What follows belongs to an exercise in optimizing a design on an open flow for small area; a production flow would make more cautious choices. In this exercise RTL edits were held to simulation tests only and were not proved equivalent to the original. Some runs may be left out. An edit can pass the tests and still lose a function that they never use. No activity file was given, so power comes from the tool's default toggle rates.

[flow/design.v]
module FA 
(
  input logic   A,
  input logic   B,
  input logic   Cin, 
  output logic  S,
  output logic  Co
);
  assign S = A ^ B ^ Cin;
  assign Co = (Cin & A) | (Cin & B) |(A & B);
endmodule 
module HA
(
  input logic   A,
  input logic   B,
  output logic  S,
  output logic  Co
);
  assign S = A ^ B;
  assign Co = A & B;
endmodule
module mul_8x8_signed_bw (
  input  logic [7:0]  a,
  input  logic [7:0]  b,
  input  logic [11:0] R,    
  input  logic [7:0]  P,    
  output logic [15:0] s,
  output logic [15:0] c
);
  logic pp_0_0;
  assign pp_0_0 = (a[0] & b[0]) & P[0];
  logic pp_0_1;
  assign pp_0_1 = (a[1] & b[0]) & P[1];
  logic pp_0_2;
  assign pp_0_2 = ~P[2] | (a[2] & b[0]);
  logic pp_0_3;
  assign pp_0_3 = ~P[3] | (a[3] & b[0]);
  logic pp_0_4;
  assign pp_0_4 = (~P[4] | (a[4] & b[0])) & R[0];
  logic pp_0_5;
  assign pp_0_5 = (~P[5] | (a[5] & b[0])) & R[1];
  logic pp_0_6;
  assign pp_0_6 = (~P[6] | (a[6] & b[0])) & R[2];
  logic pp_0_7;
  assign pp_0_7 = (~P[7] | ~(a[7] & b[0])) & R[3];
  logic pp_1_0;
  assign pp_1_0 = (a[0] & b[1]) & P[1];
  logic pp_1_1;
  assign pp_1_1 = (a[1] & b[1]) & P[2];
  logic pp_1_2;
  assign pp_1_2 = (a[2] & b[1]) & P[3];
  logic pp_1_3;
  assign pp_1_3 = (a[3] & b[1]) & R[0] & P[4];
  logic pp_1_4;
  assign pp_1_4 = (a[4] & b[1]) & R[1] & P[5];
  logic pp_1_5;
  assign pp_1_5 = (a[5] & b[1]) & R[2] & P[6];
  logic pp_1_6;
  assign pp_1_6 = (a[6] & b[1]) & R[3] & P[7];
  logic pp_1_7;
  assign pp_1_7 = ~(a[7] & b[1]) & R[4];
  logic pp_2_0;
  assign pp_2_0 = (a[0] & b[2]) & P[2];
  logic pp_2_1;
  assign pp_2_1 = (a[1] & b[2]) & P[3];
  logic pp_2_2;
  assign pp_2_2 = (a[2] & b[2]) & R[0] & P[4];
  logic pp_2_3;
  assign pp_2_3 = (a[3] & b[2]) & R[1] & P[5];
  logic pp_2_4;
  assign pp_2_4 = (a[4] & b[2]) & R[2] & P[6];
  logic pp_2_5;
  assign pp_2_5 = (a[5] & b[2]) & R[3] & P[7];
  logic pp_2_6;
  assign pp_2_6 = (a[6] & b[2]) & R[4];
  logic pp_2_7;
  assign pp_2_7 = ~(a[7] & b[2]) & R[5];
  logic pp_3_0;
  assign pp_3_0 = (a[0] & b[3]) & P[3];
  logic pp_3_1;
  assign pp_3_1 = (a[1] & b[3]) & R[0] & P[4];
  logic pp_3_2;
  assign pp_3_2 = (a[2] & b[3]) & R[1] & P[5];
  logic pp_3_3;
  assign pp_3_3 = (a[3] & b[3]) & R[2] & P[6];
  logic pp_3_4;
  assign pp_3_4 = (a[4] & b[3]) & R[3] & P[7];
  logic pp_3_5;
  assign pp_3_5 = (a[5] & b[3]) & R[4];
  logic pp_3_6;
  assign pp_3_6 = (a[6] & b[3]) & R[5];
  logic pp_3_7;
  assign pp_3_7 = ~(a[7] & b[3]) & R[6];
  logic pp_4_0;
  assign pp_4_0 = (a[0] & b[4]) & R[0] & P[4];
  logic pp_4_1;
  assign pp_4_1 = (a[1] & b[4]) & R[1] & P[5];
  logic pp_4_2;
  assign pp_4_2 = (a[2] & b[4]) & R[2] & P[6];
  logic pp_4_3;
  assign pp_4_3 = (a[3] & b[4]) & R[3] & P[7];
  logic pp_4_4;
  assign pp_4_4 = (a[4] & b[4]) & R[4];
  logic pp_4_5;
  assign pp_4_5 = (a[5] & b[4]) & R[5];
  logic pp_4_6;
  assign pp_4_6 = (a[6] & b[4]) & R[6];
  logic pp_4_7;
  assign pp_4_7 = ~(a[7] & b[4]) & R[7];
  logic pp_5_0;
  assign pp_5_0 = (a[0] & b[5]) & R[1] & P[5];
  logic pp_5_1;
  assign pp_5_1 = (a[1] & b[5]) & R[2] & P[6];
  logic pp_5_2;
  assign pp_5_2 = (a[2] & b[5]) & R[3] & P[7];
  logic pp_5_3;
  assign pp_5_3 = (a[3] & b[5]) & R[4];
  logic pp_5_4;
  assign pp_5_4 = (a[4] & b[5]) & R[5];
  logic pp_5_5;
  assign pp_5_5 = (a[5] & b[5]) & R[6];
  logic pp_5_6;
  assign pp_5_6 = (a[6] & b[5]) & R[7];
  logic pp_5_7;
  assign pp_5_7 = ~(a[7] & b[5]) & R[8];
  logic pp_6_0;
  assign pp_6_0 = (a[0] & b[6]) & R[2] & P[6];
  logic pp_6_1;
  assign pp_6_1 = (a[1] & b[6]) & R[3] & P[7];
  logic pp_6_2;
  assign pp_6_2 = (a[2] & b[6]) & R[4];
  logic pp_6_3;
  assign pp_6_3 = (a[3] & b[6]) & R[5];
  logic pp_6_4;
  assign pp_6_4 = (a[4] & b[6]) & R[6];
  logic pp_6_5;
  assign pp_6_5 = (a[5] & b[6]) & R[7];
  logic pp_6_6;
  assign pp_6_6 = (a[6] & b[6]) & R[8];
  logic pp_6_7;
  assign pp_6_7 = ~(a[7] & b[6]) & R[9];
  logic pp_7_0;
  assign pp_7_0 = ~(a[0] & b[7]) & R[3] & P[7];
  logic pp_7_1;
  assign pp_7_1 = ~(a[1] & b[7]) & R[4];
  logic pp_7_2;
  assign pp_7_2 = ~(a[2] & b[7]) & R[5];
  logic pp_7_3;
  assign pp_7_3 = ~(a[3] & b[7]) & R[6];
  logic pp_7_4;
  assign pp_7_4 = ~(a[4] & b[7]) & R[7];
  logic pp_7_5;
  assign pp_7_5 = ~(a[5] & b[7]) & R[8];
  logic pp_7_6;
  assign pp_7_6 = ~(a[6] & b[7]) & R[9];
  logic pp_7_7;
  assign pp_7_7 = (a[7] & b[7]) & R[10];
  logic fs0, fc0;
  logic fs1, fc1;
  logic fs2, fc2;
  logic fs3, fc3;
  logic fs4, fc4;
  logic fs5, fc5;
  logic fs6, fc6;
  logic fs7, fc7;
  logic fs8, fc8;
  logic fs9, fc9;
  logic fs10, fc10;
  logic fs11, fc11;
  logic fs12, fc12;
  logic fs13, fc13;
  logic fs14, fc14;
  logic fs15, fc15;
  logic fs16, fc16;
  logic fs17, fc17;
  logic fs18, fc18;
  logic fs19, fc19;
  logic fs20, fc20;
  logic fs21, fc21;
  logic fs22, fc22;
  logic fs23, fc23;
  logic fs24, fc24;
  logic fs25, fc25;
  logic fs26, fc26;
  logic fs27, fc27;
  logic fs28, fc28;
  logic fs29, fc29;
  logic fs30, fc30;
  logic fs31, fc31;
  logic fs32, fc32;
  logic fs33, fc33;
  logic fs34, fc34;
  logic fs35, fc35;
  logic fs36, fc36;
  logic fs37, fc37;
  logic fs38, fc38;
  logic fs39, fc39;
  logic fs40, fc40;
  logic fs41, fc41;
  HA ha0 (.A(pp_0_6), .B(pp_1_5), .S(fs0), .Co(fc0));
  FA fa1 (.A(pp_0_7), .B(pp_1_6), .Cin(pp_2_5), .S(fs1), .Co(fc1));
  HA ha2 (.A(pp_3_4), .B(pp_4_3), .S(fs2), .Co(fc2));
  FA fa3 (.A(pp_1_7), .B(pp_2_6), .Cin(pp_3_5), .S(fs3), .Co(fc3));
  FA fa4 (.A(pp_4_4), .B(pp_5_3), .Cin(pp_6_2), .S(fs4), .Co(fc4));
  FA fa5 (.A(pp_2_7), .B(pp_3_6), .Cin(pp_4_5), .S(fs5), .Co(fc5));
  HA ha6 (.A(pp_0_4), .B(pp_1_3), .S(fs6), .Co(fc6));
  FA fa7 (.A(pp_0_5), .B(pp_1_4), .Cin(pp_2_3), .S(fs7), .Co(fc7));
  HA ha8 (.A(pp_3_2), .B(pp_4_1), .S(fs8), .Co(fc8));
  FA fa9 (.A(fs0), .B(pp_2_4), .Cin(pp_3_3), .S(fs9), .Co(fc9));
  FA fa10 (.A(pp_4_2), .B(pp_5_1), .Cin(pp_6_0), .S(fs10), .Co(fc10));
  FA fa11 (.A(fc0), .B(fs1), .Cin(fs2), .S(fs11), .Co(fc11));
  FA fa12 (.A(pp_5_2), .B(pp_6_1), .Cin(pp_7_0), .S(fs12), .Co(fc12));
  FA fa13 (.A(fc1), .B(fc2), .Cin(fs3), .S(fs13), .Co(fc13));
  FA fa14 (.A(fs4), .B(pp_7_1), .Cin(R[4]), .S(fs14), .Co(fc14));
  FA fa15 (.A(fc3), .B(fc4), .Cin(fs5), .S(fs15), .Co(fc15));
  FA fa16 (.A(pp_5_4), .B(pp_6_3), .Cin(pp_7_2), .S(fs16), .Co(fc16));
  FA fa17 (.A(fc5), .B(pp_3_7), .Cin(pp_4_6), .S(fs17), .Co(fc17));
  FA fa18 (.A(pp_5_5), .B(pp_6_4), .Cin(pp_7_3), .S(fs18), .Co(fc18));
  FA fa19 (.A(pp_4_7), .B(pp_5_6), .Cin(pp_6_5), .S(fs19), .Co(fc19));
  HA ha20 (.A(pp_0_3), .B(pp_1_2), .S(fs20), .Co(fc20));
  FA fa21 (.A(fs6), .B(pp_2_2), .Cin(pp_3_1), .S(fs21), .Co(fc21));
  FA fa22 (.A(fc6), .B(fs7), .Cin(fs8), .S(fs22), .Co(fc22));
  FA fa23 (.A(fc7), .B(fc8), .Cin(fs9), .S(fs23), .Co(fc23));
  FA fa24 (.A(fc9), .B(fc10), .Cin(fs11), .S(fs24), .Co(fc24));
  FA fa25 (.A(fc11), .B(fc12), .Cin(fs13), .S(fs25), .Co(fc25));
  FA fa26 (.A(fc13), .B(fc14), .Cin(fs15), .S(fs26), .Co(fc26));
  FA fa27 (.A(fc15), .B(fc16), .Cin(fs17), .S(fs27), .Co(fc27));
  FA fa28 (.A(fc17), .B(fc18), .Cin(fs19), .S(fs28), .Co(fc28));
  FA fa29 (.A(fc19), .B(pp_5_7), .Cin(pp_6_6), .S(fs29), .Co(fc29));
  HA ha30 (.A(pp_0_2), .B(pp_1_1), .S(fs30), .Co(fc30));
  FA fa31 (.A(fs20), .B(pp_2_1), .Cin(pp_3_0), .S(fs31), .Co(fc31));
  FA fa32 (.A(fc20), .B(fs21), .Cin(pp_4_0), .S(fs32), .Co(fc32));
  FA fa33 (.A(fc21), .B(fs22), .Cin(pp_5_0), .S(fs33), .Co(fc33));
  FA fa34 (.A(fc22), .B(fs23), .Cin(fs10), .S(fs34), .Co(fc34));
  FA fa35 (.A(fc23), .B(fs24), .Cin(fs12), .S(fs35), .Co(fc35));
  FA fa36 (.A(fc24), .B(fs25), .Cin(fs14), .S(fs36), .Co(fc36));
  FA fa37 (.A(fc25), .B(fs26), .Cin(fs16), .S(fs37), .Co(fc37));
  FA fa38 (.A(fc26), .B(fs27), .Cin(fs18), .S(fs38), .Co(fc38));
  FA fa39 (.A(fc27), .B(fs28), .Cin(pp_7_4), .S(fs39), .Co(fc39));
  FA fa40 (.A(fc28), .B(fs29), .Cin(pp_7_5), .S(fs40), .Co(fc40));
  FA fa41 (.A(fc29), .B(pp_6_7), .Cin(pp_7_6), .S(fs41), .Co(fc41));
  assign s[0] = pp_0_0;
  assign c[0] = 1'b0;
  assign s[1] = pp_0_1;
  assign c[1] = pp_1_0;
  assign s[2] = fs30;
  assign c[2] = pp_2_0;
  assign s[3] = fc30;
  assign c[3] = fs31;
  assign s[4] = fc31;
  assign c[4] = fs32;
  assign s[5] = fc32;
  assign c[5] = fs33;
  assign s[6] = fc33;
  assign c[6] = fs34;
  assign s[7] = fc34;
  assign c[7] = fs35;
  assign s[8] = fc35;
  assign c[8] = fs36;
  assign s[9] = fc36;
  assign c[9] = fs37;
  assign s[10] = fc37;
  assign c[10] = fs38;
  assign s[11] = fc38;
  assign c[11] = fs39;
  assign s[12] = fc39;
  assign c[12] = fs40;
  assign s[13] = fc40;
  assign c[13] = fs41;
  assign s[14] = fc41;
  assign c[14] = pp_7_7;
  assign s[15] = R[11];
  assign c[15] = 1'b0;
endmodule
module multiplier_generic (
    input  logic [7:0]  i_a,
    input  logic [7:0]  i_b,
    input  logic [11:0] i_mult_res_mask,
    input  logic [7:0]  i_mult_appr_mask,
    output logic [15:0] o_prod
);
logic [15:0] s, c, t;
logic        sign_res;
mul_8x8_signed_bw tree_i (
    .a (i_a),
    .b (i_b),
    .R (i_mult_res_mask),
    .P (i_mult_appr_mask),
    .s (s),
    .c (c)
);
adder_ideal #(.W(16)) cpa_i (.i_p(s), .i_c(c), .o_c(t));
assign sign_res = i_a[7] ^ i_b[7];
assign o_prod[3:0]  = t[3:0];
assign o_prod[15:4] = (i_mult_res_mask & t[15:4]) | (~i_mult_res_mask & {12{sign_res}});
endmodule
module adder_ideal #(
    parameter W = 16
)(
    input  logic [W-1:0] i_p,
    input  logic [W-1:0] i_c,
    output logic [W-1:0] o_c
);
assign o_c = i_p + i_c;
endmodule
module adder_generic (
    input  logic [15:0] i_p,
    input  logic [31:0] i_c,
    output logic [31:0] o_c
);
assign o_c = i_c + {{16{i_p[15]}}, i_p};
endmodule
module zero_det_neg (
    input  logic [7:0] i_a,
    input  logic [7:0] i_b,
    input  logic [1:0] i_thres,
    output logic       o_zero_det
);
logic a_s3, a_s2, a_s1, b_s3, b_s2, b_s1, neg_det;
assign a_s3 = (i_a[7:3] == 5'b00000) | (i_a[7:3] == 5'b11111);
assign a_s2 = a_s3 & (i_a[2] == i_a[3]);
assign a_s1 = a_s2 & (i_a[1] == i_a[2]);
assign b_s3 = (i_b[7:3] == 5'b00000) | (i_b[7:3] == 5'b11111);
assign b_s2 = b_s3 & (i_b[2] == i_b[3]);
assign b_s1 = b_s2 & (i_b[1] == i_b[2]);
always_comb begin
    case (i_thres)
        2'd1:    neg_det = a_s1 & b_s1;
        2'd2:    neg_det = a_s2 & b_s2;
        2'd3:    neg_det = a_s3 & b_s3;
        default: neg_det = 1'b0;
    endcase
end
assign o_zero_det = (i_a == 8'd0) | (i_b == 8'd0) | neg_det;
endmodule
module sa_processing_element #(
    parameter PRIM_A  = 0,   
    parameter PRIM_B  = 0,   
    parameter PRIM_C  = 0,   
    parameter TRUE_SC = 0    
)(
    input  logic        i_clk,
    input  logic        i_rstn,
    input  logic        i_z,
    input  logic        i_clear,
    input  logic        i_en,
    input  logic        i_cscan_en,
    input  logic [7:0]  i_a,
    input  logic [7:0]  i_b,
    input  logic        i_cswitch,
    input  logic [31:0] i_c,
    input  logic [11:0] i_mult_res_mask,
    input  logic [7:0]  i_mult_appr_mask,
    input  logic [1:0]  i_thres,
    output logic [7:0]  o_a,
    output logic [7:0]  o_b,
    output logic        o_cswitch,
    output logic [31:0] o_c
);
logic [7:0]  a_q, b_q;
logic        cswitch_q;
logic [31:0] mac_q, mac_sc_q;
logic [15:0] mul_q;
logic        nz, ld_a, ld_b, hold;
logic        zero_det, ld_mul, add_en, cswitch_eff;
logic        sel_sc, sel_mac, sc_mac, sc_in, sc_hold;
logic [15:0] prod, addend;
logic [31:0] acc_in, mac_d, sc_d;
assign nz   = ~i_z;
assign ld_a = i_en & ((PRIM_A != 0) | nz);
assign ld_b = i_en & ((PRIM_B != 0) | nz);
assign hold = ~i_en & nz;
always_ff @(posedge i_clk) begin
    a_q       <= ({8{ld_a}} & i_a) | ({8{hold}} & a_q);
    b_q       <= ({8{ld_b}} & i_b) | ({8{hold}} & b_q);
    cswitch_q <= (ld_b & i_cswitch) | (hold & cswitch_q);
end
zero_det_neg zero_det_neg_i (
    .i_a        (a_q),
    .i_b        (b_q),
    .i_thres    (i_thres),
    .o_zero_det (zero_det)
);
multiplier_generic multiplier_i (
    .i_a              (a_q),
    .i_b              (b_q),
    .i_mult_res_mask  (i_mult_res_mask),
    .i_mult_appr_mask (i_mult_appr_mask),
    .o_prod           (prod)
);
assign ld_mul = i_en & nz & ~zero_det;
always_ff @(posedge i_clk) begin
    mul_q <= ({16{ld_mul}} & prod) | ({16{hold}} & mul_q);
end
assign cswitch_eff = cswitch_q & nz;
assign add_en      = i_en & nz;
assign addend      = {16{add_en}} & mul_q;
assign sel_sc  = i_en & cswitch_eff;
assign sel_mac = nz & ~sel_sc;
assign acc_in  = ({32{sel_sc}} & mac_sc_q) | ({32{sel_mac}} & mac_q);
adder_generic adder_i (
    .i_p (addend),
    .i_c (acc_in),
    .o_c (mac_d)
);
always_ff @(posedge i_clk) begin
    mac_q <= mac_d;
end
assign sc_mac  = i_en & cswitch_eff;
assign sc_in   = i_en & ~cswitch_eff & i_cscan_en & ((PRIM_C != 0) | nz);
assign sc_hold = nz & ~(i_en & (cswitch_eff | i_cscan_en));
assign sc_d    = ({32{sc_mac}} & mac_q) | ({32{sc_in}} & i_c) | ({32{sc_hold}} & mac_sc_q);
generate
    if (TRUE_SC != 0) begin : g_true_sc
        always_ff @(posedge i_clk or negedge i_rstn) begin
            if (~i_rstn) begin
                mac_sc_q <= '0;
            end else begin
                mac_sc_q <= {32{~i_clear}} & sc_d;
            end
        end
    end else begin : g_raw_sc
        always_ff @(posedge i_clk) begin
            mac_sc_q <= sc_d;
        end
    end
endgenerate
assign o_a       = a_q;
assign o_b       = b_q;
assign o_cswitch = cswitch_q;
assign o_c       = mac_sc_q;
endmodule
module sa_array #(
    parameter X = 4,
    parameter Y = 4
)(
    input  logic                 i_clk,
    input  logic                 i_rstn,
    input  logic [0:Y-1][7:0]    i_a_arr,
    input  logic [0:X-1][7:0]    i_b_arr,
    input  logic [0:Y-1][31:0]   i_c_arr,
    input  logic                 i_reg_clear,
    input  logic                 i_pipeline_en,
    input  logic [0:X-1]         i_cswitch_arr,
    input  logic                 i_cscan_en,
    input  logic [1:0]           i_thres,
    input  logic [11:0]          i_mult_res_mask,
    input  logic [7:0]           i_mult_appr_mask,
    output logic [0:Y-1][31:0]   o_c_arr
);
logic z_q;
always_ff @(posedge i_clk or negedge i_rstn) begin
    if (~i_rstn) begin
        z_q <= 1'b1;
    end else begin
        z_q <= i_reg_clear;
    end
end
logic [1:0]  thres_q;
always_ff @(posedge i_clk) begin
    if (i_pipeline_en) begin
        thres_q <= i_thres;
    end
end
logic [0:Y-1][0:X][7:0]    mat_a;
logic [0:Y][0:X-1][7:0]    mat_b;
logic [0:Y-1][0:X][31:0]   mat_c;
logic [0:Y][0:X-1]         mat_cswitch;
genvar i, j;
generate
    for (j = 0; j < Y; j++) begin : y_ios
        assign mat_a[j][0] = i_a_arr[j];
        assign mat_c[j][X] = i_c_arr[j];
        assign o_c_arr[j]  = mat_c[j][0];
    end
    for (i = 0; i < X; i++) begin : x_ios
        assign mat_b[0][i]       = i_b_arr[i];
        assign mat_cswitch[0][i] = i_cswitch_arr[i];
    end
    for (j = 0; j < Y; j++) begin : y_axis
        for (i = 0; i < X; i++) begin : x_axis
            sa_processing_element #(
                .PRIM_A  (i == 0),
                .PRIM_B  (j == 0),
                .PRIM_C  (i == X-1),
                .TRUE_SC (i == 0)
            ) sa_processing_element_i (
                .i_clk            (i_clk),
                .i_rstn           (i_rstn),
                .i_z              (z_q),
                .i_clear          (i_reg_clear),
                .i_en             (i_pipeline_en),
                .i_cscan_en       (i_cscan_en),
                .i_a              (mat_a[j][i]),
                .i_b              (mat_b[j][i]),
                .i_cswitch        (mat_cswitch[j][i]),
                .i_c              (mat_c[j][i+1]),
                .i_mult_res_mask  (i_mult_res_mask),
                .i_mult_appr_mask (i_mult_appr_mask),
                .i_thres          (thres_q),
                .o_a              (mat_a[j][i+1]),
                .o_b              (mat_b[j+1][i]),
                .o_cswitch        (mat_cswitch[j+1][i]),
                .o_c              (mat_c[j][i])
            );
        end
    end
endgenerate
endmodule
module sauria_sa_top #(
    parameter X = 4,
    parameter Y = 4,
    parameter IA_W = 8,
    parameter IB_W = 8,
    parameter OC_W = 32,
    parameter TH_W = 2,
    parameter MULT_RES_MASK_W = 12,
    parameter MULT_APPR_MASK_W = 8
)(
    input  logic                        i_clk,
    input  logic                        i_rstn,
    input  logic [Y*IA_W-1:0]           i_a_arr,         
    input  logic [X*IB_W-1:0]           i_b_arr,         
    input  logic [Y*OC_W-1:0]           i_c_arr,         
    input  logic                        i_reg_clear,
    input  logic                        i_pipeline_en,
    input  logic [X-1:0]                i_cswitch_arr,   
    input  logic                        i_cscan_en,
    input  logic [TH_W-1:0]             i_thres,
    input  logic [MULT_RES_MASK_W-1:0]  i_mult_res_mask,
    input  logic [MULT_APPR_MASK_W-1:0] i_mult_appr_mask,
    output logic [Y*OC_W-1:0]           o_c_arr          
);
logic [0:Y-1][IA_W-1:0] a_arr;
logic [0:X-1][IB_W-1:0] b_arr;
logic [0:Y-1][OC_W-1:0] c_arr, oc_arr;
logic [0:X-1]           cswitch_arr;
genvar j, i;
generate
    for (j = 0; j < Y; j++) begin : rows
        assign a_arr[j] = i_a_arr[j*IA_W +: IA_W];
        assign c_arr[j] = i_c_arr[j*OC_W +: OC_W];
        assign o_c_arr[j*OC_W +: OC_W] = oc_arr[j];
    end
    for (i = 0; i < X; i++) begin : cols
        assign b_arr[i] = i_b_arr[i*IB_W +: IB_W];
        assign cswitch_arr[i] = i_cswitch_arr[i];
    end
endgenerate
sa_array #(
    .X(X),
    .Y(Y)
) sa_array_i (
    .i_clk            (i_clk),
    .i_rstn           (i_rstn),
    .i_a_arr          (a_arr),
    .i_b_arr          (b_arr),
    .i_c_arr          (c_arr),
    .i_reg_clear      (i_reg_clear),
    .i_pipeline_en    (i_pipeline_en),
    .i_cswitch_arr    (cswitch_arr),
    .i_cscan_en       (i_cscan_en),
    .i_thres          (i_thres),
    .i_mult_res_mask  (i_mult_res_mask),
    .i_mult_appr_mask (i_mult_appr_mask),
    .o_c_arr          (oc_arr)
);
endmodule
[flow/run.sh]
#!/bin/bash
# synth_recipe.tcl (not shown) runs the flow's synth.tcl, then flattens the netlist and writes it again
# the make line also repeats each setting of config.mk as NAME=value (left out here)
make -C /OpenROAD-flow-scripts/flow DESIGN_CONFIG=/design/flow/config.mk WORK_HOME=/design/flow/orfs CLKGATE_MAP_FILE= SYNTH_SCRIPT=/design/flow/synth_recipe.tcl finish
[flow/config.mk]
export PLATFORM = sky130hd
export DESIGN_NAME = sauria_sa_top
export DESIGN_NICKNAME = sauria_sa_top
export VERILOG_FILES = /design/flow/design.v
export SDC_FILE = /design/flow/constraint.sdc
export NUM_CORES = 4
export LEC_CHECK = 0
export CAP_MARGIN = 20
export CORE_MARGIN = 2
export CORE_UTILIZATION = 40
export PLACE_DENSITY = 0.6
export SLEW_MARGIN = 20
[flow/constraint.sdc]
create_clock -name core_clock -period 8.0 [get_ports {i_clk}]
set_input_delay 1.6000 -clock core_clock [delete_from_list [all_inputs] [get_ports {i_clk}]]
set_output_delay 1.6000 -clock core_clock [all_outputs]
set_load 0.01 [all_outputs]
run_1/floorplan.png
Pins as bars on the die edge. Tap cells in grey.
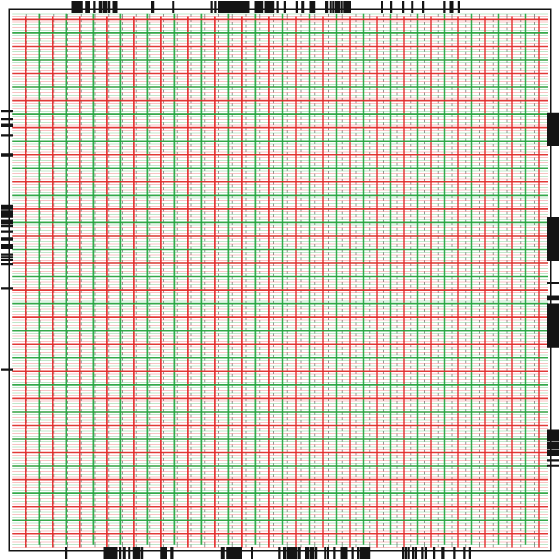
[red] VSS
[green] VDD
signal pins: 351
rows: 197
met4 straps: 39
maximum vdd ir drop: 0.188 mV
DIE WIDTH: 543 um
Die Y-Extent: 543 um
core box area: 288000 um2

run_1/class_map.png
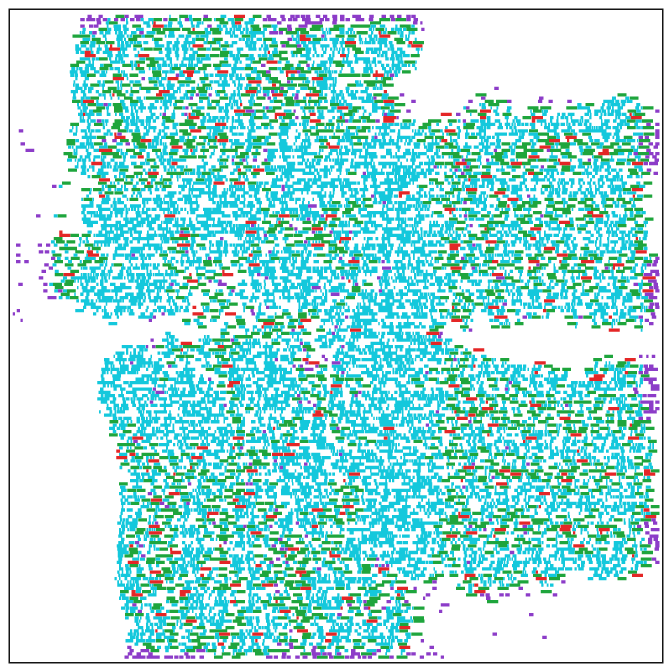
[purple] remaining buffers and delay cells | cells: 529
[cyan] remaining logic cells | cells: 11298
[red] clock drivers and dummy loads | cells: 342
[green] registers | cells: 1555
core occupancy in the finished layout: 44.3%
summed area of non-filler cells in the final layout: 128000 um2

==> flow_metrics.tcl, run 1 <==
set metrics [dict create \
    crit_path_cell_trace "buf_2, and2_4, buf_4, and3_1, fa_1, fa_1, fa_1, fa_1, ha_1, or3_1, o21ai_0, a21oi_1, a31oi_1, o21ai_0, or3_1, nand3_1" \
    post_synthesis_cell_type_count 100 \
    layout.cells.most_common_list "1779 x nand2_1, 1424 x dfxtp_1, 1133 x inv_1, 880 x ha_1, 712 x a21oi_1" \
    ys_warn_count 8 \
    synth.ff_latch_count 1555 \
    netlist_instances 13900 \
    met2_usage_pct 38.8 \
    clock_tree_from_tritoncts "built" \
    outcome "complete, no violations" \
    max_capacitance_violation_count 0 \
    power.combinational.fraction_pct 14.0 \
    switching_power_mw 5.73 \
    ioPinCount 351 \
    grt_pass1_wl_um 571000 \
    synth_edf_count 2 \
    remaining_drc_errors 0 \
    timing.critical_path.max_delay_family "adder cells" \
    wl_met3_um 24900 \
    netlist_top_cells_count "1783 x nand2_1, 1424 x dfxtp_1, 1137 x inv_1" \
    hold-worst-slack_ns 0.366 \
    instances_no_fill 17500 \
    worst_setup_path_startpoint "i_mult_res_mask[3]" \
    met1Wirelength_um 170000 \
    power-per-cell-area_nw_per_um2 157 \
    reg2reg_depth 13 \
    setup.reg_to_reg.worst_slack_ns 2.76 \
    synth_xor_area_share_pct 5.06 \
    signal_buffer_area_fraction_pct 3.85 \
    power.internal_mw 14.3 \
    power_frac_seq_pct 42.1 \
    dpl_ws_ns 1.00 \
    biggestRegsByFlops "sa_array_i.y_axis.x_axis.sa_processing_element_i.mac_q (512), sa_array_i.y_axis.x_axis.sa_processing_element_i.mac_sc_q (512), sa_array_i.y_axis.x_axis.sa_processing_element_i.mul_q (256)" \
    timing.critical_path.to_type "flip-flop" \
    seq_share_pct 24.9 \
    signal_buffers 529 \
    multi_input_area_share_pct 59.3 \
    post_synth_main_area_contributors "dfxtp_1 25%, fa_1 10%, ha_1 9.5%" \
    taps 3781 \
    pg_comb_mw 2.81 \
    place_hpwl_um 269000 \
    netlist.area_leader.share_pct 24.6 \
    pwr.group.sequential_mw 8.44 \
    worst_ep_arrival_time_ns 6.96 \
    layout_commonest_cell "nand2_1" \
    highest_layer "met5" \
    dominantRegCellSynth "dfxtp_1" \
    synth-adder-area-share_pct 19.7 \
    overflow 0 \
    clock.fmax_mhz 162 \
    min_period_over_period_pct 77.4 \
    critical_path.reg2reg.startpoint "sa_array_i.z_q$_DFF_PN1_" \
    setup-tns-final_ns 0 \
    max-slew-margin-rel_pct 25.1 \
    crit_path_start_kind "primary input" \
    timing.critical_path.buf_inv 2 \
    clk_transition_reported_paths_ns 0.06 \
    cts_made_buffers 190 \
    total_power_mw 20.0 \
    dr_wl_met2_um 165000 \
    synth_most_common_cell "nand2_1" \
    place_congestion 0.908 \
    postCtsSetupRepairBufs 0 \
    grt_busiest_layer "met2" \
    cts_root_buf "clkbuf_16" \
    grt_use_met1_pct 34.8 \
    netSwitchingFraction_pct 28.6 \
    dpl-instance-area_um2 121000 \
    grt_setup_unrepaired "no" \
    async_flop_share_pct 8.30 \
    synthDominantAreaCellType "dfxtp_1" \
    final_period_minus_worst_setup_slack_ns 6.19 \
    multi_input_comb_area_um2 75800 \
    critPathKind "in -> reg" \
    synth_mux_area_share_pct 2.86 \
    synthToLayoutAreaGrowth_pct 10.2 \
    layout.area.seq_um2 31800 \
]
run_1/clock_wires.png
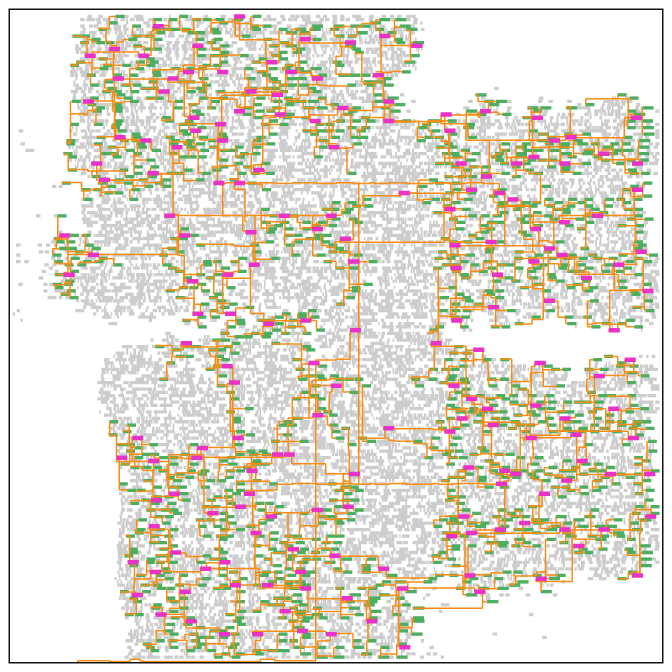
[green] flip-flops | count: 1555
[orange] clock wires | length: 23.2 mm
[magenta] clock-net drivers | count: 190
flops lie: widely spread
routed clock nets: 191
power share of the clock group: 43.9%
Worst Skew: 0.0914 ns
reported clock group power: 8.80 mW
clk latency of the worst-skew pair: 0.91 ns

run_1/layers.png
Scale bar: 200 um. Two of the layers only.
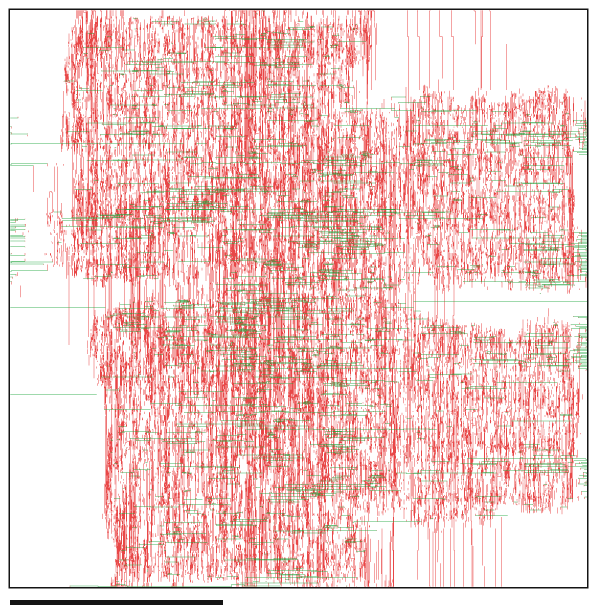

--- run 2 (diff from run 1) ---
--- a/flow/design.v
+++ b/flow/design.v
@@ -24,6 +24,8 @@
   input  logic [7:0]  b,
   input  logic [11:0] R,    
   input  logic [7:0]  P,    
+  input  logic [7:4]  RP,   
+  input  logic [7:4]  RnP,  
   output logic [15:0] s,
   output logic [15:0] c
 );
@@ -36,13 +38,13 @@
   logic pp_0_3;
   assign pp_0_3 = ~P[3] | (a[3] & b[0]);
   logic pp_0_4;
-  assign pp_0_4 = (~P[4] | (a[4] & b[0])) & R[0];
+  assign pp_0_4 = RnP[4] | ((a[4] & b[0]) & R[0]);
   logic pp_0_5;
-  assign pp_0_5 = (~P[5] | (a[5] & b[0])) & R[1];
+  assign pp_0_5 = RnP[5] | ((a[5] & b[0]) & R[1]);
   logic pp_0_6;
-  assign pp_0_6 = (~P[6] | (a[6] & b[0])) & R[2];
+  assign pp_0_6 = RnP[6] | ((a[6] & b[0]) & R[2]);
   logic pp_0_7;
-  assign pp_0_7 = (~P[7] | ~(a[7] & b[0])) & R[3];
+  assign pp_0_7 = RnP[7] | (~(a[7] & b[0]) & R[3]);
   logic pp_1_0;
   assign pp_1_0 = (a[0] & b[1]) & P[1];
   logic pp_1_1;
@@ -50,13 +52,13 @@
   logic pp_1_2;
   assign pp_1_2 = (a[2] & b[1]) & P[3];
   logic pp_1_3;
-  assign pp_1_3 = (a[3] & b[1]) & R[0] & P[4];
+  assign pp_1_3 = (a[3] & b[1]) & RP[4];
   logic pp_1_4;
-  assign pp_1_4 = (a[4] & b[1]) & R[1] & P[5];
+  assign pp_1_4 = (a[4] & b[1]) & RP[5];
   logic pp_1_5;
-  assign pp_1_5 = (a[5] & b[1]) & R[2] & P[6];
+  assign pp_1_5 = (a[5] & b[1]) & RP[6];
   logic pp_1_6;
-  assign pp_1_6 = (a[6] & b[1]) & R[3] & P[7];
+  assign pp_1_6 = (a[6] & b[1]) & RP[7];
   logic pp_1_7;
   assign pp_1_7 = ~(a[7] & b[1]) & R[4];
   logic pp_2_0;
@@ -64,13 +66,13 @@
   logic pp_2_1;
   assign pp_2_1 = (a[1] & b[2]) & P[3];
   logic pp_2_2;
-  assign pp_2_2 = (a[2] & b[2]) & R[0] & P[4];
+  assign pp_2_2 = (a[2] & b[2]) & RP[4];
   logic pp_2_3;
-  assign pp_2_3 = (a[3] & b[2]) & R[1] & P[5];
+  assign pp_2_3 = (a[3] & b[2]) & RP[5];
   logic pp_2_4;
-  assign pp_2_4 = (a[4] & b[2]) & R[2] & P[6];
+  assign pp_2_4 = (a[4] & b[2]) & RP[6];
   logic pp_2_5;
-  assign pp_2_5 = (a[5] & b[2]) & R[3] & P[7];
+  assign pp_2_5 = (a[5] & b[2]) & RP[7];
   logic pp_2_6;
   assign pp_2_6 = (a[6] & b[2]) & R[4];
   logic pp_2_7;
@@ -78,13 +80,13 @@
   logic pp_3_0;
   assign pp_3_0 = (a[0] & b[3]) & P[3];
   logic pp_3_1;
-  assign pp_3_1 = (a[1] & b[3]) & R[0] & P[4];
+  assign pp_3_1 = (a[1] & b[3]) & RP[4];
   logic pp_3_2;
-  assign pp_3_2 = (a[2] & b[3]) & R[1] & P[5];
+  assign pp_3_2 = (a[2] & b[3]) & RP[5];
   logic pp_3_3;
-  assign pp_3_3 = (a[3] & b[3]) & R[2] & P[6];
+  assign pp_3_3 = (a[3] & b[3]) & RP[6];
   logic pp_3_4;
-  assign pp_3_4 = (a[4] & b[3]) & R[3] & P[7];
+  assign pp_3_4 = (a[4] & b[3]) & RP[7];
   logic pp_3_5;
   assign pp_3_5 = (a[5] & b[3]) & R[4];
   logic pp_3_6;
@@ -92,13 +94,13 @@
   logic pp_3_7;
   assign pp_3_7 = ~(a[7] & b[3]) & R[6];
   logic pp_4_0;
-  assign pp_4_0 = (a[0] & b[4]) & R[0] & P[4];
+  assign pp_4_0 = (a[0] & b[4]) & RP[4];
   logic pp_4_1;
-  assign pp_4_1 = (a[1] & b[4]) & R[1] & P[5];
+  assign pp_4_1 = (a[1] & b[4]) & RP[5];
   logic pp_4_2;
-  assign pp_4_2 = (a[2] & b[4]) & R[2] & P[6];
+  assign pp_4_2 = (a[2] & b[4]) & RP[6];
   logic pp_4_3;
-  assign pp_4_3 = (a[3] & b[4]) & R[3] & P[7];
+  assign pp_4_3 = (a[3] & b[4]) & RP[7];
   logic pp_4_4;
   assign pp_4_4 = (a[4] & b[4]) & R[4];
   logic pp_4_5;
@@ -108,11 +110,11 @@
   logic pp_4_7;
   assign pp_4_7 = ~(a[7] & b[4]) & R[7];
   logic pp_5_0;
-  assign pp_5_0 = (a[0] & b[5]) & R[1] & P[5];
+  assign pp_5_0 = (a[0] & b[5]) & RP[5];
   logic pp_5_1;
-  assign pp_5_1 = (a[1] & b[5]) & R[2] & P[6];
+  assign pp_5_1 = (a[1] & b[5]) & RP[6];
   logic pp_5_2;
-  assign pp_5_2 = (a[2] & b[5]) & R[3] & P[7];
+  assign pp_5_2 = (a[2] & b[5]) & RP[7];
   logic pp_5_3;
   assign pp_5_3 = (a[3] & b[5]) & R[4];
   logic pp_5_4;
@@ -124,9 +126,9 @@
   logic pp_5_7;
   assign pp_5_7 = ~(a[7] & b[5]) & R[8];
   logic pp_6_0;
-  assign pp_6_0 = (a[0] & b[6]) & R[2] & P[6];
+  assign pp_6_0 = (a[0] & b[6]) & RP[6];
   logic pp_6_1;
-  assign pp_6_1 = (a[1] & b[6]) & R[3] & P[7];
+  assign pp_6_1 = (a[1] & b[6]) & RP[7];
   logic pp_6_2;
   assign pp_6_2 = (a[2] & b[6]) & R[4];
   logic pp_6_3;
@@ -140,7 +142,7 @@
   logic pp_6_7;
   assign pp_6_7 = ~(a[7] & b[6]) & R[9];
   logic pp_7_0;
-  assign pp_7_0 = ~(a[0] & b[7]) & R[3] & P[7];
+  assign pp_7_0 = ~(a[0] & b[7]) & RP[7];
   logic pp_7_1;
   assign pp_7_1 = ~(a[1] & b[7]) & R[4];
   logic pp_7_2;
@@ -277,6 +279,8 @@
     input  logic [7:0]  i_b,
     input  logic [11:0] i_mult_res_mask,
     input  logic [7:0]  i_mult_appr_mask,
+    input  logic [7:4]  i_rp,        
+    input  logic [7:4]  i_rnp,       
     output logic [15:0] o_prod
 );
 logic [15:0] s, c, t;
@@ -286,29 +290,85 @@
     .b (i_b),
     .R (i_mult_res_mask),
     .P (i_mult_appr_mask),
+    .RP  (i_rp),
+    .RnP (i_rnp),
     .s (s),
     .c (c)
 );
-adder_ideal #(.W(16)) cpa_i (.i_p(s), .i_c(c), .o_c(t));
+adder_ideal #(.W(16), .BLK(8)) cpa_i (.i_p(s), .i_c(c), .i_ci(1'b0), .o_c(t), .o_co());
 assign sign_res = i_a[7] ^ i_b[7];
 assign o_prod[3:0]  = t[3:0];
 assign o_prod[15:4] = (i_mult_res_mask & t[15:4]) | (~i_mult_res_mask & {12{sign_res}});
 endmodule
 module adder_ideal #(
-    parameter W = 16
+    parameter W   = 16,
+    parameter BLK = 5
 )(
     input  logic [W-1:0] i_p,
     input  logic [W-1:0] i_c,
-    output logic [W-1:0] o_c
-);
-assign o_c = i_p + i_c;
+    input  logic         i_ci,
+    output logic [W-1:0] o_c,
+    output logic         o_co
+);
+localparam NB = (W + BLK - 1) / BLK;
+logic [NB:0] bc;     
+assign bc[0] = i_ci;
+genvar k, n;
+generate
+    for (n = 0; n < NB; n++) begin : blk
+        localparam LO = n * BLK;
+        localparam HI = ((n + 1) * BLK < W) ? (n + 1) * BLK : W;
+        if (n == 0) begin : first
+            logic [HI-LO:0] cy;
+            assign cy[0] = bc[0];
+            for (k = LO; k < HI; k++) begin : bits
+                FA fa_i (.A(i_p[k]), .B(i_c[k]), .Cin(cy[k-LO]), .S(o_c[k]), .Co(cy[k-LO+1]));
+            end
+            assign bc[1] = cy[HI-LO];
+        end else begin : sel
+            logic [HI-LO:0] cy0, cy1;
+            logic [HI-LO-1:0] s0, s1;
+            assign cy0[0] = 1'b0;
+            assign cy1[0] = 1'b1;
+            for (k = LO; k < HI; k++) begin : bits
+                FA fa0_i (.A(i_p[k]), .B(i_c[k]), .Cin(cy0[k-LO]), .S(s0[k-LO]), .Co(cy0[k-LO+1]));
+                FA fa1_i (.A(i_p[k]), .B(i_c[k]), .Cin(cy1[k-LO]), .S(s1[k-LO]), .Co(cy1[k-LO+1]));
+            end
+            assign o_c[HI-1:LO] = bc[n] ? s1 : s0;
+            assign bc[n+1] = bc[n] ? cy1[HI-LO] : cy0[HI-LO];
+        end
+    end
+endgenerate
+assign o_co = bc[NB];
 endmodule
-module adder_generic (
+module adder_generic #(
+    parameter BLK = 8
+)(
     input  logic [15:0] i_p,
     input  logic [31:0] i_c,
     output logic [31:0] o_c
 );
-assign o_c = i_c + {{16{i_p[15]}}, i_p};
+logic        c16, inc, dec;
+logic [16:0] all1, all0;
+adder_ideal #(.W(16), .BLK(BLK)) lo_i (
+    .i_p  (i_p),
+    .i_c  (i_c[15:0]),
+    .i_ci (1'b0),
+    .o_c  (o_c[15:0]),
+    .o_co (c16)
+);
+assign inc = c16 & ~i_p[15];
+assign dec = ~c16 & i_p[15];
+assign all1[0] = 1'b1;
+assign all0[0] = 1'b1;
+genvar k;
+generate
+    for (k = 0; k < 16; k++) begin : hi
+        assign all1[k+1] = all1[k] & i_c[16+k];
+        assign all0[k+1] = all0[k] & ~i_c[16+k];
+        assign o_c[16+k] = i_c[16+k] ^ ((inc & all1[k]) | (dec & all0[k]));
+    end
+endgenerate
 endmodule
 module zero_det_neg (
     input  logic [7:0] i_a,
@@ -351,6 +411,8 @@
     input  logic [31:0] i_c,
     input  logic [11:0] i_mult_res_mask,
     input  logic [7:0]  i_mult_appr_mask,
+    input  logic [7:4]  i_rp,
+    input  logic [7:4]  i_rnp,
     input  logic [1:0]  i_thres,
     output logic [7:0]  o_a,
     output logic [7:0]  o_b,
@@ -386,6 +448,8 @@
     .i_b              (b_q),
     .i_mult_res_mask  (i_mult_res_mask),
     .i_mult_appr_mask (i_mult_appr_mask),
+    .i_rp             (i_rp),
+    .i_rnp            (i_rnp),
     .o_prod           (prod)
 );
 assign ld_mul = i_en & nz & ~zero_det;
@@ -462,6 +526,9 @@
         thres_q <= i_thres;
     end
 end
+logic [7:4] rp, rnp;
+assign rp  = i_mult_res_mask[3:0] & i_mult_appr_mask[7:4];
+assign rnp = i_mult_res_mask[3:0] & ~i_mult_appr_mask[7:4];
 logic [0:Y-1][0:X][7:0]    mat_a;
 logic [0:Y][0:X-1][7:0]    mat_b;
 logic [0:Y-1][0:X][31:0]   mat_c;
@@ -497,6 +564,8 @@
                 .i_c              (mat_c[j][i+1]),
                 .i_mult_res_mask  (i_mult_res_mask),
                 .i_mult_appr_mask (i_mult_appr_mask),
+                .i_rp             (rp),
+                .i_rnp            (rnp),
                 .i_thres          (thres_q),
                 .o_a              (mat_a[j][i+1]),
                 .o_b              (mat_b[j+1][i]),
==> flow/flow/run.sh (new file) <==
#!/bin/bash
# The standard layout (standard.sh, standard synthesis unchanged),
# with the smallest buffer on the ports, yosys/abc buffers removed instead of
# an early timing repair on the unplaced netlist, and a clock tree of
# mid-size buffers without dummy loads. make's full output goes to
# standard.log.
set -euo pipefail
bash standard.sh finish \
  "REMOVE_ABC_BUFFERS=1" \
  "BUFFER_PORTS_ARGS=-buffer_cell sky130_fd_sc_hd__buf_1" \
  "CTS_ARGS=-sink_clustering_enable -repair_clock_nets -dont_use_dummy_load -buf_list sky130_fd_sc_hd__clkbuf_8 -sink_clustering_size 20 -sink_clustering_max_diameter 50" \
  > standard.log 2>&1
==> flow/standard.sh (new file) <==
#!/bin/bash
# synth_recipe.tcl (not shown) runs the flow's synth.tcl, then flattens the netlist and writes it again
# the make line also repeats each setting of config.mk as NAME=value (left out here)
make -C /OpenROAD-flow-scripts/flow DESIGN_CONFIG=/design/flow/config.mk WORK_HOME=/design/flow/orfs CLKGATE_MAP_FILE= SYNTH_SCRIPT=/design/flow/synth_recipe.tcl "${@:-finish}"
removed: flow/run.sh
run_2/layers.png
Scale bar: 200 um. Two of the layers only.
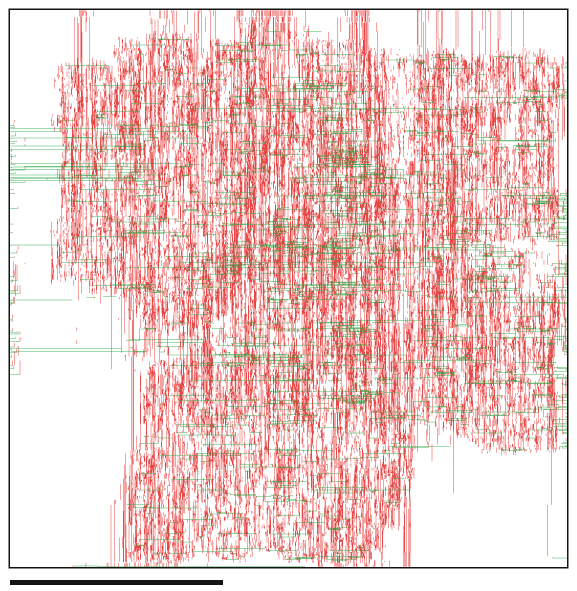
[red] M2 | wire length: 156 mm
[green] M3 | wire length: 23.9 mm
DR vias: 89400
Detailed Route WL: 350000 um
GRT Total Usage: 24.9%
detailed-route wire length per cell: 22.1 um

run_2/floorplan.png
Pins as bars on the die edge. Tap cells in grey.
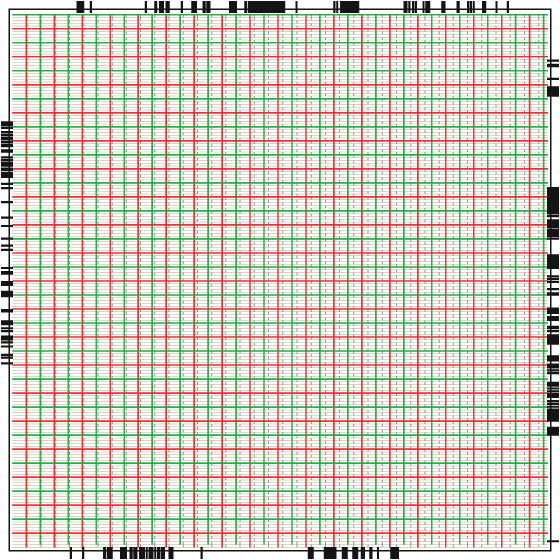
[green] VDD
[red] VSS
tap cells: 3552
met1 rails: 191
rows: 190
met5 straps: 38
Die Y-Extent: 524 um
core box area: 269000 um2
DIE WIDTH: 524 um
maximum vdd ir drop: 0.163 mV

run_2/clock_wires.png
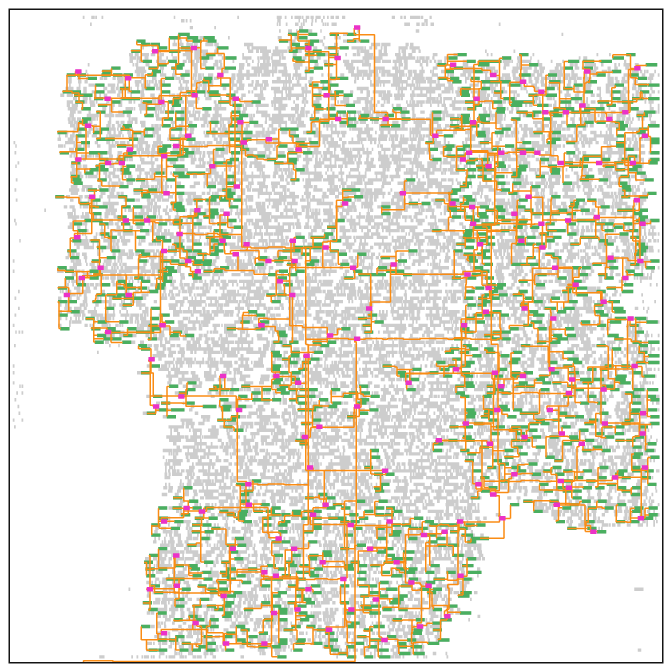
power share of the clock group: 31.2%
clk latency of the worst-skew pair: 1.04 ns
Worst Skew: 0.147 ns
reported clock group power: 5.06 mW

run_2/class_map.png
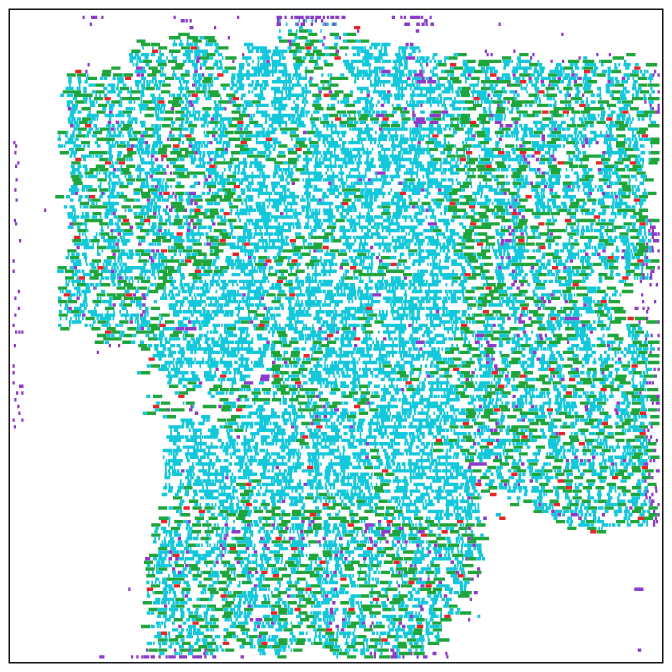
[green] registers | cells: 1555
[purple] remaining buffers and delay cells | cells: 792
[red] clock-net drivers | cells: 199
[cyan] remaining logic cells | cells: 9726
core occupancy in the finished layout: 43.3%
summed area of non-filler cells in the final layout: 116000 um2
Placement Rows: 190
proportion of cell area occupied by registers: 27.4%

==> flow_metrics.tcl, run 2 <==
set metrics [dict create \
    multi_input_area_share_pct 58.1 \
    min_period_over_period_pct 96.2 \
    power.combinational.fraction_pct 16.7 \
    max_slew.worst_pin.slew_ns 1.09 \
    taps 3552 \
    grt_pass1_wl_um 534000 \
    post_synth_main_area_contributors "dfxtp_1 26%, fa_1 14%, ha_1 5.7%" \
    postCtsSetupRepairBufs 0 \
    synth_mux_area_share_pct 3.57 \
    power_frac_seq_pct 52.0 \
    critPathKind "in -> reg" \
    p_leak_nw 52.7 \
    netlist_top_cells_count "1527 x nand2_1, 1424 x dfxtp_1, 1214 x inv_1" \
    power.internal_mw 11.2 \
    post_synthesis_cell_type_count 97 \
    remaining_drc_errors 0 \
    biggestRegsByFlops "sa_array_i.y_axis.x_axis.sa_processing_element_i.mac_q (512), sa_array_i.y_axis.x_axis.sa_processing_element_i.mac_sc_q (512), sa_array_i.y_axis.x_axis.sa_processing_element_i.mul_q (256)" \
    cpMostUsedCell "fa_1" \
    port-buffer-count 350 \
    overflow 0 \
    finish.net_count 13800 \
    place_hpwl_um 251000 \
    grt_busiest_layer "met2" \
    netlist.area_leader.share_pct 26.3 \
    pg_comb_mw 2.71 \
    post_route_worst_setup_slack_ns 0.307 \
    critPathMaxStageDelay_ns 0.52 \
    number_of_clock_buffers_in_the_layout 199 \
    layout_commonest_cell "nand2_1" \
    number_of_stages_on_the_worst_setup_path 27 \
    synth_edf_count 2 \
    report.final.setup_viol 0 \
    clock.fmax_mhz 130 \
    detail_route.iter0.violations 8785 \
    sink_count 1555 \
    wl_met3_um 23900 \
    final_period_minus_worst_setup_slack_ns 7.69 \
    layout.cells.most_common_list "1524 x nand2_1, 1424 x dfxtp_1, 1214 x inv_1, 764 x fa_1, 589 x and3_1" \
    met2_usage_pct 39.2 \
    dr_wl_met2_um 156000 \
    routed_via_density 5.65 \
    dominantRegCellSynth "dfxtp_1" \
    instances_no_fill 15800 \
    die-area_um2 275000 \
    critPathMaxFanout 6 \
    layout.area.seq_um2 31800 \
    yosys.area_share.simple_pct 16.9 \
    max-slew-margin-rel_pct 27.2 \
    reg2reg_depth 24 \
    synth.ff_latch_count 1555 \
    setup.reg_to_reg.worst_slack_ns 0.31 \
    timing.critical_path.buf_inv 5 \
    grt_max_degree 144 \
    timing.critical_path.to_type "flip-flop" \
    largestClassByArea "multi-input gates" \
    signal_buffers 792 \
    grt_setup_unrepaired "yes" \
    hold_class "reg -> reg" \
    post_synth.cell_area_avg_um2 8.73 \
    highest_layer "met5" \
    multi_input_comb_area_um2 67500 \
    area_share_clock_buf_inv_pct 2.36 \
    crit_slowest_cell "or3b_2" \
    cts_made_buffers 199 \
    n_sequential_cell 1555 \
    grt_use_met1_pct 34.5 \
    timing.critical_path.max_delay_family "adder cells" \
    min_path_cells 2 \
    cts_max_level 4 \
    main_combinational_cell_family_by_area_after_synthesis "adder cells" \
    synthToLayoutAreaGrowth_pct 7.37 \
    crit_path_start_kind "primary input" \
    async_flop_share_pct 8.30 \
    gr-usage-met3_pct 3.92 \
    cts_hold_buf 0 \
    total_power_mw 16.2 \
    mappedNetlistArea_um2 108000 \
    switching_power_mw 5.02 \
    synth-adder-area-share_pct 19.9 \
    netlist_instances 12400 \
    outcome "complete, no violations" \
    power-per-cell-area_nw_per_um2 139 \
    hold-worst-slack_ns 0.376 \
    final-hold-violation-count 0 \
    synth_most_common_cell "nand2_1" \
    invs_w_o_clock 1216 \
    synth_seq_area_share_pct 29.4 \
    cp_data_required_time_ns 8.90 \
    worst_ep_arrival_time_ns 8.59 \
    floorplan.initialDensity_pct 40.3 \
    clk_transition_reported_paths_ns 0.06 \
    main_power_consuming_group "registers" \
    fillers 26800 \
    max_capacitance_violation_count 0 \
    dp_cells 15600 \
    ys_warn_count 8 \
    ctsResizeCount 2 \
    grt_antenna_before_repair 15 \
    n_multi_input_combinational_cell 8510 \
    drt-pass1-iter-count 11 \
    final_max_slew_viol_count 0 \
    detail-route-antenna-nets 0 \
    clock_tree_from_tritoncts "built" \
    setup-tns-final_ns 0 \
    pwr.group.sequential_mw 8.43 \
    netSwitchingFraction_pct 31.0 \
    cts_root_buf "clkbuf_8" \
    share_of_final_layout_standard_cells_stronger_than_drive_strength_1_pct 7.95 \
    insertedDiodeCount 2 \
    cts_max_path_buffers 3 \
    met1Wirelength_um 156000 \
    synth_compound_gate_area_share_pct 17.1 \
    place_congestion 0.909 \
    signal_buffer_area_fraction_pct 4.38 \
    synth_xor_area_share_pct 4.39 \
    dpl_ws_ns -1.07 \
    dpl-instance-area_um2 113000 \
    worst_setup_path_startpoint "i_pipeline_en" \
    synthDominantAreaCellType "dfxtp_1" \
    critical_path.reg2reg.startpoint "sa_array_i.z_q$_DFF_PN1_" \
    first_global_vias 85500 \
    ioPinCount 351 \
]
run_2/routed.png
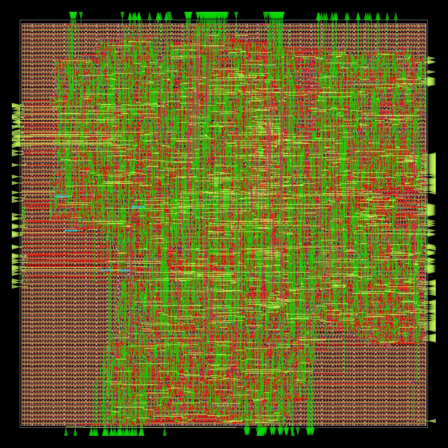

--- run 3 (diff from run 2) ---
==> flow/run.sh (new file) <==
#!/bin/bash
# synth_recipe.tcl (not shown) runs the flow's synth.tcl, then flattens the netlist and writes it again
# the make line also repeats each setting of config.mk as NAME=value (left out here)
make -C /OpenROAD-flow-scripts/flow DESIGN_CONFIG=/design/flow/config.mk WORK_HOME=/design/flow/orfs CLKGATE_MAP_FILE= SYNTH_SCRIPT=/design/flow/synth_recipe.tcl finish
--- a/flow/config.mk
+++ b/flow/config.mk
@@ -7,6 +7,9 @@
 export LEC_CHECK = 0
 export CAP_MARGIN = 20
 export CORE_MARGIN = 2
-export CORE_UTILIZATION = 40
-export PLACE_DENSITY = 0.6
+export CORE_UTILIZATION = 50
+export CTS_BUF_LIST = sky130_fd_sc_hd__clkbuf_8
+export CTS_CLUSTER_DIAMETER = 40
+export CTS_CLUSTER_SIZE = 16
+export PLACE_DENSITY = 0.65
 export SLEW_MARGIN = 20
removed: flow/flow/run.sh
removed: flow/standard.sh
run_3/routed.png
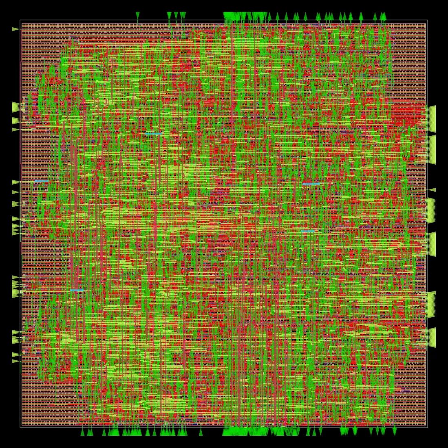
wire length on met2: 151000 um
DR vias: 93300

run_3/floorplan.png
Pins as bars on the die edge. Tap cells in grey.
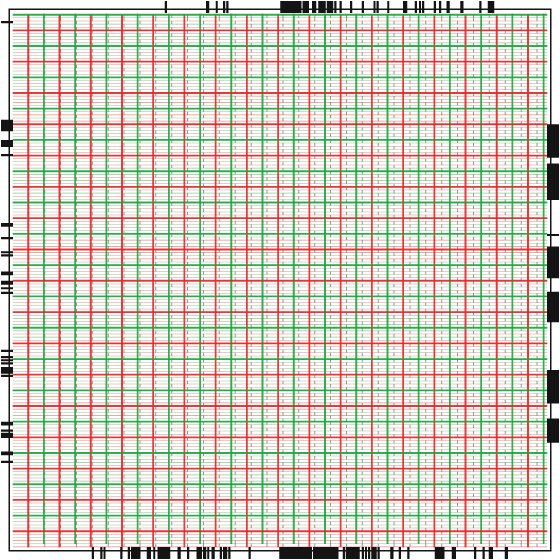
[green] VDD
[red] VSS
met4 straps: 34
met5 straps: 34
met1 rails: 171
signal pins: 351
tap cells: 2838
Die Y-Extent: 469 um
maximum vdd ir drop: 0.211 mV
DIE WIDTH: 469 um

==> flow_metrics.tcl, run 3 <==
set metrics [dict create \
    share_of_final_layout_standard_cells_stronger_than_drive_strength_1_pct 10.6 \
    min_path_cells 2 \
    layout.area.seq_um2 31800 \
    wl_met3_um 36200 \
    grt_use_met1_pct 44.7 \
    taps 2838 \
    cts_root_buf "clkbuf_8" \
    ys_warn_count 8 \
    worst_ep_arrival_time_ns 8.39 \
    switching_power_mw 6.25 \
    setup.reg_to_reg.worst_slack_ns 0.53 \
    timing.critical_path.max_delay_family "adder cells" \
    instances_no_fill 15400 \
    synth_edf_count 2 \
    netlist_instances 12400 \
    detail_route.iter0.violations 10200 \
    insertedDiodeCount 8 \
    netlist.area_leader.share_pct 26.3 \
    place_congestion 0.931 \
    reg2reg_depth 25 \
    layout.cells.most_common_list "1525 x nand2_1, 1424 x dfxtp_1, 1236 x inv_1, 674 x fa_1, 589 x and3_1" \
    synth_seq_area_share_pct 29.4 \
    critPathMaxStageDelay_ns 0.96 \
    multi_input_area_share_pct 56.0 \
    synth_xor_area_share_pct 4.39 \
    synthDominantAreaCellType "dfxtp_1" \
    number_of_stages_on_the_worst_setup_path 25 \
    cpMostUsedCell "fa_2" \
    final-hold-violation-count 0 \
    synth_mux_area_share_pct 3.57 \
    power.internal_mw 14.4 \
    power_frac_seq_pct 40.9 \
    grt_antenna_before_repair 29 \
    overflow 0 \
    p_leak_nw 55.5 \
    area_share_clock_buf_inv_pct 5.77 \
    grt_setup_unrepaired "no" \
    min_period_over_period_pct 93.4 \
    hold_class "reg -> reg" \
    place_hpwl_um 258000 \
    drt-pass1-iter-count 9 \
    cp_data_required_time_ns 8.91 \
    hold-worst-slack_ns 0.420 \
    invs_w_o_clock 1216 \
    final_period_minus_worst_setup_slack_ns 7.47 \
    critical_path.reg2reg.startpoint "sa_array_i.z_q$_DFF_PN1_" \
    netlist_top_cells_count "1527 x nand2_1, 1424 x dfxtp_1, 1214 x inv_1" \
    detail-route-antenna-nets 0 \
    setup-tns-final_ns 0 \
    total_power_mw 20.6 \
    main_combinational_cell_family_by_area_after_synthesis "adder cells" \
    async_flop_share_pct 8.30 \
    clock_tree_from_tritoncts "built" \
    track_usage_pct 31.8 \
    grt_pass1_wl_um 550000 \
    power-per-cell-area_nw_per_um2 170 \
    dominantRegCellSynth "dfxtp_1" \
    synth-adder-area-share_pct 19.9 \
    port-buffer-count 350 \
    cts_made_buffers 305 \
    synth_compound_gate_area_share_pct 17.1 \
    dpl_ws_ns -0.294 \
    multi_input_comb_area_um2 68000 \
    post_synth.cell_area_avg_um2 8.73 \
    dp_cells 14800 \
    routed_via_density 6.06 \
    fillers 19100 \
    clk_transition_reported_paths_ns 0.08 \
    synth_most_common_cell "nand2_1" \
    final_max_slew_viol_count 0 \
    netSwitchingFraction_pct 30.3 \
    outcome "complete, no violations" \
    die-area_um2 220000 \
    gr-usage-met3_pct 7.51 \
    grt_busiest_layer "met2" \
    sink_count 1555 \
    dpl-instance-area_um2 114000 \
    critPathKind "reg -> reg" \
    signal_buffer_area_fraction_pct 5.38 \
    cts_max_path_buffers 4 \
    signal_buffers 723 \
    power.combinational.fraction_pct 13.8 \
    synth.ff_latch_count 1555 \
    remaining_drc_errors 0 \
    largestClassByArea "multi-input gates" \
    timing.critical_path.buf_inv 2 \
    worst_setup_path_startpoint "sa_array_i.z_q$_DFF_PN1_" \
    max_capacitance_violation_count 0 \
    clock.fmax_mhz 134 \
    main_power_consuming_group "the clock network" \
    report.final.setup_viol 0 \
]
run_3/class_map.png
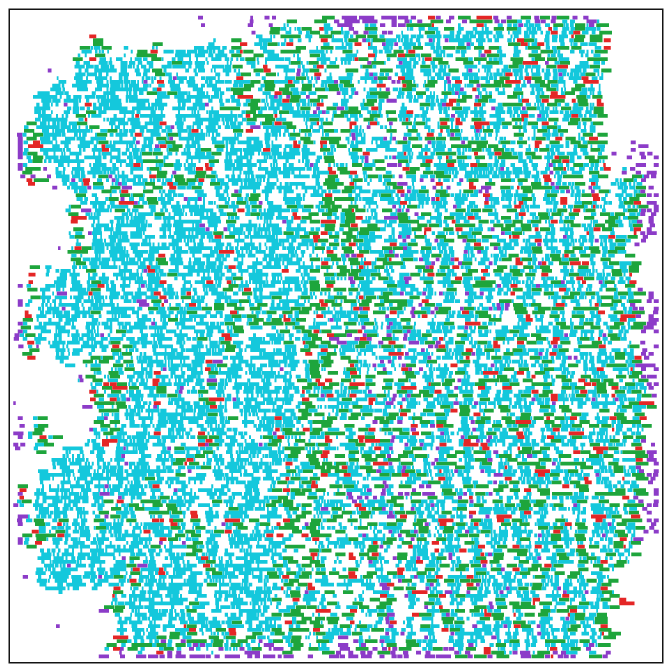
[purple] remaining buffers and delay cells | cells: 723
[green] registers | cells: 1555
[red] clock drivers and dummy loads | cells: 539
[cyan] remaining logic cells | cells: 9726
Placement Rows: 170
summed area of non-filler cells in the final layout: 121000 um2
proportion of cell area occupied by registers: 26.2%
core occupancy in the finished layout: 56.5%
core box area: 215000 um2

run_3/clock_wires.png
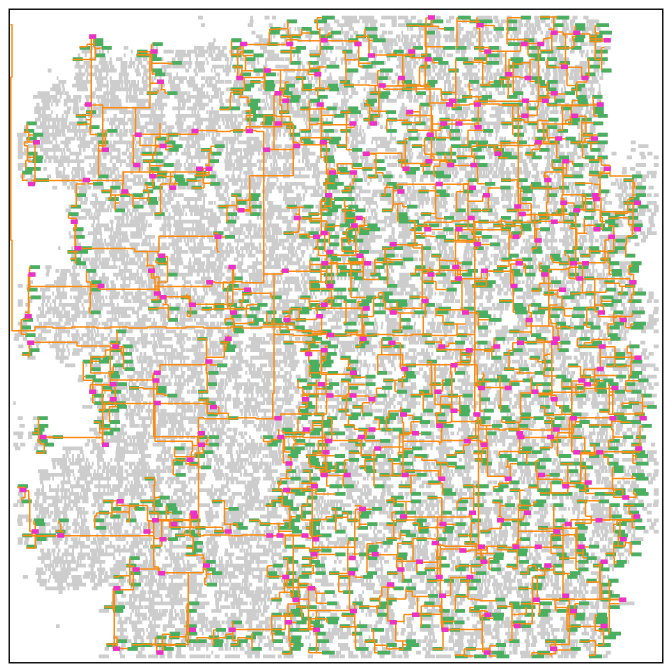
reported clock group power: 9.34 mW
clk latency of the worst-skew pair: 1.08 ns
power share of the clock group: 45.3%
Worst Skew: 0.0881 ns

run_3/layers.png
Scale bar: 100 um. Two of the layers only.
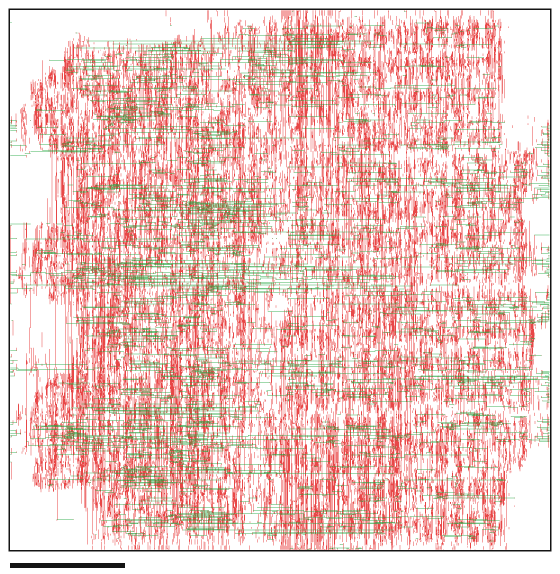

--- run 4 (diff from run 3) ---
--- a/flow/design.v
+++ b/flow/design.v
@@ -344,29 +344,31 @@
 module adder_generic #(
     parameter BLK = 8
 )(
-    input  logic [15:0] i_p,
-    input  logic [31:0] i_c,
-    output logic [31:0] o_c
+    input  logic [15:0] i_p,       
+    input  logic [15:0] i_c_lo,    
+    output logic [15:0] o_lo,      
+    output logic        o_ps,      
+    output logic        o_pc,
+    input  logic [15:0] i_hi,      
+    input  logic        i_ps,      
+    input  logic        i_pc,
+    output logic [15:0] o_hi       
 );
-logic        c16, inc, dec;
-logic [16:0] all1, all0;
 adder_ideal #(.W(16), .BLK(BLK)) lo_i (
     .i_p  (i_p),
-    .i_c  (i_c[15:0]),
+    .i_c  (i_c_lo),
     .i_ci (1'b0),
-    .o_c  (o_c[15:0]),
-    .o_co (c16)
+    .o_c  (o_lo),
+    .o_co (o_pc)
 );
-assign inc = c16 & ~i_p[15];
-assign dec = ~c16 & i_p[15];
-assign all1[0] = 1'b1;
-assign all0[0] = 1'b1;
+assign o_ps = i_p[15];
+logic [16:0] tg;
+assign tg[0] = i_ps ^ i_pc;
 genvar k;
 generate
     for (k = 0; k < 16; k++) begin : hi
-        assign all1[k+1] = all1[k] & i_c[16+k];
-        assign all0[k+1] = all0[k] & ~i_c[16+k];
-        assign o_c[16+k] = i_c[16+k] ^ ((inc & all1[k]) | (dec & all0[k]));
+        assign tg[k+1]  = tg[k] & (i_hi[k] ^ i_ps);
+        assign o_hi[k]  = i_hi[k] ^ tg[k];
     end
 endgenerate
 endmodule
@@ -421,13 +423,16 @@
 );
 logic [7:0]  a_q, b_q;
 logic        cswitch_q;
+logic [15:0] mac_lo_q, mac_hi_q, mac_hi;
+logic        mac_ps_q, mac_pc_q, ps_d, pc_d;
 logic [31:0] mac_q, mac_sc_q;
 logic [15:0] mul_q;
 logic        nz, ld_a, ld_b, hold;
 logic        zero_det, ld_mul, add_en, cswitch_eff;
 logic        sel_sc, sel_mac, sc_mac, sc_in, sc_hold;
 logic [15:0] prod, addend;
-logic [31:0] acc_in, mac_d, sc_d;
+logic [31:0] acc_in, sc_d;
+logic [15:0] lo_d;
 assign nz   = ~i_z;
 assign ld_a = i_en & ((PRIM_A != 0) | nz);
 assign ld_b = i_en & ((PRIM_B != 0) | nz);
@@ -459,16 +464,26 @@
 assign cswitch_eff = cswitch_q & nz;
 assign add_en      = i_en & nz;
 assign addend      = {16{add_en}} & mul_q;
+assign mac_q   = {mac_hi, mac_lo_q};
 assign sel_sc  = i_en & cswitch_eff;
 assign sel_mac = nz & ~sel_sc;
 assign acc_in  = ({32{sel_sc}} & mac_sc_q) | ({32{sel_mac}} & mac_q);
 adder_generic adder_i (
-    .i_p (addend),
-    .i_c (acc_in),
-    .o_c (mac_d)
+    .i_p    (addend),
+    .i_c_lo (acc_in[15:0]),
+    .o_lo   (lo_d),
+    .o_ps   (ps_d),
+    .o_pc   (pc_d),
+    .i_hi   (mac_hi_q),
+    .i_ps   (mac_ps_q),
+    .i_pc   (mac_pc_q),
+    .o_hi   (mac_hi)
 );
 always_ff @(posedge i_clk) begin
-    mac_q <= mac_d;
+    mac_lo_q <= lo_d;
+    mac_hi_q <= acc_in[31:16];
+    mac_ps_q <= ps_d;
+    mac_pc_q <= pc_d;
 end
 assign sc_mac  = i_en & cswitch_eff;
 assign sc_in   = i_en & ~cswitch_eff & i_cscan_en & ((PRIM_C != 0) | nz);
==> flow/flow/run.sh (new file) <==
#!/bin/bash
# The standard layout (standard.sh, standard synthesis unchanged),
# with the smallest buffer on the ports, yosys/abc buffers removed instead of
# an early timing repair on the unplaced netlist, and a clock tree of
# mid-size buffers without dummy loads. make's full output goes to
# standard.log.
set -euo pipefail
bash standard.sh finish \
  "REMOVE_ABC_BUFFERS=1" \
  "BUFFER_PORTS_ARGS=-buffer_cell sky130_fd_sc_hd__buf_1" \
  "CTS_ARGS=-sink_clustering_enable -repair_clock_nets -dont_use_dummy_load -buf_list sky130_fd_sc_hd__clkbuf_8 -sink_clustering_size 20 -sink_clustering_max_diameter 50" \
  > standard.log 2>&1
==> flow/standard.sh (new file) <==
#!/bin/bash
# synth_recipe.tcl (not shown) runs the flow's synth.tcl, then flattens the netlist and writes it again
# the make line also repeats each setting of config.mk as NAME=value (left out here)
make -C /OpenROAD-flow-scripts/flow DESIGN_CONFIG=/design/flow/config.mk WORK_HOME=/design/flow/orfs CLKGATE_MAP_FILE= SYNTH_SCRIPT=/design/flow/synth_recipe.tcl "${@:-finish}"
==> flow/config.mk (replaced) <==
export PLATFORM = sky130hd
export DESIGN_NAME = sauria_sa_top
export DESIGN_NICKNAME = sauria_sa_top
export VERILOG_FILES = /design/flow/design.v
export SDC_FILE = /design/flow/constraint.sdc
export NUM_CORES = 4
export LEC_CHECK = 0
export CAP_MARGIN = 20
export CORE_MARGIN = 2
export CORE_UTILIZATION = 40
export PLACE_DENSITY = 0.6
export SLEW_MARGIN = 20
removed: flow/run.sh
run_4/layers.png
Scale bar: 200 um. Two of the layers only.
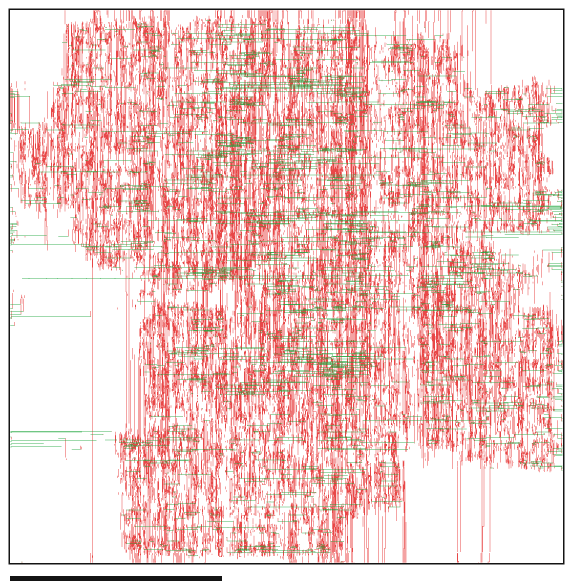
detailed-route wire length per cell: 22.9 um
Detailed Route WL: 353000 um

run_4/class_map.png
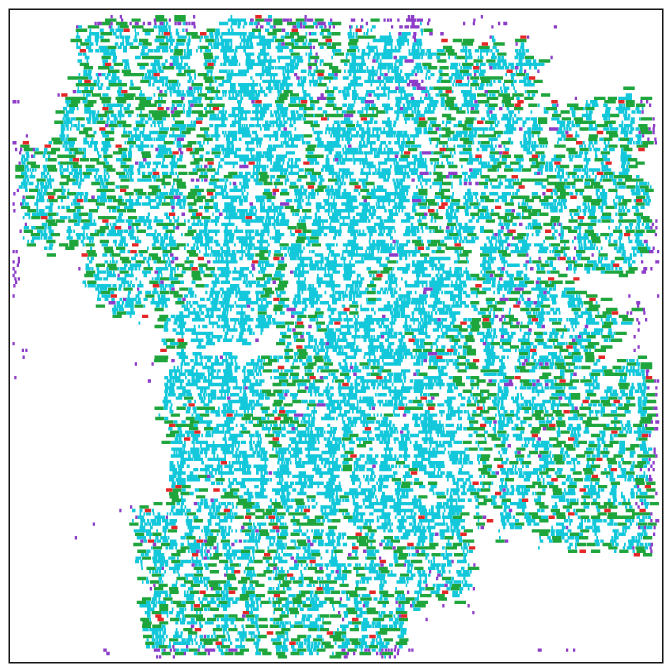
[red] clock-net drivers | cells: 216
[cyan] remaining logic cells | cells: 9519
[green] registers | cells: 1587
[purple] remaining buffers and delay cells | cells: 591
core occupancy in the finished layout: 42.7%
summed area of non-filler cells in the final layout: 113000 um2

==> flow_metrics.tcl, run 4 <==
set metrics [dict create \
    ctsResizeCount 0 \
    die_w_um 521 \
    critPathKind "reg -> reg" \
    dr_vias 89500 \
    min_path_cells 2 \
    invs_w_o_clock 1108 \
    insertedDiodeCount 12 \
    die_y_um 521 \
    power-per-cell-area_nw_per_um2 145 \
    synth_seq_area_share_pct 30.4 \
    cts_max_level 4 \
    synthDominantAreaCellType "dfxtp_1" \
    netlist_instances 12200 \
    final_period_minus_worst_setup_slack_ns 6.93 \
    synth_most_common_cell "dfxtp_1" \
    switching_power_mw 5.02 \
    placeableCoreArea_um2 265000 \
    dpl-instance-area_um2 110000 \
    main_combinational_cell_family_by_area_after_synthesis "adder cells" \
    main_power_consuming_group "registers" \
    cp_data_required_time_ns 8.85 \
    yosys.area_share.simple_pct 16.1 \
    max-slew-margin-rel_pct 26.6 \
    grt_antenna_before_repair 23 \
    setup-tns-final_ns 0 \
    power_frac_seq_pct 52.0 \
    multi_input_comb_area_um2 65900 \
    p_leak_nw 49.5 \
    layout.cells.most_common_list "1456 x dfxtp_1, 1393 x nand2_1, 1104 x inv_1, 768 x fa_1, 673 x o21ai_0" \
    detail_route.iter0.violations 9152 \
    grt_pass1_wl_um 540000 \
    dpl_ws_ns 0.210 \
    post_synth_main_area_contributors "dfxtp_1 27%, fa_1 14%, ha_1 5.4%" \
    netSwitchingFraction_pct 30.4 \
    hold_class "reg -> reg" \
    overflow 0 \
    signal_buffers 591 \
    taps 3533 \
    synth_compound_gate_area_share_pct 17.5 \
    area_share_clock_buf_inv_pct 2.62 \
    synth_xor_area_share_pct 4.84 \
    pg_comb_mw 2.55 \
    post_route_worst_setup_slack_ns 1.07 \
    floorplan.initialDensity_pct 40.3 \
    signal_buffer_area_fraction_pct 3.07 \
    mappedNetlistArea_um2 107000 \
    gr-usage-met3_pct 3.81 \
    worst_setup_path_startpoint "sa_array_i.z_q$_DFF_PN1_" \
    total_power_mw 16.5 \
    reg2reg_depth 20 \
    clock_tree_from_tritoncts "built" \
    crit_slowest_cell "dfstp_4" \
    power.ir.vdd_worst_mv 0.127 \
    grt_use_met1_pct 34.6 \
    met1Wirelength_um 152000 \
    cts_root_buf "clkbuf_8" \
    remaining_drc_errors 0 \
    share_of_final_layout_standard_cells_stronger_than_drive_strength_1_pct 5.47 \
    multi_input_area_share_pct 58.1 \
    met2_usage_pct 39.7 \
    cpMostUsedCell "fa_1" \
    port-buffer-count 350 \
    number_of_clock_buffers_in_the_layout 216 \
    max_flop_register "sa_array_i.y_axis.x_axis.sa_processing_element_i.mac_sc_q" \
    finish.net_count 13400 \
    power.combinational.fraction_pct 15.5 \
    grt_setup_unrepaired "no" \
    hold-worst-slack_ns 0.390 \
    synth_edf_count 2 \
    rows 189 \
    synthToLayoutAreaGrowth_pct 6.17 \
    place_hpwl_um 252000 \
    ioPinCount 351 \
    setup.reg_to_reg.worst_slack_ns 1.07 \
    worst_ep_arrival_time_ns 7.77 \
    synth.ff_latch_count 1587 \
    clk_transition_reported_paths_ns 0.10 \
    crit_path_start_kind "flip-flop" \
    seq_share_pct 28.6 \
    pwr.group.sequential_mw 8.57 \
    place_congestion 0.904 \
    synth_mux_area_share_pct 3.16 \
    cts_hold_buf 0 \
    min_period_over_period_pct 86.6 \
    largest_register_ffs 512 \
    clk_latency_ns 1.05 \
    n_multi_input_combinational_cell 8411 \
    async_flop_share_pct 8.13 \
    routed_via_density 5.79 \
    netlist.area_leader.share_pct 27.3 \
    crit_path_cell_trace "nor2b_4, buf_12, buf_12, and2_2, buf_4, o21ai_0, ha_1, fa_1, inv_1, fa_1, fa_1, fa_1, fa_1, fa_1, fa_1, mux2i_1, o41a_1, o21ai_0, o211ai_1, xnor2_1" \
    cts_max_path_buffers 4 \
    final_max_slew_viol_count 0 \
    timing.critical_path.max_delay_family "adder cells" \
    outcome "complete, no violations" \
    synth-adder-area-share_pct 19.8 \
    timing.critical_path.buf_inv 4 \
    layout_commonest_cell "dfxtp_1" \
    fillers 26100 \
    critical_path.reg2reg.startpoint "sa_array_i.z_q$_DFF_PN1_" \
    first_global_vias 87800 \
    wl_met3_um 26300 \
    number_of_stages_on_the_worst_setup_path 20 \
    power.internal_mw 11.5 \
    dominantRegCellSynth "dfxtp_1" \
    max_slew.worst_pin.slew_ns 1.10 \
    n_sequential_cell 1587 \
    largestClassByArea "multi-input gates" \
    cts_made_buffers 216 \
    critPathMaxFanout 56 \
    track_usage_pct 25.4 \
    instances_no_fill 15500 \
    clock.fmax_mhz 144 \
    detail-route-antenna-nets 0 \
    max_capacitance_violation_count 0 \
    postCtsSetupRepairBufs 0 \
    critPathMaxStageDelay_ns 0.88 \
    grt_busiest_layer "met2" \
    timing.critical_path.to_type "flip-flop" \
    ys_warn_count 8 \
    post_synth.cell_area_avg_um2 8.78 \
    grt_max_degree 99 \
    dp_cells 15200 \
    netlist_top_cells_count "1456 x dfxtp_1, 1394 x nand2_1, 1106 x inv_1" \
    final-hold-violation-count 0 \
    layout.area.seq_um2 32400 \
    drt-pass1-iter-count 10 \
    die-area_um2 271000 \
    sink_count 1587 \
    post_synthesis_cell_type_count 81 \
    report.final.setup_viol 0 \
]
run_4/routed.png
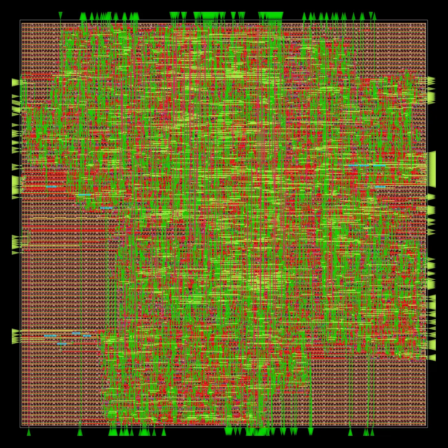
highest routed metal layer: met5
wire length on met2: 158000 um

run_4/clock_wires.png
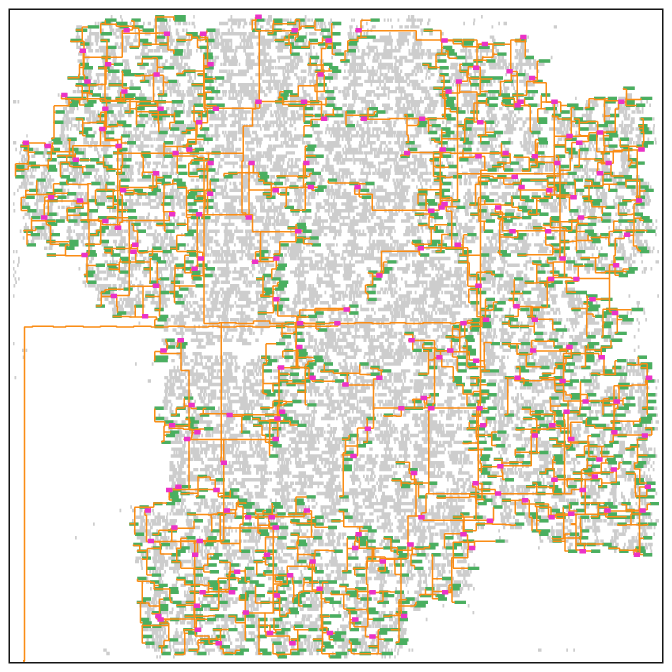
[green] flip-flops | count: 1587
[magenta] clock-net drivers | count: 216
[orange] clock wires | length: 22.6 mm
flops lie: widely spread
routed clock nets: 217
Worst Skew: 0.148 ns
reported clock group power: 5.36 mW
power share of the clock group: 32.5%

run_4/floorplan.png
Pins as bars on the die edge. Tap cells in grey.
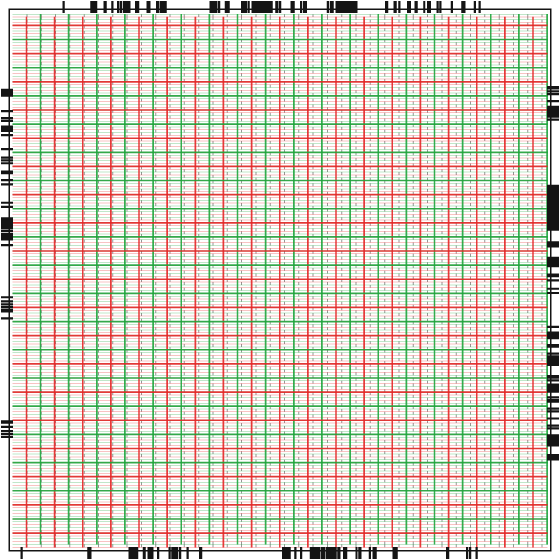

--- run 5 (diff from run 4) ---
--- a/flow/design.v
+++ b/flow/design.v
@@ -302,7 +302,7 @@
 endmodule
 module adder_ideal #(
     parameter W   = 16,
-    parameter BLK = 5
+    parameter BLK = 8
 )(
     input  logic [W-1:0] i_p,
     input  logic [W-1:0] i_c,
@@ -325,17 +325,17 @@
                 FA fa_i (.A(i_p[k]), .B(i_c[k]), .Cin(cy[k-LO]), .S(o_c[k]), .Co(cy[k-LO+1]));
             end
             assign bc[1] = cy[HI-LO];
-        end else begin : sel
-            logic [HI-LO:0] cy0, cy1;
-            logic [HI-LO-1:0] s0, s1;
-            assign cy0[0] = 1'b0;
-            assign cy1[0] = 1'b1;
+        end else begin : inc
+            logic [HI-LO:0] cy, all1;
+            logic [HI-LO-1:0] s;
+            assign cy[0] = 1'b0;
+            assign all1[0] = 1'b1;
             for (k = LO; k < HI; k++) begin : bits
-                FA fa0_i (.A(i_p[k]), .B(i_c[k]), .Cin(cy0[k-LO]), .S(s0[k-LO]), .Co(cy0[k-LO+1]));
-                FA fa1_i (.A(i_p[k]), .B(i_c[k]), .Cin(cy1[k-LO]), .S(s1[k-LO]), .Co(cy1[k-LO+1]));
+                FA fa_i (.A(i_p[k]), .B(i_c[k]), .Cin(cy[k-LO]), .S(s[k-LO]), .Co(cy[k-LO+1]));
+                assign all1[k-LO+1] = all1[k-LO] & s[k-LO];
+                assign o_c[k] = s[k-LO] ^ (bc[n] & all1[k-LO]);
             end
-            assign o_c[HI-1:LO] = bc[n] ? s1 : s0;
-            assign bc[n+1] = bc[n] ? cy1[HI-LO] : cy0[HI-LO];
+            assign bc[n+1] = cy[HI-LO] | (bc[n] & all1[HI-LO]);
         end
     end
 endgenerate
run_5/floorplan.png
Pins as bars on the die edge. Tap cells in grey.
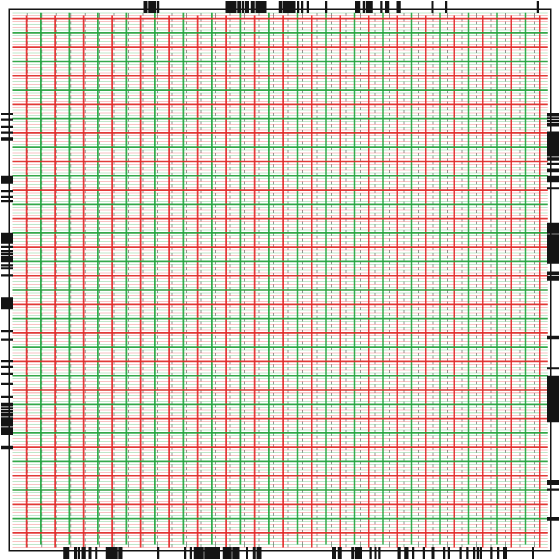
maximum vdd ir drop: 0.144 mV
DIE WIDTH: 514 um
Die Y-Extent: 514 um
core box area: 259000 um2

run_5/routed.png
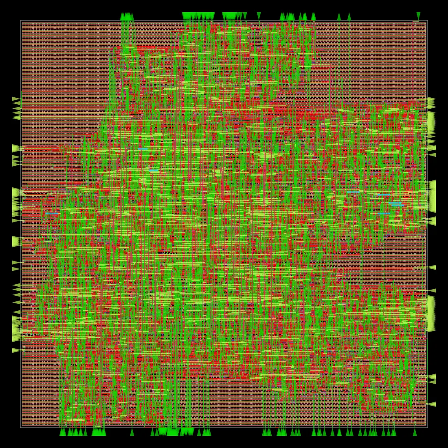
M1 WL: 148000 um
detailed-route wire length per cell: 23.6 um
WL met3: 27900 um
GRT Total Usage: 25.6%
Detailed Route WL: 345000 um

==> flow_metrics.tcl, run 5 <==
set metrics [dict create \
    n_multi_input_combinational_cell 7728 \
    reg2reg_depth 18 \
    die-area_um2 264000 \
    largest_register_ffs 512 \
    max_flop_register "sa_array_i.y_axis.x_axis.sa_processing_element_i.mac_sc_q" \
    post_synth.cell_area_avg_um2 9.09 \
    place_congestion 0.926 \
    power.combinational.fraction_pct 15.7 \
    power-per-cell-area_nw_per_um2 146 \
    detail-route-antenna-nets 0 \
    timing.critical_path.max_delay_family "adder cells" \
    largestClassByArea "multi-input gates" \
    multi_input_comb_area_um2 63300 \
    switching_power_mw 4.88 \
    setup-tns-final_ns 0 \
    critPathKind "in -> reg" \
    grt_use_met1_pct 34.9 \
    grt_antenna_before_repair 35 \
    post_synth_main_area_contributors "dfxtp_1 28%, fa_1 19%, nand2_1 4.7%" \
    cts_root_buf "clkbuf_8" \
    multi_input_area_share_pct 57.4 \
    taps 3402 \
    hold_class "reg -> reg" \
    ioPinCount 351 \
    final_period_minus_worst_setup_slack_ns 6.79 \
    overflow 0 \
    clk_transition_reported_paths_ns 0.09 \
    netlist.area_leader.share_pct 28.0 \
    floorplan.initialDensity_pct 40.2 \
    worst_setup_path_startpoint "i_mult_res_mask[3]" \
    seq_share_pct 29.4 \
    max_slew.worst_pin.slew_ns 1.18 \
    min_path_cells 2 \
    critPathMaxFanout 41 \
    async_flop_share_pct 8.13 \
    timing.critical_path.to_type "flip-flop" \
    total_power_mw 16.0 \
    final_core_utilization_pct 42.5 \
    dpl-instance-area_um2 107000 \
    max_capacitance_violation_count 0 \
    grt_pass1_wl_um 523000 \
    layout.area.seq_um2 32400 \
    synth_mux_area_share_pct 3.19 \
    dp_cells 14400 \
    mappedNetlistArea_um2 104000 \
    finish.net_count 12600 \
    signal_buffers 579 \
    dominantRegCellSynth "dfxtp_1" \
    synth_compound_gate_area_share_pct 14.4 \
    yosys.area_share.simple_pct 16.4 \
    synthDominantAreaCellType "dfxtp_1" \
    first_global_vias 83800 \
    highest_layer "met5" \
    crit_path_cell_trace "clkbuf_4, and2_2, buf_12, nand3_1, fa_1, inv_1, fa_1, inv_1, fa_1, inv_1, fa_1, ha_1, fa_1, fa_1, inv_1, fa_1, fa_1, fa_1, inv_1, fa_1, nor4bb_1, xnor2_1, mux2i_1, o21ai_0" \
    crit_path_start_kind "primary input" \
    grt_busiest_layer "met2" \
    instances_no_fill 14600 \
    met2_usage_pct 40.7 \
    remaining_drc_errors 0 \
    dr_wl_met2_um 157000 \
    layout.cell_area.non_filler_um2 110000 \
    synth_seq_area_share_pct 31.2 \
    dpl_ws_ns 0.272 \
    ys_warn_count 8 \
    invs_w_o_clock 1092 \
    signal_buffer_area_fraction_pct 3.12 \
    main_combinational_cell_family_by_area_after_synthesis "adder cells" \
    outcome "complete, no violations" \
    synth_xor_area_share_pct 4.76 \
    clock_tree_from_tritoncts "built" \
    min_period_over_period_pct 84.8 \
    share_of_final_layout_standard_cells_stronger_than_drive_strength_1_pct 5.18 \
    routed_via_density 5.78 \
    final-hold-violation-count 0 \
    report.final.setup_viol 0 \
    number_of_stages_on_the_worst_setup_path 24 \
    cts_made_buffers 192 \
    port-buffer-count 350 \
    cts_hold_buf 0 \
    cpMostUsedCell "fa_1" \
    power.internal_mw 11.2 \
    netlist_top_cells_count "1456 x dfxtp_1, 1312 x nand2_1, 1092 x inv_1" \
    layout_commonest_cell "dfxtp_1" \
    setup.reg_to_reg.worst_slack_ns 1.55 \
    power_frac_seq_pct 53.1 \
    number_of_clock_buffers_in_the_layout 192 \
    rows 187 \
]
run_5/layers.png
Scale bar: 200 um. Two of the layers only.
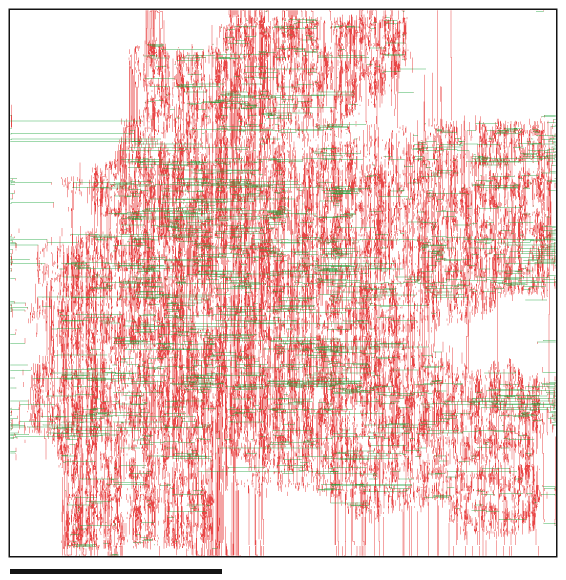
[red] M2 | wire length: 157 mm
[green] M3 | wire length: 27.9 mm
DR vias: 84300

run_5/clock_wires.png
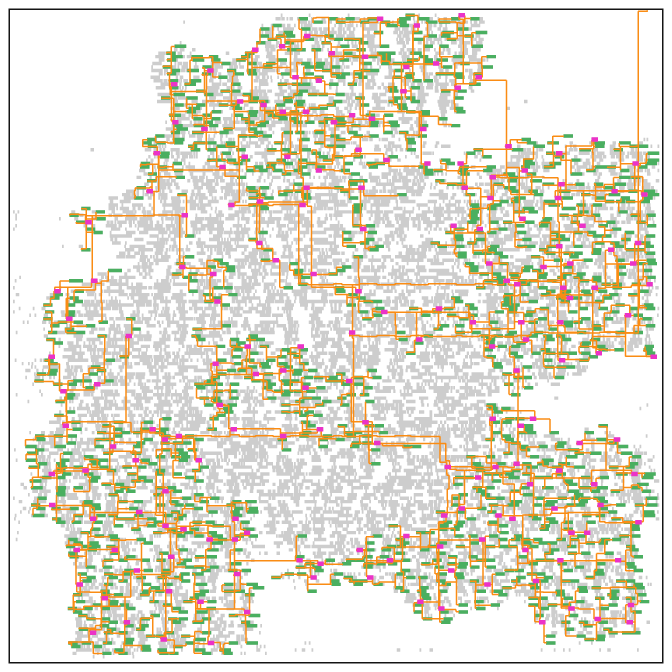
Worst Skew: 0.150 ns
reported clock group power: 5.00 mW
clk latency of the worst-skew pair: 1.05 ns
power share of the clock group: 31.1%

run_5/class_map.png
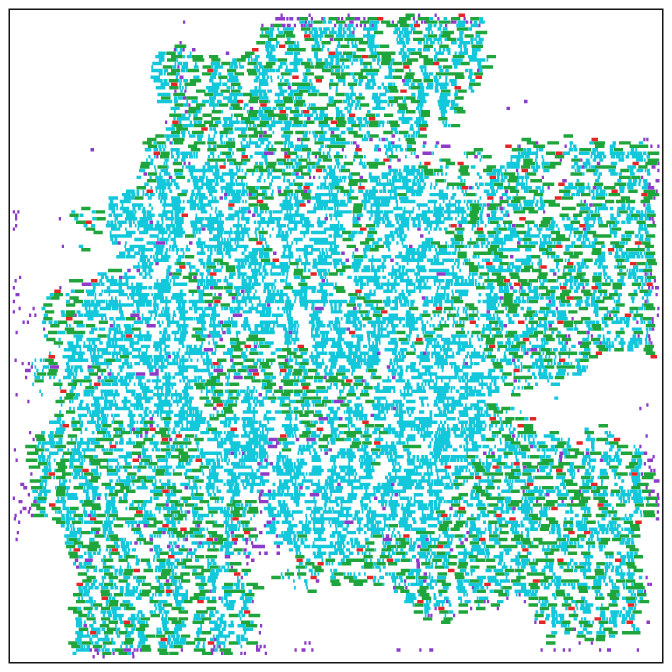

--- run 6 (diff from run 5) ---
--- a/flow/design.v
+++ b/flow/design.v
@@ -485,9 +485,11 @@
     mac_ps_q <= ps_d;
     mac_pc_q <= pc_d;
 end
-assign sc_mac  = i_en & cswitch_eff;
-assign sc_in   = i_en & ~cswitch_eff & i_cscan_en & ((PRIM_C != 0) | nz);
-assign sc_hold = nz & ~(i_en & (cswitch_eff | i_cscan_en));
+logic sc_keep;
+assign sc_keep = (TRUE_SC == 0) | ~i_clear;
+assign sc_mac  = sc_keep & i_en & cswitch_eff;
+assign sc_in   = sc_keep & i_en & ~cswitch_eff & i_cscan_en & ((PRIM_C != 0) | nz);
+assign sc_hold = sc_keep & nz & ~(i_en & (cswitch_eff | i_cscan_en));
 assign sc_d    = ({32{sc_mac}} & mac_q) | ({32{sc_in}} & i_c) | ({32{sc_hold}} & mac_sc_q);
 generate
     if (TRUE_SC != 0) begin : g_true_sc
@@ -495,7 +497,7 @@
             if (~i_rstn) begin
                 mac_sc_q <= '0;
             end else begin
-                mac_sc_q <= {32{~i_clear}} & sc_d;
+                mac_sc_q <= sc_d;
             end
         end
     end else begin : g_raw_sc
--- a/flow/config.mk
+++ b/flow/config.mk
@@ -7,6 +7,6 @@
 export LEC_CHECK = 0
 export CAP_MARGIN = 20
 export CORE_MARGIN = 2
-export CORE_UTILIZATION = 40
-export PLACE_DENSITY = 0.6
+export CORE_UTILIZATION = 48
+export PLACE_DENSITY = 0.62
 export SLEW_MARGIN = 20
run_6/class_map.png
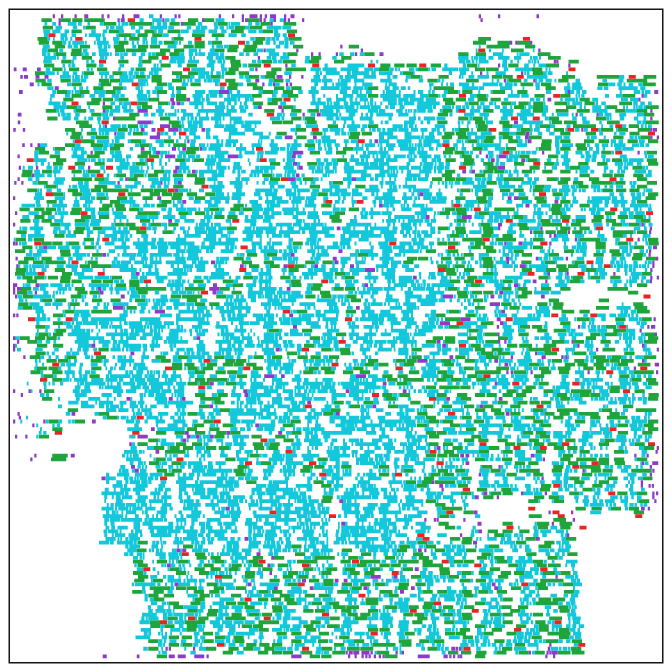
[purple] remaining buffers and delay cells | cells: 548
[green] registers | cells: 1587
[cyan] remaining logic cells | cells: 8663
[red] clock-net drivers | cells: 191
proportion of cell area occupied by registers: 29.9%
core box area: 214000 um2
summed area of non-filler cells in the final layout: 109000 um2
core occupancy in the finished layout: 50.7%

run_6/layers.png
Scale bar: 100 um. Two of the layers only.
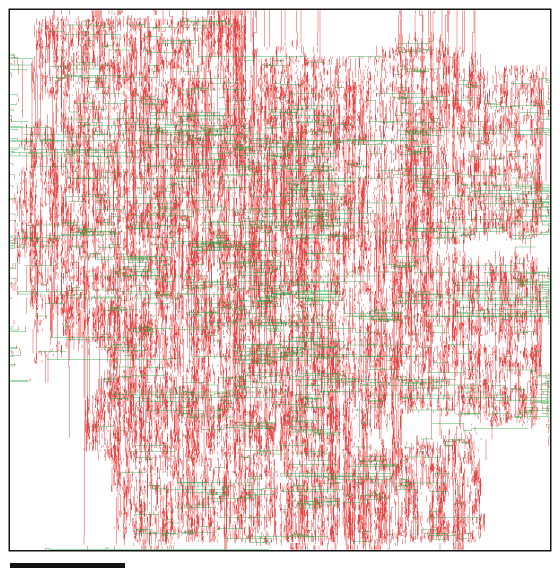
[red] M2 | wire length: 147 mm
[green] M3 | wire length: 26.0 mm
Detailed Route WL: 327000 um
DR vias: 82700
GRT Total Usage: 29.3%

run_6/clock_wires.png
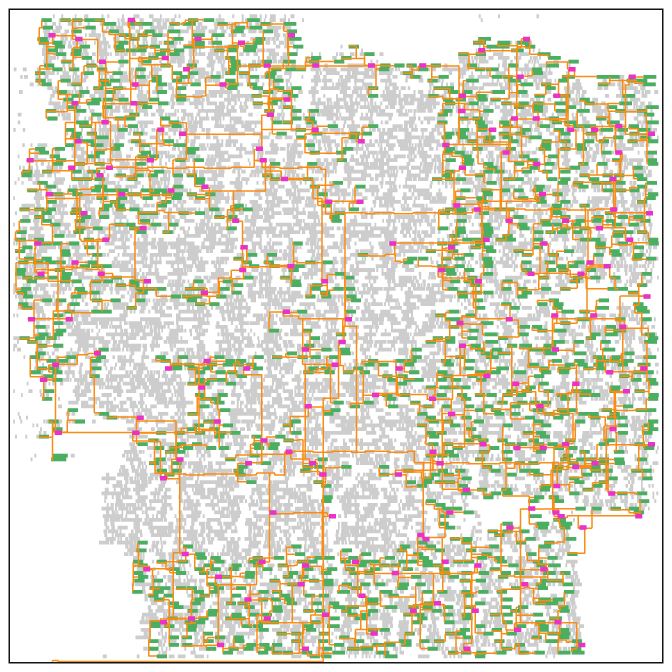
[magenta] clock-net drivers | count: 191
[green] flip-flops | count: 1587
[orange] clock wires | length: 21.0 mm
routed clock nets: 192
reported clock group power: 4.96 mW
Worst Skew: 0.118 ns
clk latency of the worst-skew pair: 0.99 ns

run_6/floorplan.png
Pins as bars on the die edge. Tap cells in grey.
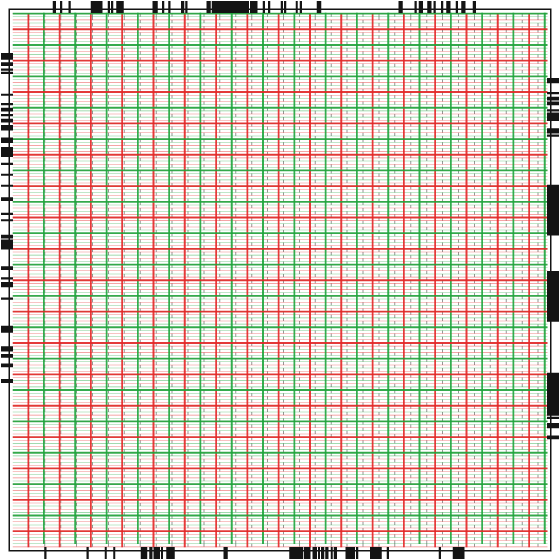
[green] VDD
[red] VSS
met1 rails: 171
met5 straps: 34
met4 straps: 34
tap cells: 2838
maximum vdd ir drop: 0.159 mV
DIE WIDTH: 468 um
Die Y-Extent: 468 um

==> flow_metrics.tcl, run 6 <==
set metrics [dict create \
    outcome "complete, no violations" \
    synth_edf_count 2 \
    synth_compound_gate_area_share_pct 14.5 \
    highest_layer "met5" \
    switching_power_mw 4.81 \
    wl_met3_um 26000 \
    post_route_worst_setup_slack_ns 1.18 \
    cts_max_path_buffers 3 \
    main_combinational_cell_family_by_area_after_synthesis "adder cells" \
    synth_xor_area_share_pct 4.82 \
    floorplan.initialDensity_pct 48.3 \
    n_multi_input_combinational_cell 7481 \
    cts_max_level 4 \
    invs_w_o_clock 1182 \
    dpl-instance-area_um2 106000 \
    detail_route.iter0.violations 8893 \
    netlist_instances 11300 \
    min_period_over_period_pct 85.2 \
    synth_mux_area_share_pct 3.26 \
    n_sequential_cell 1587 \
    grt_max_degree 180 \
    dp_cells 13600 \
    async_flop_share_pct 8.13 \
    yosys.area_share.simple_pct 15.6 \
    signal_buffers 548 \
    crit_path_start_kind "primary input" \
    pwr.group.sequential_mw 8.52 \
    synth-adder-area-share_pct 22.0 \
    grt_pass1_wl_um 498000 \
    main_power_consuming_group "registers" \
    dpl_ws_ns 0.257 \
    instances_no_fill 13900 \
    max_capacitance_violation_count 0 \
    routed_via_density 5.97 \
    final-hold-violation-count 0 \
    post_synth_main_area_contributors "dfxtp_1 28%, fa_1 19%, nand2_1 4.4%" \
    share_of_final_layout_standard_cells_stronger_than_drive_strength_1_pct 5.19 \
    final_period_minus_worst_setup_slack_ns 6.82 \
    taps 2838 \
    area_share_clock_buf_inv_pct 2.42 \
    max-slew-margin-rel_pct 22.3 \
    max_slew.worst_pin.slew_ns 1.16 \
    clk_transition_reported_paths_ns 0.10 \
    dr_wl_met2_um 147000 \
    port-buffer-count 350 \
    share_clk_of_total_power_pct 31.1 \
    layout.area.seq_um2 32400 \
    synth_seq_area_share_pct 31.4 \
    postCtsSetupRepairBufs 0 \
    number_of_clock_buffers_in_the_layout 191 \
    p_leak_nw 47.7 \
    hold-worst-slack_ns 0.435 \
    hold_class "reg -> reg" \
    power.internal_mw 11.2 \
    report.final.setup_viol 0 \
    power-per-cell-area_nw_per_um2 147 \
    grt_antenna_before_repair 35 \
    synthDominantAreaCellType "dfxtp_1" \
    netlist.area_leader.share_pct 28.2 \
    clock_tree_from_tritoncts "built" \
    die-area_um2 219000 \
    synthToLayoutAreaGrowth_pct 5.02 \
    crit_slowest_cell "nor4_1" \
    setup-tns-final_ns 0 \
    min_path_cells 2 \
    power_frac_seq_pct 53.4 \
    largestClassByArea "multi-input gates" \
    overflow 0 \
    critPathKind "in -> reg" \
    mappedNetlistArea_um2 103000 \
    clock.fmax_mhz 147 \
    critPathMaxFanout 26 \
    drt-pass1-iter-count 12 \
    pg_comb_mw 2.48 \
    netlist_top_cells_count "1456 x dfxtp_1, 1222 x nand2_1, 1181 x inv_1" \
    finish.net_count 12400 \
    layout.cells.most_common_list "1456 x dfxtp_1, 1222 x nand2_1, 1181 x inv_1, 976 x fa_1, 855 x o21ai_0" \
    remaining_drc_errors 0 \
    number_of_stages_on_the_worst_setup_path 18 \
    met2_usage_pct 46.0 \
    netSwitchingFraction_pct 30.1 \
    ioPinCount 351 \
    first_global_vias 81500 \
    final_max_slew_viol_count 0 \
    critPathMaxStageDelay_ns 0.53 \
    rows 170 \
    grt_use_met1_pct 40.7 \
    worst_setup_path_startpoint "i_mult_res_mask[4]" \
    crit_path_cell_trace "clkbuf_4, buf_4, a21boi_0, fa_1, fa_1, fa_1, fa_1, ha_1, fa_1, fa_1, inv_1, fa_1, fa_1, fa_1, nor4_1, a21oi_1, nor3_1, o21ai_0" \
    met1Wirelength_um 141000 \
    signal_buffer_area_fraction_pct 2.90 \
    timing.critical_path.max_delay_family "adder cells" \
    synth_most_common_cell "dfxtp_1" \
    timing.critical_path.buf_inv 3 \
    cpMostUsedCell "fa_1" \
    ys_warn_count 8 \
    max_flop_register "sa_array_i.y_axis.x_axis.sa_processing_element_i.mac_sc_q" \
    power.combinational.fraction_pct 15.6 \
    cp_data_required_time_ns 8.81 \
    insertedDiodeCount 23 \
    dominantRegCellSynth "dfxtp_1" \
    cts_hold_buf 0 \
    grt_busiest_layer "met2" \
]
run_6/routed.png
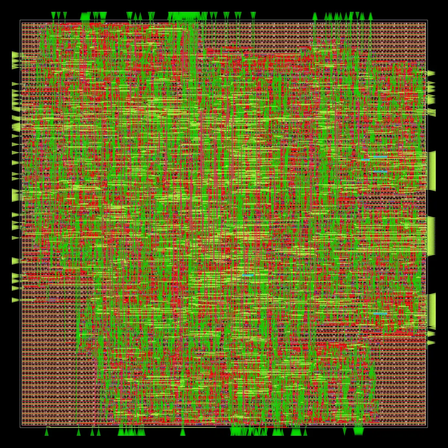

--- run 7 (diff from run 6) ---
--- a/flow/config.mk
+++ b/flow/config.mk
@@ -7,6 +7,6 @@
 export LEC_CHECK = 0
 export CAP_MARGIN = 20
 export CORE_MARGIN = 2
-export CORE_UTILIZATION = 48
-export PLACE_DENSITY = 0.62
+export CORE_UTILIZATION = 52
+export PLACE_DENSITY = 0.66
 export SLEW_MARGIN = 20
run_7/routed.png
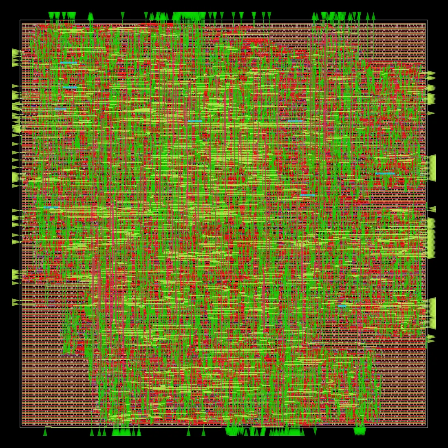
wire length on met2: 148000 um
GRT Total Usage: 31.5%
Detailed Route WL: 324000 um
detailed-route wire length per cell: 23.8 um

run_7/floorplan.png
Pins as bars on the die edge. Tap cells in grey.
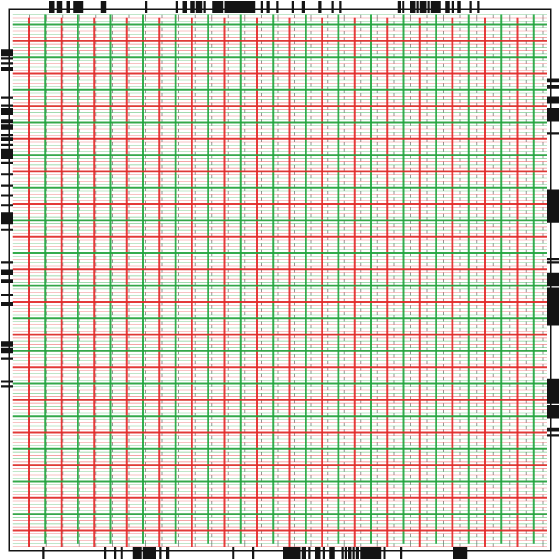
[red] VSS
[green] VDD
met5 straps: 32
signal pins: 351
maximum vdd ir drop: 0.167 mV
DIE WIDTH: 450 um
core box area: 197000 um2

run_7/clock_wires.png
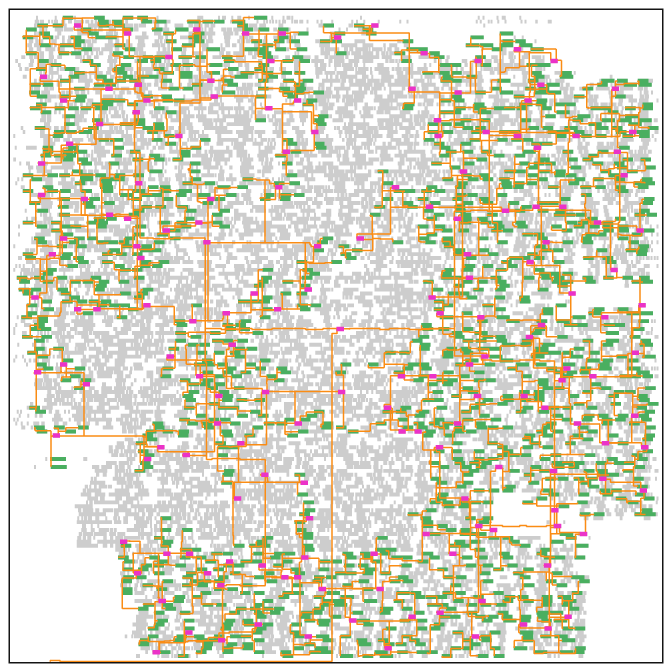
power share of the clock group: 29.9%
reported clock group power: 4.69 mW

run_7/layers.png
Scale bar: 100 um. Two of the layers only.
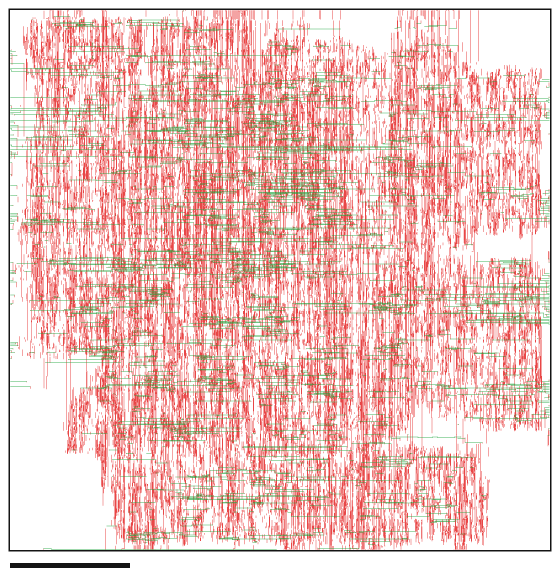
[red] M2 | wire length: 148 mm
[green] M3 | wire length: 27.2 mm
DR vias: 83100

==> flow_metrics.tcl, run 7 <==
set metrics [dict create \
    outcome "complete, no violations" \
    final_period_minus_worst_setup_slack_ns 6.71 \
    netlist.area_leader.share_pct 28.2 \
    insertedDiodeCount 11 \
    max_flop_register "sa_array_i.y_axis.x_axis.sa_processing_element_i.mac_sc_q" \
    report.final.setup_viol 0 \
    highest_layer "met5" \
    final_core_utilization_pct 54.7 \
    area_share_clock_buf_inv_pct 2.20 \
    synth_edf_count 2 \
    n_multi_input_combinational_cell 7481 \
    crit_path_cell_trace "clkbuf_4, buf_4, a21boi_0, fa_1, fa_1, fa_1, fa_1, ha_1, fa_1, fa_1, inv_1, fa_1, fa_1, fa_1, nor4_1, a21oi_1, nor3_1, o21ai_0" \
    synthToLayoutAreaGrowth_pct 4.44 \
    grt_antenna_before_repair 18 \
    cts_max_level 4 \
    critPathKind "in -> reg" \
    cts_max_path_buffers 3 \
    post_route_worst_setup_slack_ns 1.29 \
    timing.critical_path.buf_inv 3 \
    switching_power_mw 4.72 \
    power.combinational.fraction_pct 15.7 \
    power-per-cell-area_nw_per_um2 145 \
    max_slew.worst_pin.slew_ns 1.23 \
    ctsResizeCount 0 \
    signal_buffers 542 \
    ys_warn_count 8 \
    port-buffer-count 350 \
    met2_usage_pct 49.8 \
    share_of_final_layout_standard_cells_stronger_than_drive_strength_1_pct 4.96 \
    setup.reg_to_reg.worst_slack_ns 1.68 \
    main_power_consuming_group "registers" \
    final_max_slew_viol_count 0 \
    clk_latency_ns 1.01 \
    critPathMaxFanout 32 \
    cp_data_required_time_ns 8.81 \
    dpl-instance-area_um2 106000 \
    final-hold-violation-count 0 \
    detail-route-antenna-nets 0 \
    largestClassByArea "multi-input gates" \
    clk_transition_reported_paths_ns 0.09 \
    cts_made_buffers 173 \
    drt-pass1-iter-count 14 \
    p_leak_nw 47.5 \
    main_combinational_cell_family_by_area_after_synthesis "adder cells" \
    netSwitchingFraction_pct 30.1 \
    n_sequential_cell 1587 \
    clock.fmax_mhz 149 \
    yosys.area_share.simple_pct 15.6 \
    post_synth_main_area_contributors "dfxtp_1 28%, fa_1 19%, nand2_1 4.4%" \
    wl_met3_um 27200 \
    crit_path_start_kind "primary input" \
    ioPinCount 351 \
    synth-adder-area-share_pct 22.0 \
    synth_mux_area_share_pct 3.26 \
    hold_class "reg -> reg" \
    setup-tns-final_ns 0 \
    synth_xor_area_share_pct 4.82 \
    post_synth.cell_area_avg_um2 9.17 \
    number_of_stages_on_the_worst_setup_path 18 \
    invs_w_o_clock 1182 \
    finish.net_count 12400 \
    multi_input_area_share_pct 57.7 \
    synth_seq_area_share_pct 31.4 \
    instances_no_fill 13600 \
    floorplan.initialDensity_pct 52.4 \
    min_path_cells 2 \
    max-slew-margin-rel_pct 17.8 \
    rows 163 \
    post_synthesis_cell_type_count 74 \
    max_capacitance_violation_count 0 \
    number_of_clock_buffers_in_the_layout 173 \
    detail_route.iter0.violations 9015 \
    synthDominantAreaCellType "dfxtp_1" \
    hold-worst-slack_ns 0.416 \
    layout.cells.most_common_list "1456 x dfxtp_1, 1222 x nand2_1, 1181 x inv_1, 976 x fa_1, 855 x o21ai_0" \
    grt_use_met1_pct 42.3 \
    synth_compound_gate_area_share_pct 14.5 \
    worst_setup_path_startpoint "i_mult_res_mask[4]" \
    remaining_drc_errors 0 \
    skew_ns 0.110 \
    min_period_over_period_pct 83.8 \
    async_flop_share_pct 8.13 \
    grt_setup_unrepaired "no" \
    taps 2640 \
    gr-usage-met3_pct 5.84 \
    place_congestion 0.946 \
    seq_share_pct 30.0 \
    first_global_vias 82700 \
    mappedNetlistArea_um2 103000 \
    layout.area.seq_um2 32400 \
    netlist_top_cells_count "1456 x dfxtp_1, 1222 x nand2_1, 1181 x inv_1" \
    critPathMaxStageDelay_ns 0.56 \
    postCtsSetupRepairBufs 0 \
    layout_commonest_cell "dfxtp_1" \
    power_frac_seq_pct 54.4 \
    cts_root_buf "clkbuf_8" \
    cpMostUsedCell "fa_1" \
    pg_comb_mw 2.46 \
    place_hpwl_um 232000 \
    met1Wirelength_um 134000 \
    power.internal_mw 11.0 \
    dpl_ws_ns 0.313 \
    die-area_um2 203000 \
    grt_busiest_layer "met2" \
    cts_hold_buf 0 \
]
run_7/class_map.png
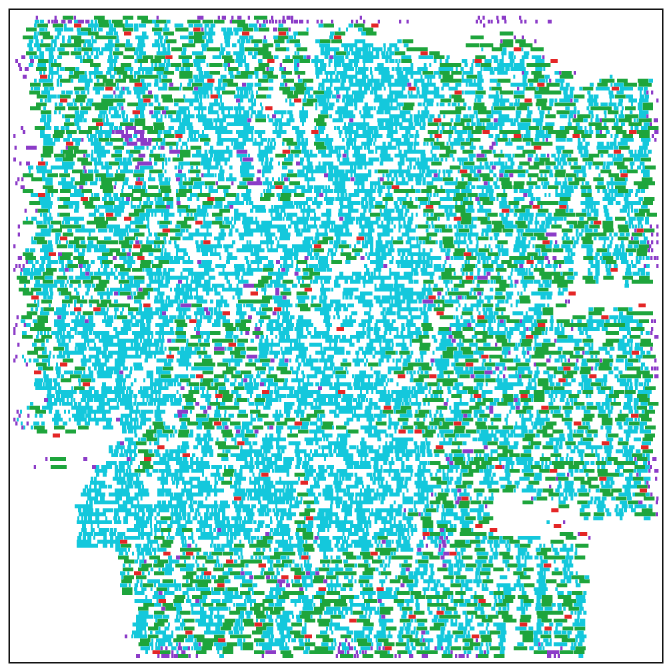

--- run 8 (diff from run 7) ---
--- a/flow/design.v
+++ b/flow/design.v
@@ -295,7 +295,7 @@
     .s (s),
     .c (c)
 );
-adder_ideal #(.W(16), .BLK(8)) cpa_i (.i_p(s), .i_c(c), .i_ci(1'b0), .o_c(t), .o_co());
+adder_ideal #(.W(16), .BLK(10)) cpa_i (.i_p(s), .i_c(c), .i_ci(1'b0), .o_c(t), .o_co());
 assign sign_res = i_a[7] ^ i_b[7];
 assign o_prod[3:0]  = t[3:0];
 assign o_prod[15:4] = (i_mult_res_mask & t[15:4]) | (~i_mult_res_mask & {12{sign_res}});
@@ -342,7 +342,7 @@
 assign o_co = bc[NB];
 endmodule
 module adder_generic #(
-    parameter BLK = 8
+    parameter BLK = 10
 )(
     input  logic [15:0] i_p,       
     input  logic [15:0] i_c_lo,    
run_8/class_map.png
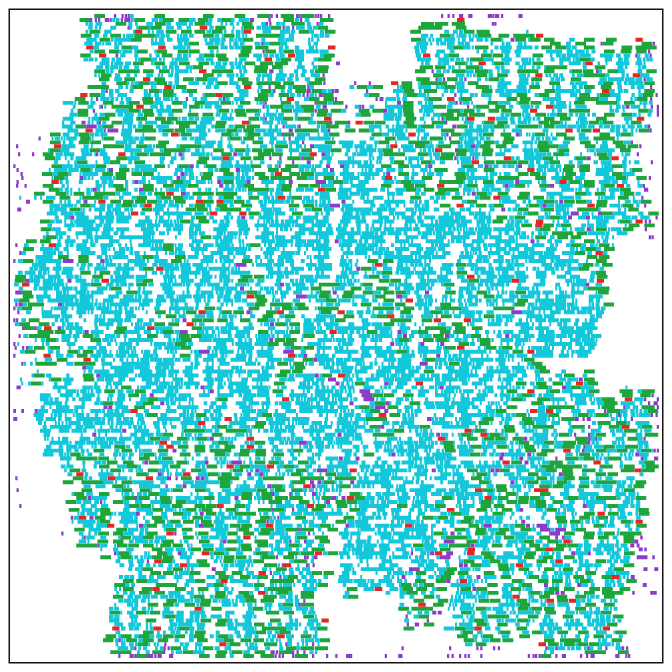
Placement Rows: 163
summed area of non-filler cells in the final layout: 108000 um2
core box area: 197000 um2
core occupancy in the finished layout: 54.7%

run_8/floorplan.png
Pins as bars on the die edge. Tap cells in grey.
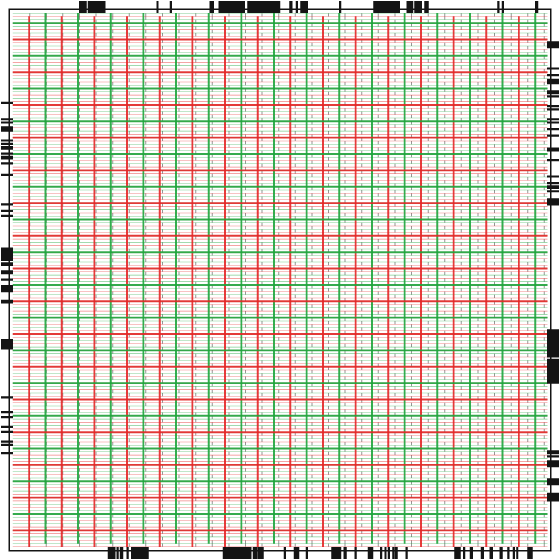
[red] VSS
[green] VDD
tap cells: 2640
met5 straps: 32
maximum vdd ir drop: 0.130 mV
Die Y-Extent: 449 um

==> flow_metrics.tcl, run 8 <==
set metrics [dict create \
    outcome "complete, no violations" \
    synth_compound_gate_area_share_pct 15.6 \
    die-area_um2 201000 \
    area_share_clock_buf_inv_pct 2.29 \
    dp_cells 13300 \
    critPathKind "in -> reg" \
    total_power_mw 15.6 \
    netlist_instances 11100 \
    met2_usage_pct 48.0 \
    power-per-cell-area_nw_per_um2 145 \
    insertedDiodeCount 21 \
    multi_input_comb_area_um2 61200 \
    max_capacitance_violation_count 0 \
    port-buffer-count 350 \
    async_flop_share_pct 8.13 \
    netSwitchingFraction_pct 29.7 \
    finish.net_count 12300 \
    cts_root_buf "clkbuf_8" \
    max-slew-margin-rel_pct 28.9 \
    taps 2640 \
    synthDominantAreaCellType "dfxtp_1" \
    timing.critical_path.max_delay_family "adder cells" \
    floorplan.initialDensity_pct 52.2 \
    clock.fmax_mhz 145 \
    hold-worst-slack_ns 0.405 \
    min_period_over_period_pct 86.4 \
    number_of_clock_buffers_in_the_layout 179 \
    highest_layer "met5" \
    grt_max_degree 158 \
    max_flop_register "sa_array_i.y_axis.x_axis.sa_processing_element_i.mac_sc_q" \
    share_of_final_layout_standard_cells_stronger_than_drive_strength_1_pct 5.13 \
    synth_seq_area_share_pct 31.5 \
    netlist.area_leader.share_pct 28.3 \
    synth_edf_count 2 \
    drt-pass1-iter-count 13 \
    cpMostUsedCell "fa_1" \
    crit_slowest_cell "nor2b_4" \
    grt_use_met1_pct 41.1 \
    n_sequential_cell 1587 \
    invs_w_o_clock 1311 \
    place_hpwl_um 222000 \
    multi_input_area_share_pct 56.8 \
    met1Wirelength_um 128000 \
    report.final.setup_viol 0 \
    hold_class "reg -> reg" \
    n_multi_input_combinational_cell 7176 \
    max_slew.worst_pin.slew_ns 1.07 \
    post_synthesis_cell_type_count 78 \
    layout_commonest_cell "dfxtp_1" \
    ctsResizeCount 0 \
    setup.reg_to_reg.worst_slack_ns 1.27 \
    final-hold-violation-count 0 \
    grt_antenna_before_repair 23 \
    reg2reg_depth 19 \
    overflow 0 \
    mappedNetlistArea_um2 103000 \
    detail-route-antenna-nets 0 \
    critPathMaxStageDelay_ns 0.69 \
    signal_buffers 564 \
    main_power_consuming_group "registers" \
    wl_met3_um 26900 \
    dpl-instance-area_um2 105000 \
    final_period_minus_worst_setup_slack_ns 6.91 \
    main_combinational_cell_family_by_area_after_synthesis "adder cells" \
    cp_data_required_time_ns 8.86 \
    synth_mux_area_share_pct 2.94 \
    timing.critical_path.buf_inv 4 \
    routed_via_density 6.08 \
    timing.critical_path.to_type "flip-flop" \
    critical_path.reg2reg.startpoint "sa_array_i.z_q$_DFF_PN1_" \
    power.internal_mw 11.0 \
    crit_path_start_kind "primary input" \
    signal_buffer_area_fraction_pct 3.05 \
    remaining_drc_errors 0 \
    grt_pass1_wl_um 485000 \
    largestClassByArea "multi-input gates" \
    postCtsSetupRepairBufs 0 \
    synth_most_common_cell "dfxtp_1" \
    p_leak_nw 47.1 \
    power_frac_seq_pct 54.5 \
    cts_hold_buf 0 \
]
run_8/layers.png
Scale bar: 100 um. Two of the layers only.
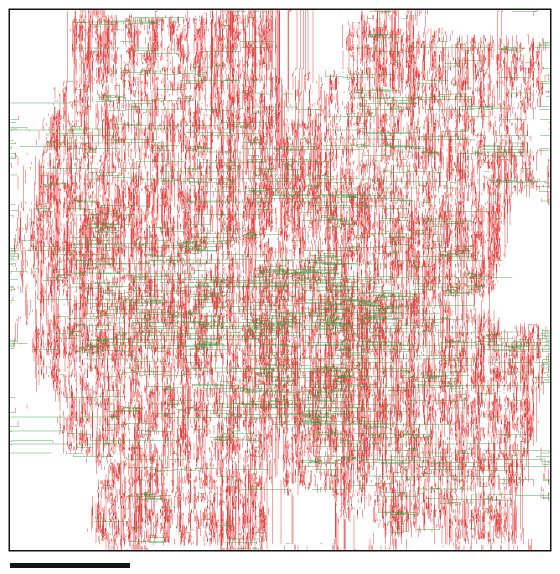
[red] M2 | wire length: 142 mm
[green] M3 | wire length: 26.9 mm
DR vias: 82000
detailed-route wire length per cell: 23.2 um
GRT Total Usage: 30.7%
Detailed Route WL: 313000 um

run_8/clock_wires.png
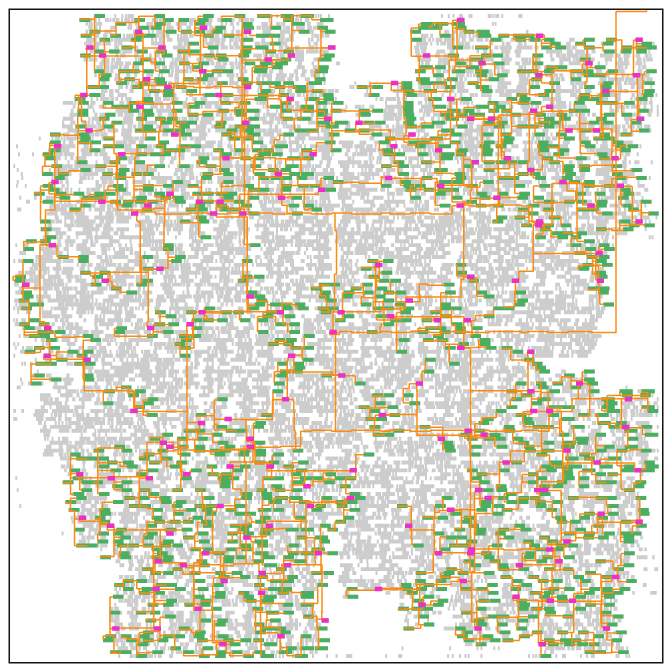
[magenta] clock-net drivers | count: 179
[green] flip-flops | count: 1587
[orange] clock wires | length: 20.4 mm
flops lie: widely spread
routed clock nets: 180
power share of the clock group: 30.6%
Worst Skew: 0.108 ns
reported clock group power: 4.78 mW
clk latency of the worst-skew pair: 1.03 ns

run_8/routed.png
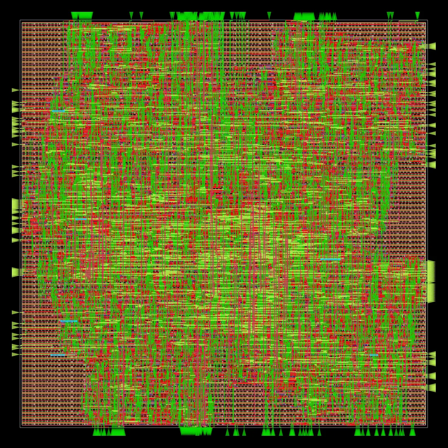

--- run 9 (diff from run 8) ---
--- a/flow/config.mk
+++ b/flow/config.mk
@@ -7,6 +7,6 @@
 export LEC_CHECK = 0
 export CAP_MARGIN = 20
 export CORE_MARGIN = 2
-export CORE_UTILIZATION = 52
-export PLACE_DENSITY = 0.66
+export CORE_UTILIZATION = 48
+export PLACE_DENSITY = 0.62
 export SLEW_MARGIN = 20
run_9/routed.png
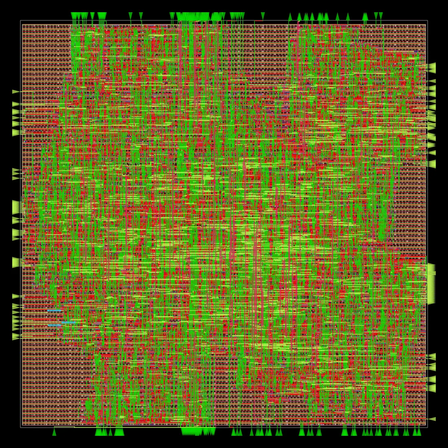
detailed-route wire length per cell: 23.5 um
GRT Total Usage: 28.9%
WL met3: 25500 um

run_9/layers.png
Scale bar: 100 um. Two of the layers only.
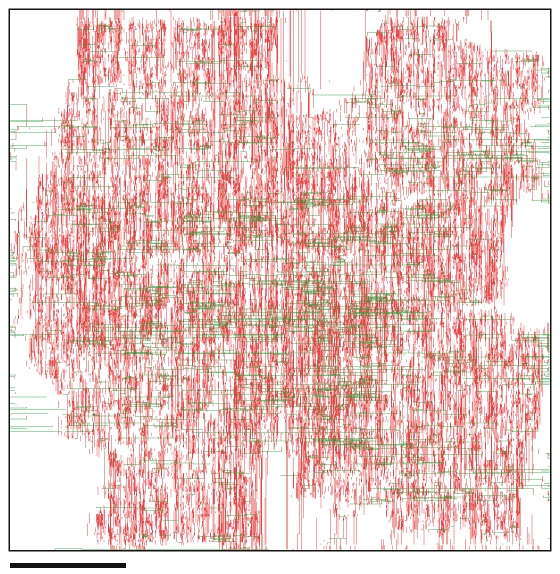
Detailed Route WL: 321000 um
DR vias: 81600

==> flow_metrics.tcl, run 9 <==
set metrics [dict create \
    rows 169 \
    invs_w_o_clock 1311 \
    number_of_clock_buffers_in_the_layout 191 \
    routed_via_density 5.97 \
    async_flop_share_pct 8.13 \
    power.internal_mw 11.1 \
    hold_class "reg -> reg" \
    die-area_um2 218000 \
    clock_tree_from_tritoncts "built" \
    ys_warn_count 8 \
    area_share_clock_buf_inv_pct 2.43 \
    n_sequential_cell 1587 \
    grt_setup_unrepaired "no" \
    multi_input_comb_area_um2 61200 \
    synth_most_common_cell "dfxtp_1" \
    n_multi_input_combinational_cell 7176 \
    final_period_minus_worst_setup_slack_ns 7.12 \
    post_route_worst_setup_slack_ns 0.885 \
    multi_input_area_share_pct 56.6 \
    power-per-cell-area_nw_per_um2 146 \
    fillers 19700 \
    synth_seq_area_share_pct 31.5 \
    number_of_stages_on_the_worst_setup_path 20 \
    layout.cell_area.non_filler_um2 108000 \
    power_frac_seq_pct 53.9 \
    placeableCoreArea_um2 213000 \
    first_global_vias 80600 \
    gr-usage-met3_pct 4.87 \
    instances_no_fill 13700 \
    overflow 0 \
    hold-worst-slack_ns 0.396 \
    seq_share_pct 30.0 \
    report.final.setup_viol 0 \
    switching_power_mw 4.70 \
    post_synth_main_area_contributors "dfxtp_1 28%, fa_1 19%, inv_1 4.8%" \
    finish.net_count 12300 \
    layout.cells.most_common_list "1456 x dfxtp_1, 1306 x inv_1, 1014 x nand2_1, 976 x fa_1, 609 x and3_1" \
    yosys.area_share.simple_pct 14.6 \
    grt_antenna_before_repair 22 \
    timing.critical_path.to_type "flip-flop" \
    synth_xor_area_share_pct 4.14 \
    timing.critical_path.max_delay_family "adder cells" \
    postCtsSetupRepairBufs 0 \
    grt_busiest_layer "met2" \
    cts_max_path_buffers 3 \
    netlist.area_leader.share_pct 28.3 \
    cts_root_buf "clkbuf_8" \
    worst_ep_arrival_time_ns 8.01 \
    setup-tns-final_ns 0 \
    synth_mux_area_share_pct 2.94 \
    place_congestion 0.896 \
    worst_setup_path_startpoint "sa_array_i.z_q$_DFF_PN1_" \
    main_combinational_cell_family_by_area_after_synthesis "adder cells" \
    netlist_top_cells_count "1456 x dfxtp_1, 1307 x inv_1, 1014 x nand2_1" \
    netSwitchingFraction_pct 29.7 \
    layout.area.seq_um2 32400 \
    share_of_final_layout_standard_cells_stronger_than_drive_strength_1_pct 5.20 \
    dpl-instance-area_um2 105000 \
    largestClassByArea "multi-input gates" \
    grt_pass1_wl_um 490000 \
    layout_commonest_cell "dfxtp_1" \
    min_period_over_period_pct 88.9 \
    outcome "complete, no violations" \
    synthToLayoutAreaGrowth_pct 5.05 \
    remaining_drc_errors 0 \
    post_synth.cell_area_avg_um2 9.27 \
    insertedDiodeCount 17 \
    final_max_slew_viol_count 0 \
    crit_slowest_cell "dfstp_4" \
    signal_buffer_area_fraction_pct 3.05 \
    synth-adder-area-share_pct 22.1 \
    max_capacitance_violation_count 0 \
    netlist_instances 11100 \
    highest_layer "met5" \
    largest_register_ffs 512 \
    floorplan.initialDensity_pct 48.4 \
    power.ir.vdd_worst_mv 0.206 \
    cts_made_buffers 191 \
    port-buffer-count 350 \
    sink_count 1587 \
    clock.fmax_mhz 141 \
    critical_path.reg2reg.startpoint "sa_array_i.z_q$_DFF_PN1_" \
    reg2reg_depth 20 \
    dr_wl_met2_um 147000 \
    post_synthesis_cell_type_count 78 \
    max_slew.worst_pin.slew_ns 1.05 \
    met2_usage_pct 45.7 \
    dpl_ws_ns -0.0680 \
    dp_cells 13500 \
    timing.critical_path.buf_inv 4 \
    final_core_utilization_pct 50.9 \
    pg_comb_mw 2.35 \
    synth_edf_count 2 \
    total_power_mw 15.8 \
    max_flop_register "sa_array_i.y_axis.x_axis.sa_processing_element_i.mac_sc_q" \
    cpMostUsedCell "fa_1" \
    mappedNetlistArea_um2 103000 \
    max-slew-margin-rel_pct 30.3 \
    cp_data_required_time_ns 8.89 \
    setup.reg_to_reg.worst_slack_ns 0.88 \
    p_leak_nw 47.2 \
    dominantRegCellSynth "dfxtp_1" \
    taps 2821 \
    cts_hold_buf 0 \
    grt_max_degree 106 \
    ctsResizeCount 0 \
    detail-route-antenna-nets 0 \
    grt_use_met1_pct 39.3 \
    crit_path_start_kind "flip-flop" \
    critPathMaxStageDelay_ns 1.03 \
    min_path_cells 2 \
]
run_9/floorplan.png
Pins as bars on the die edge. Tap cells in grey.
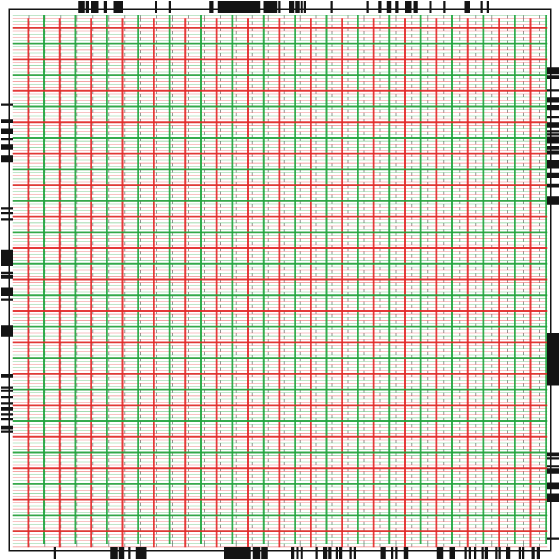
[green] VDD
[red] VSS
met5 straps: 33
signal pins: 351
met4 straps: 34
met1 rails: 170
Die Y-Extent: 467 um
DIE WIDTH: 467 um

run_9/clock_wires.png
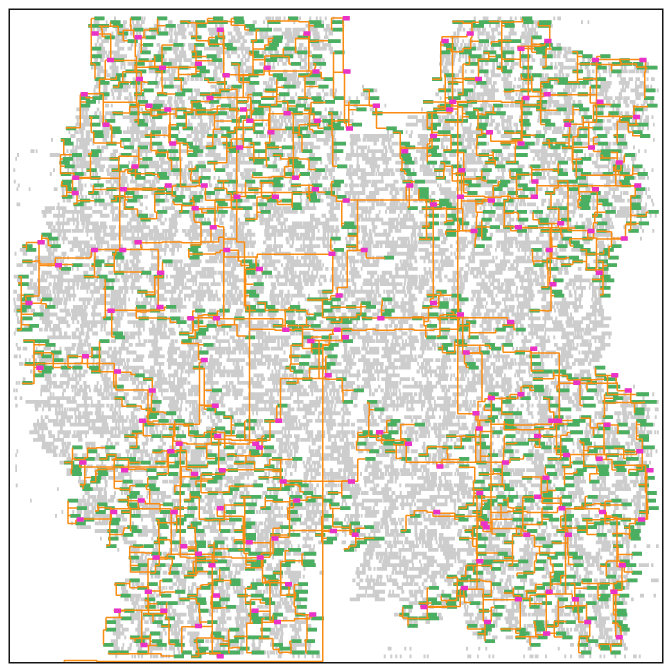
[green] flip-flops | count: 1587
[orange] clock wires | length: 20.9 mm
[magenta] clock-net drivers | count: 191
routed clock nets: 192
flops lie: widely spread
clk latency of the worst-skew pair: 1.02 ns
power share of the clock group: 31.2%
reported clock group power: 4.94 mW
Worst Skew: 0.111 ns

[separate check: timing with driven ports]
The flow's constraints put no driver on any port. The routed layouts listed below were extracted and timed again, unchanged, in two steps.
Step 1 (the two cells are an assumption about what drives the block):
set clk [get_ports {i_clk}]
set_driving_cell -lib_cell sky130_fd_sc_hd__clkbuf_16 $clk
set_driving_cell -lib_cell sky130_fd_sc_hd__buf_2 [delete_from_list [all_inputs] $clk]
Step 2 also shifts input and output timing later by t, the mid clock arrival at the registers, as if the neighbouring blocks saw the same clock.
Slacks: ideal / step 1 / step 2; pairs: ideal / step 1.
run | t (ns) | setup slack, ns | worst data-port slew with drivers (ns)
run 1 | 0.962 | 1.810 / 1.854 / 0.892 | 0.15
run 2 | 1.062 | 0.307 / 0.315 / -0.695 | 0.13
run 3 | 1.126 | 0.526 / 0.526 / -0.336 | 0.18
run 4 | 1.070 | 1.074 / 1.074 / 0.201 | 0.15
run 5 | 1.069 | 1.214 / 1.136 / 0.067 | 0.19
run 6 | 1.037 | 1.184 / 1.240 / 0.203 | 0.14
run 7 | 1.022 | 1.295 / 1.274 / 0.252 | 0.15
run 8 | 1.066 | 1.089 / 1.132 / 0.067 | 0.14
run 9 | 1.050 | 0.885 / 0.885 / -0.086 | 0.23
With both steps, setup timing fails in run 2, run 3 and run 9, where it was met with ideal ports. The setup slack of run 5, which loses most, moves by -0.078 ns with the drivers and by -1.147 ns with both steps.
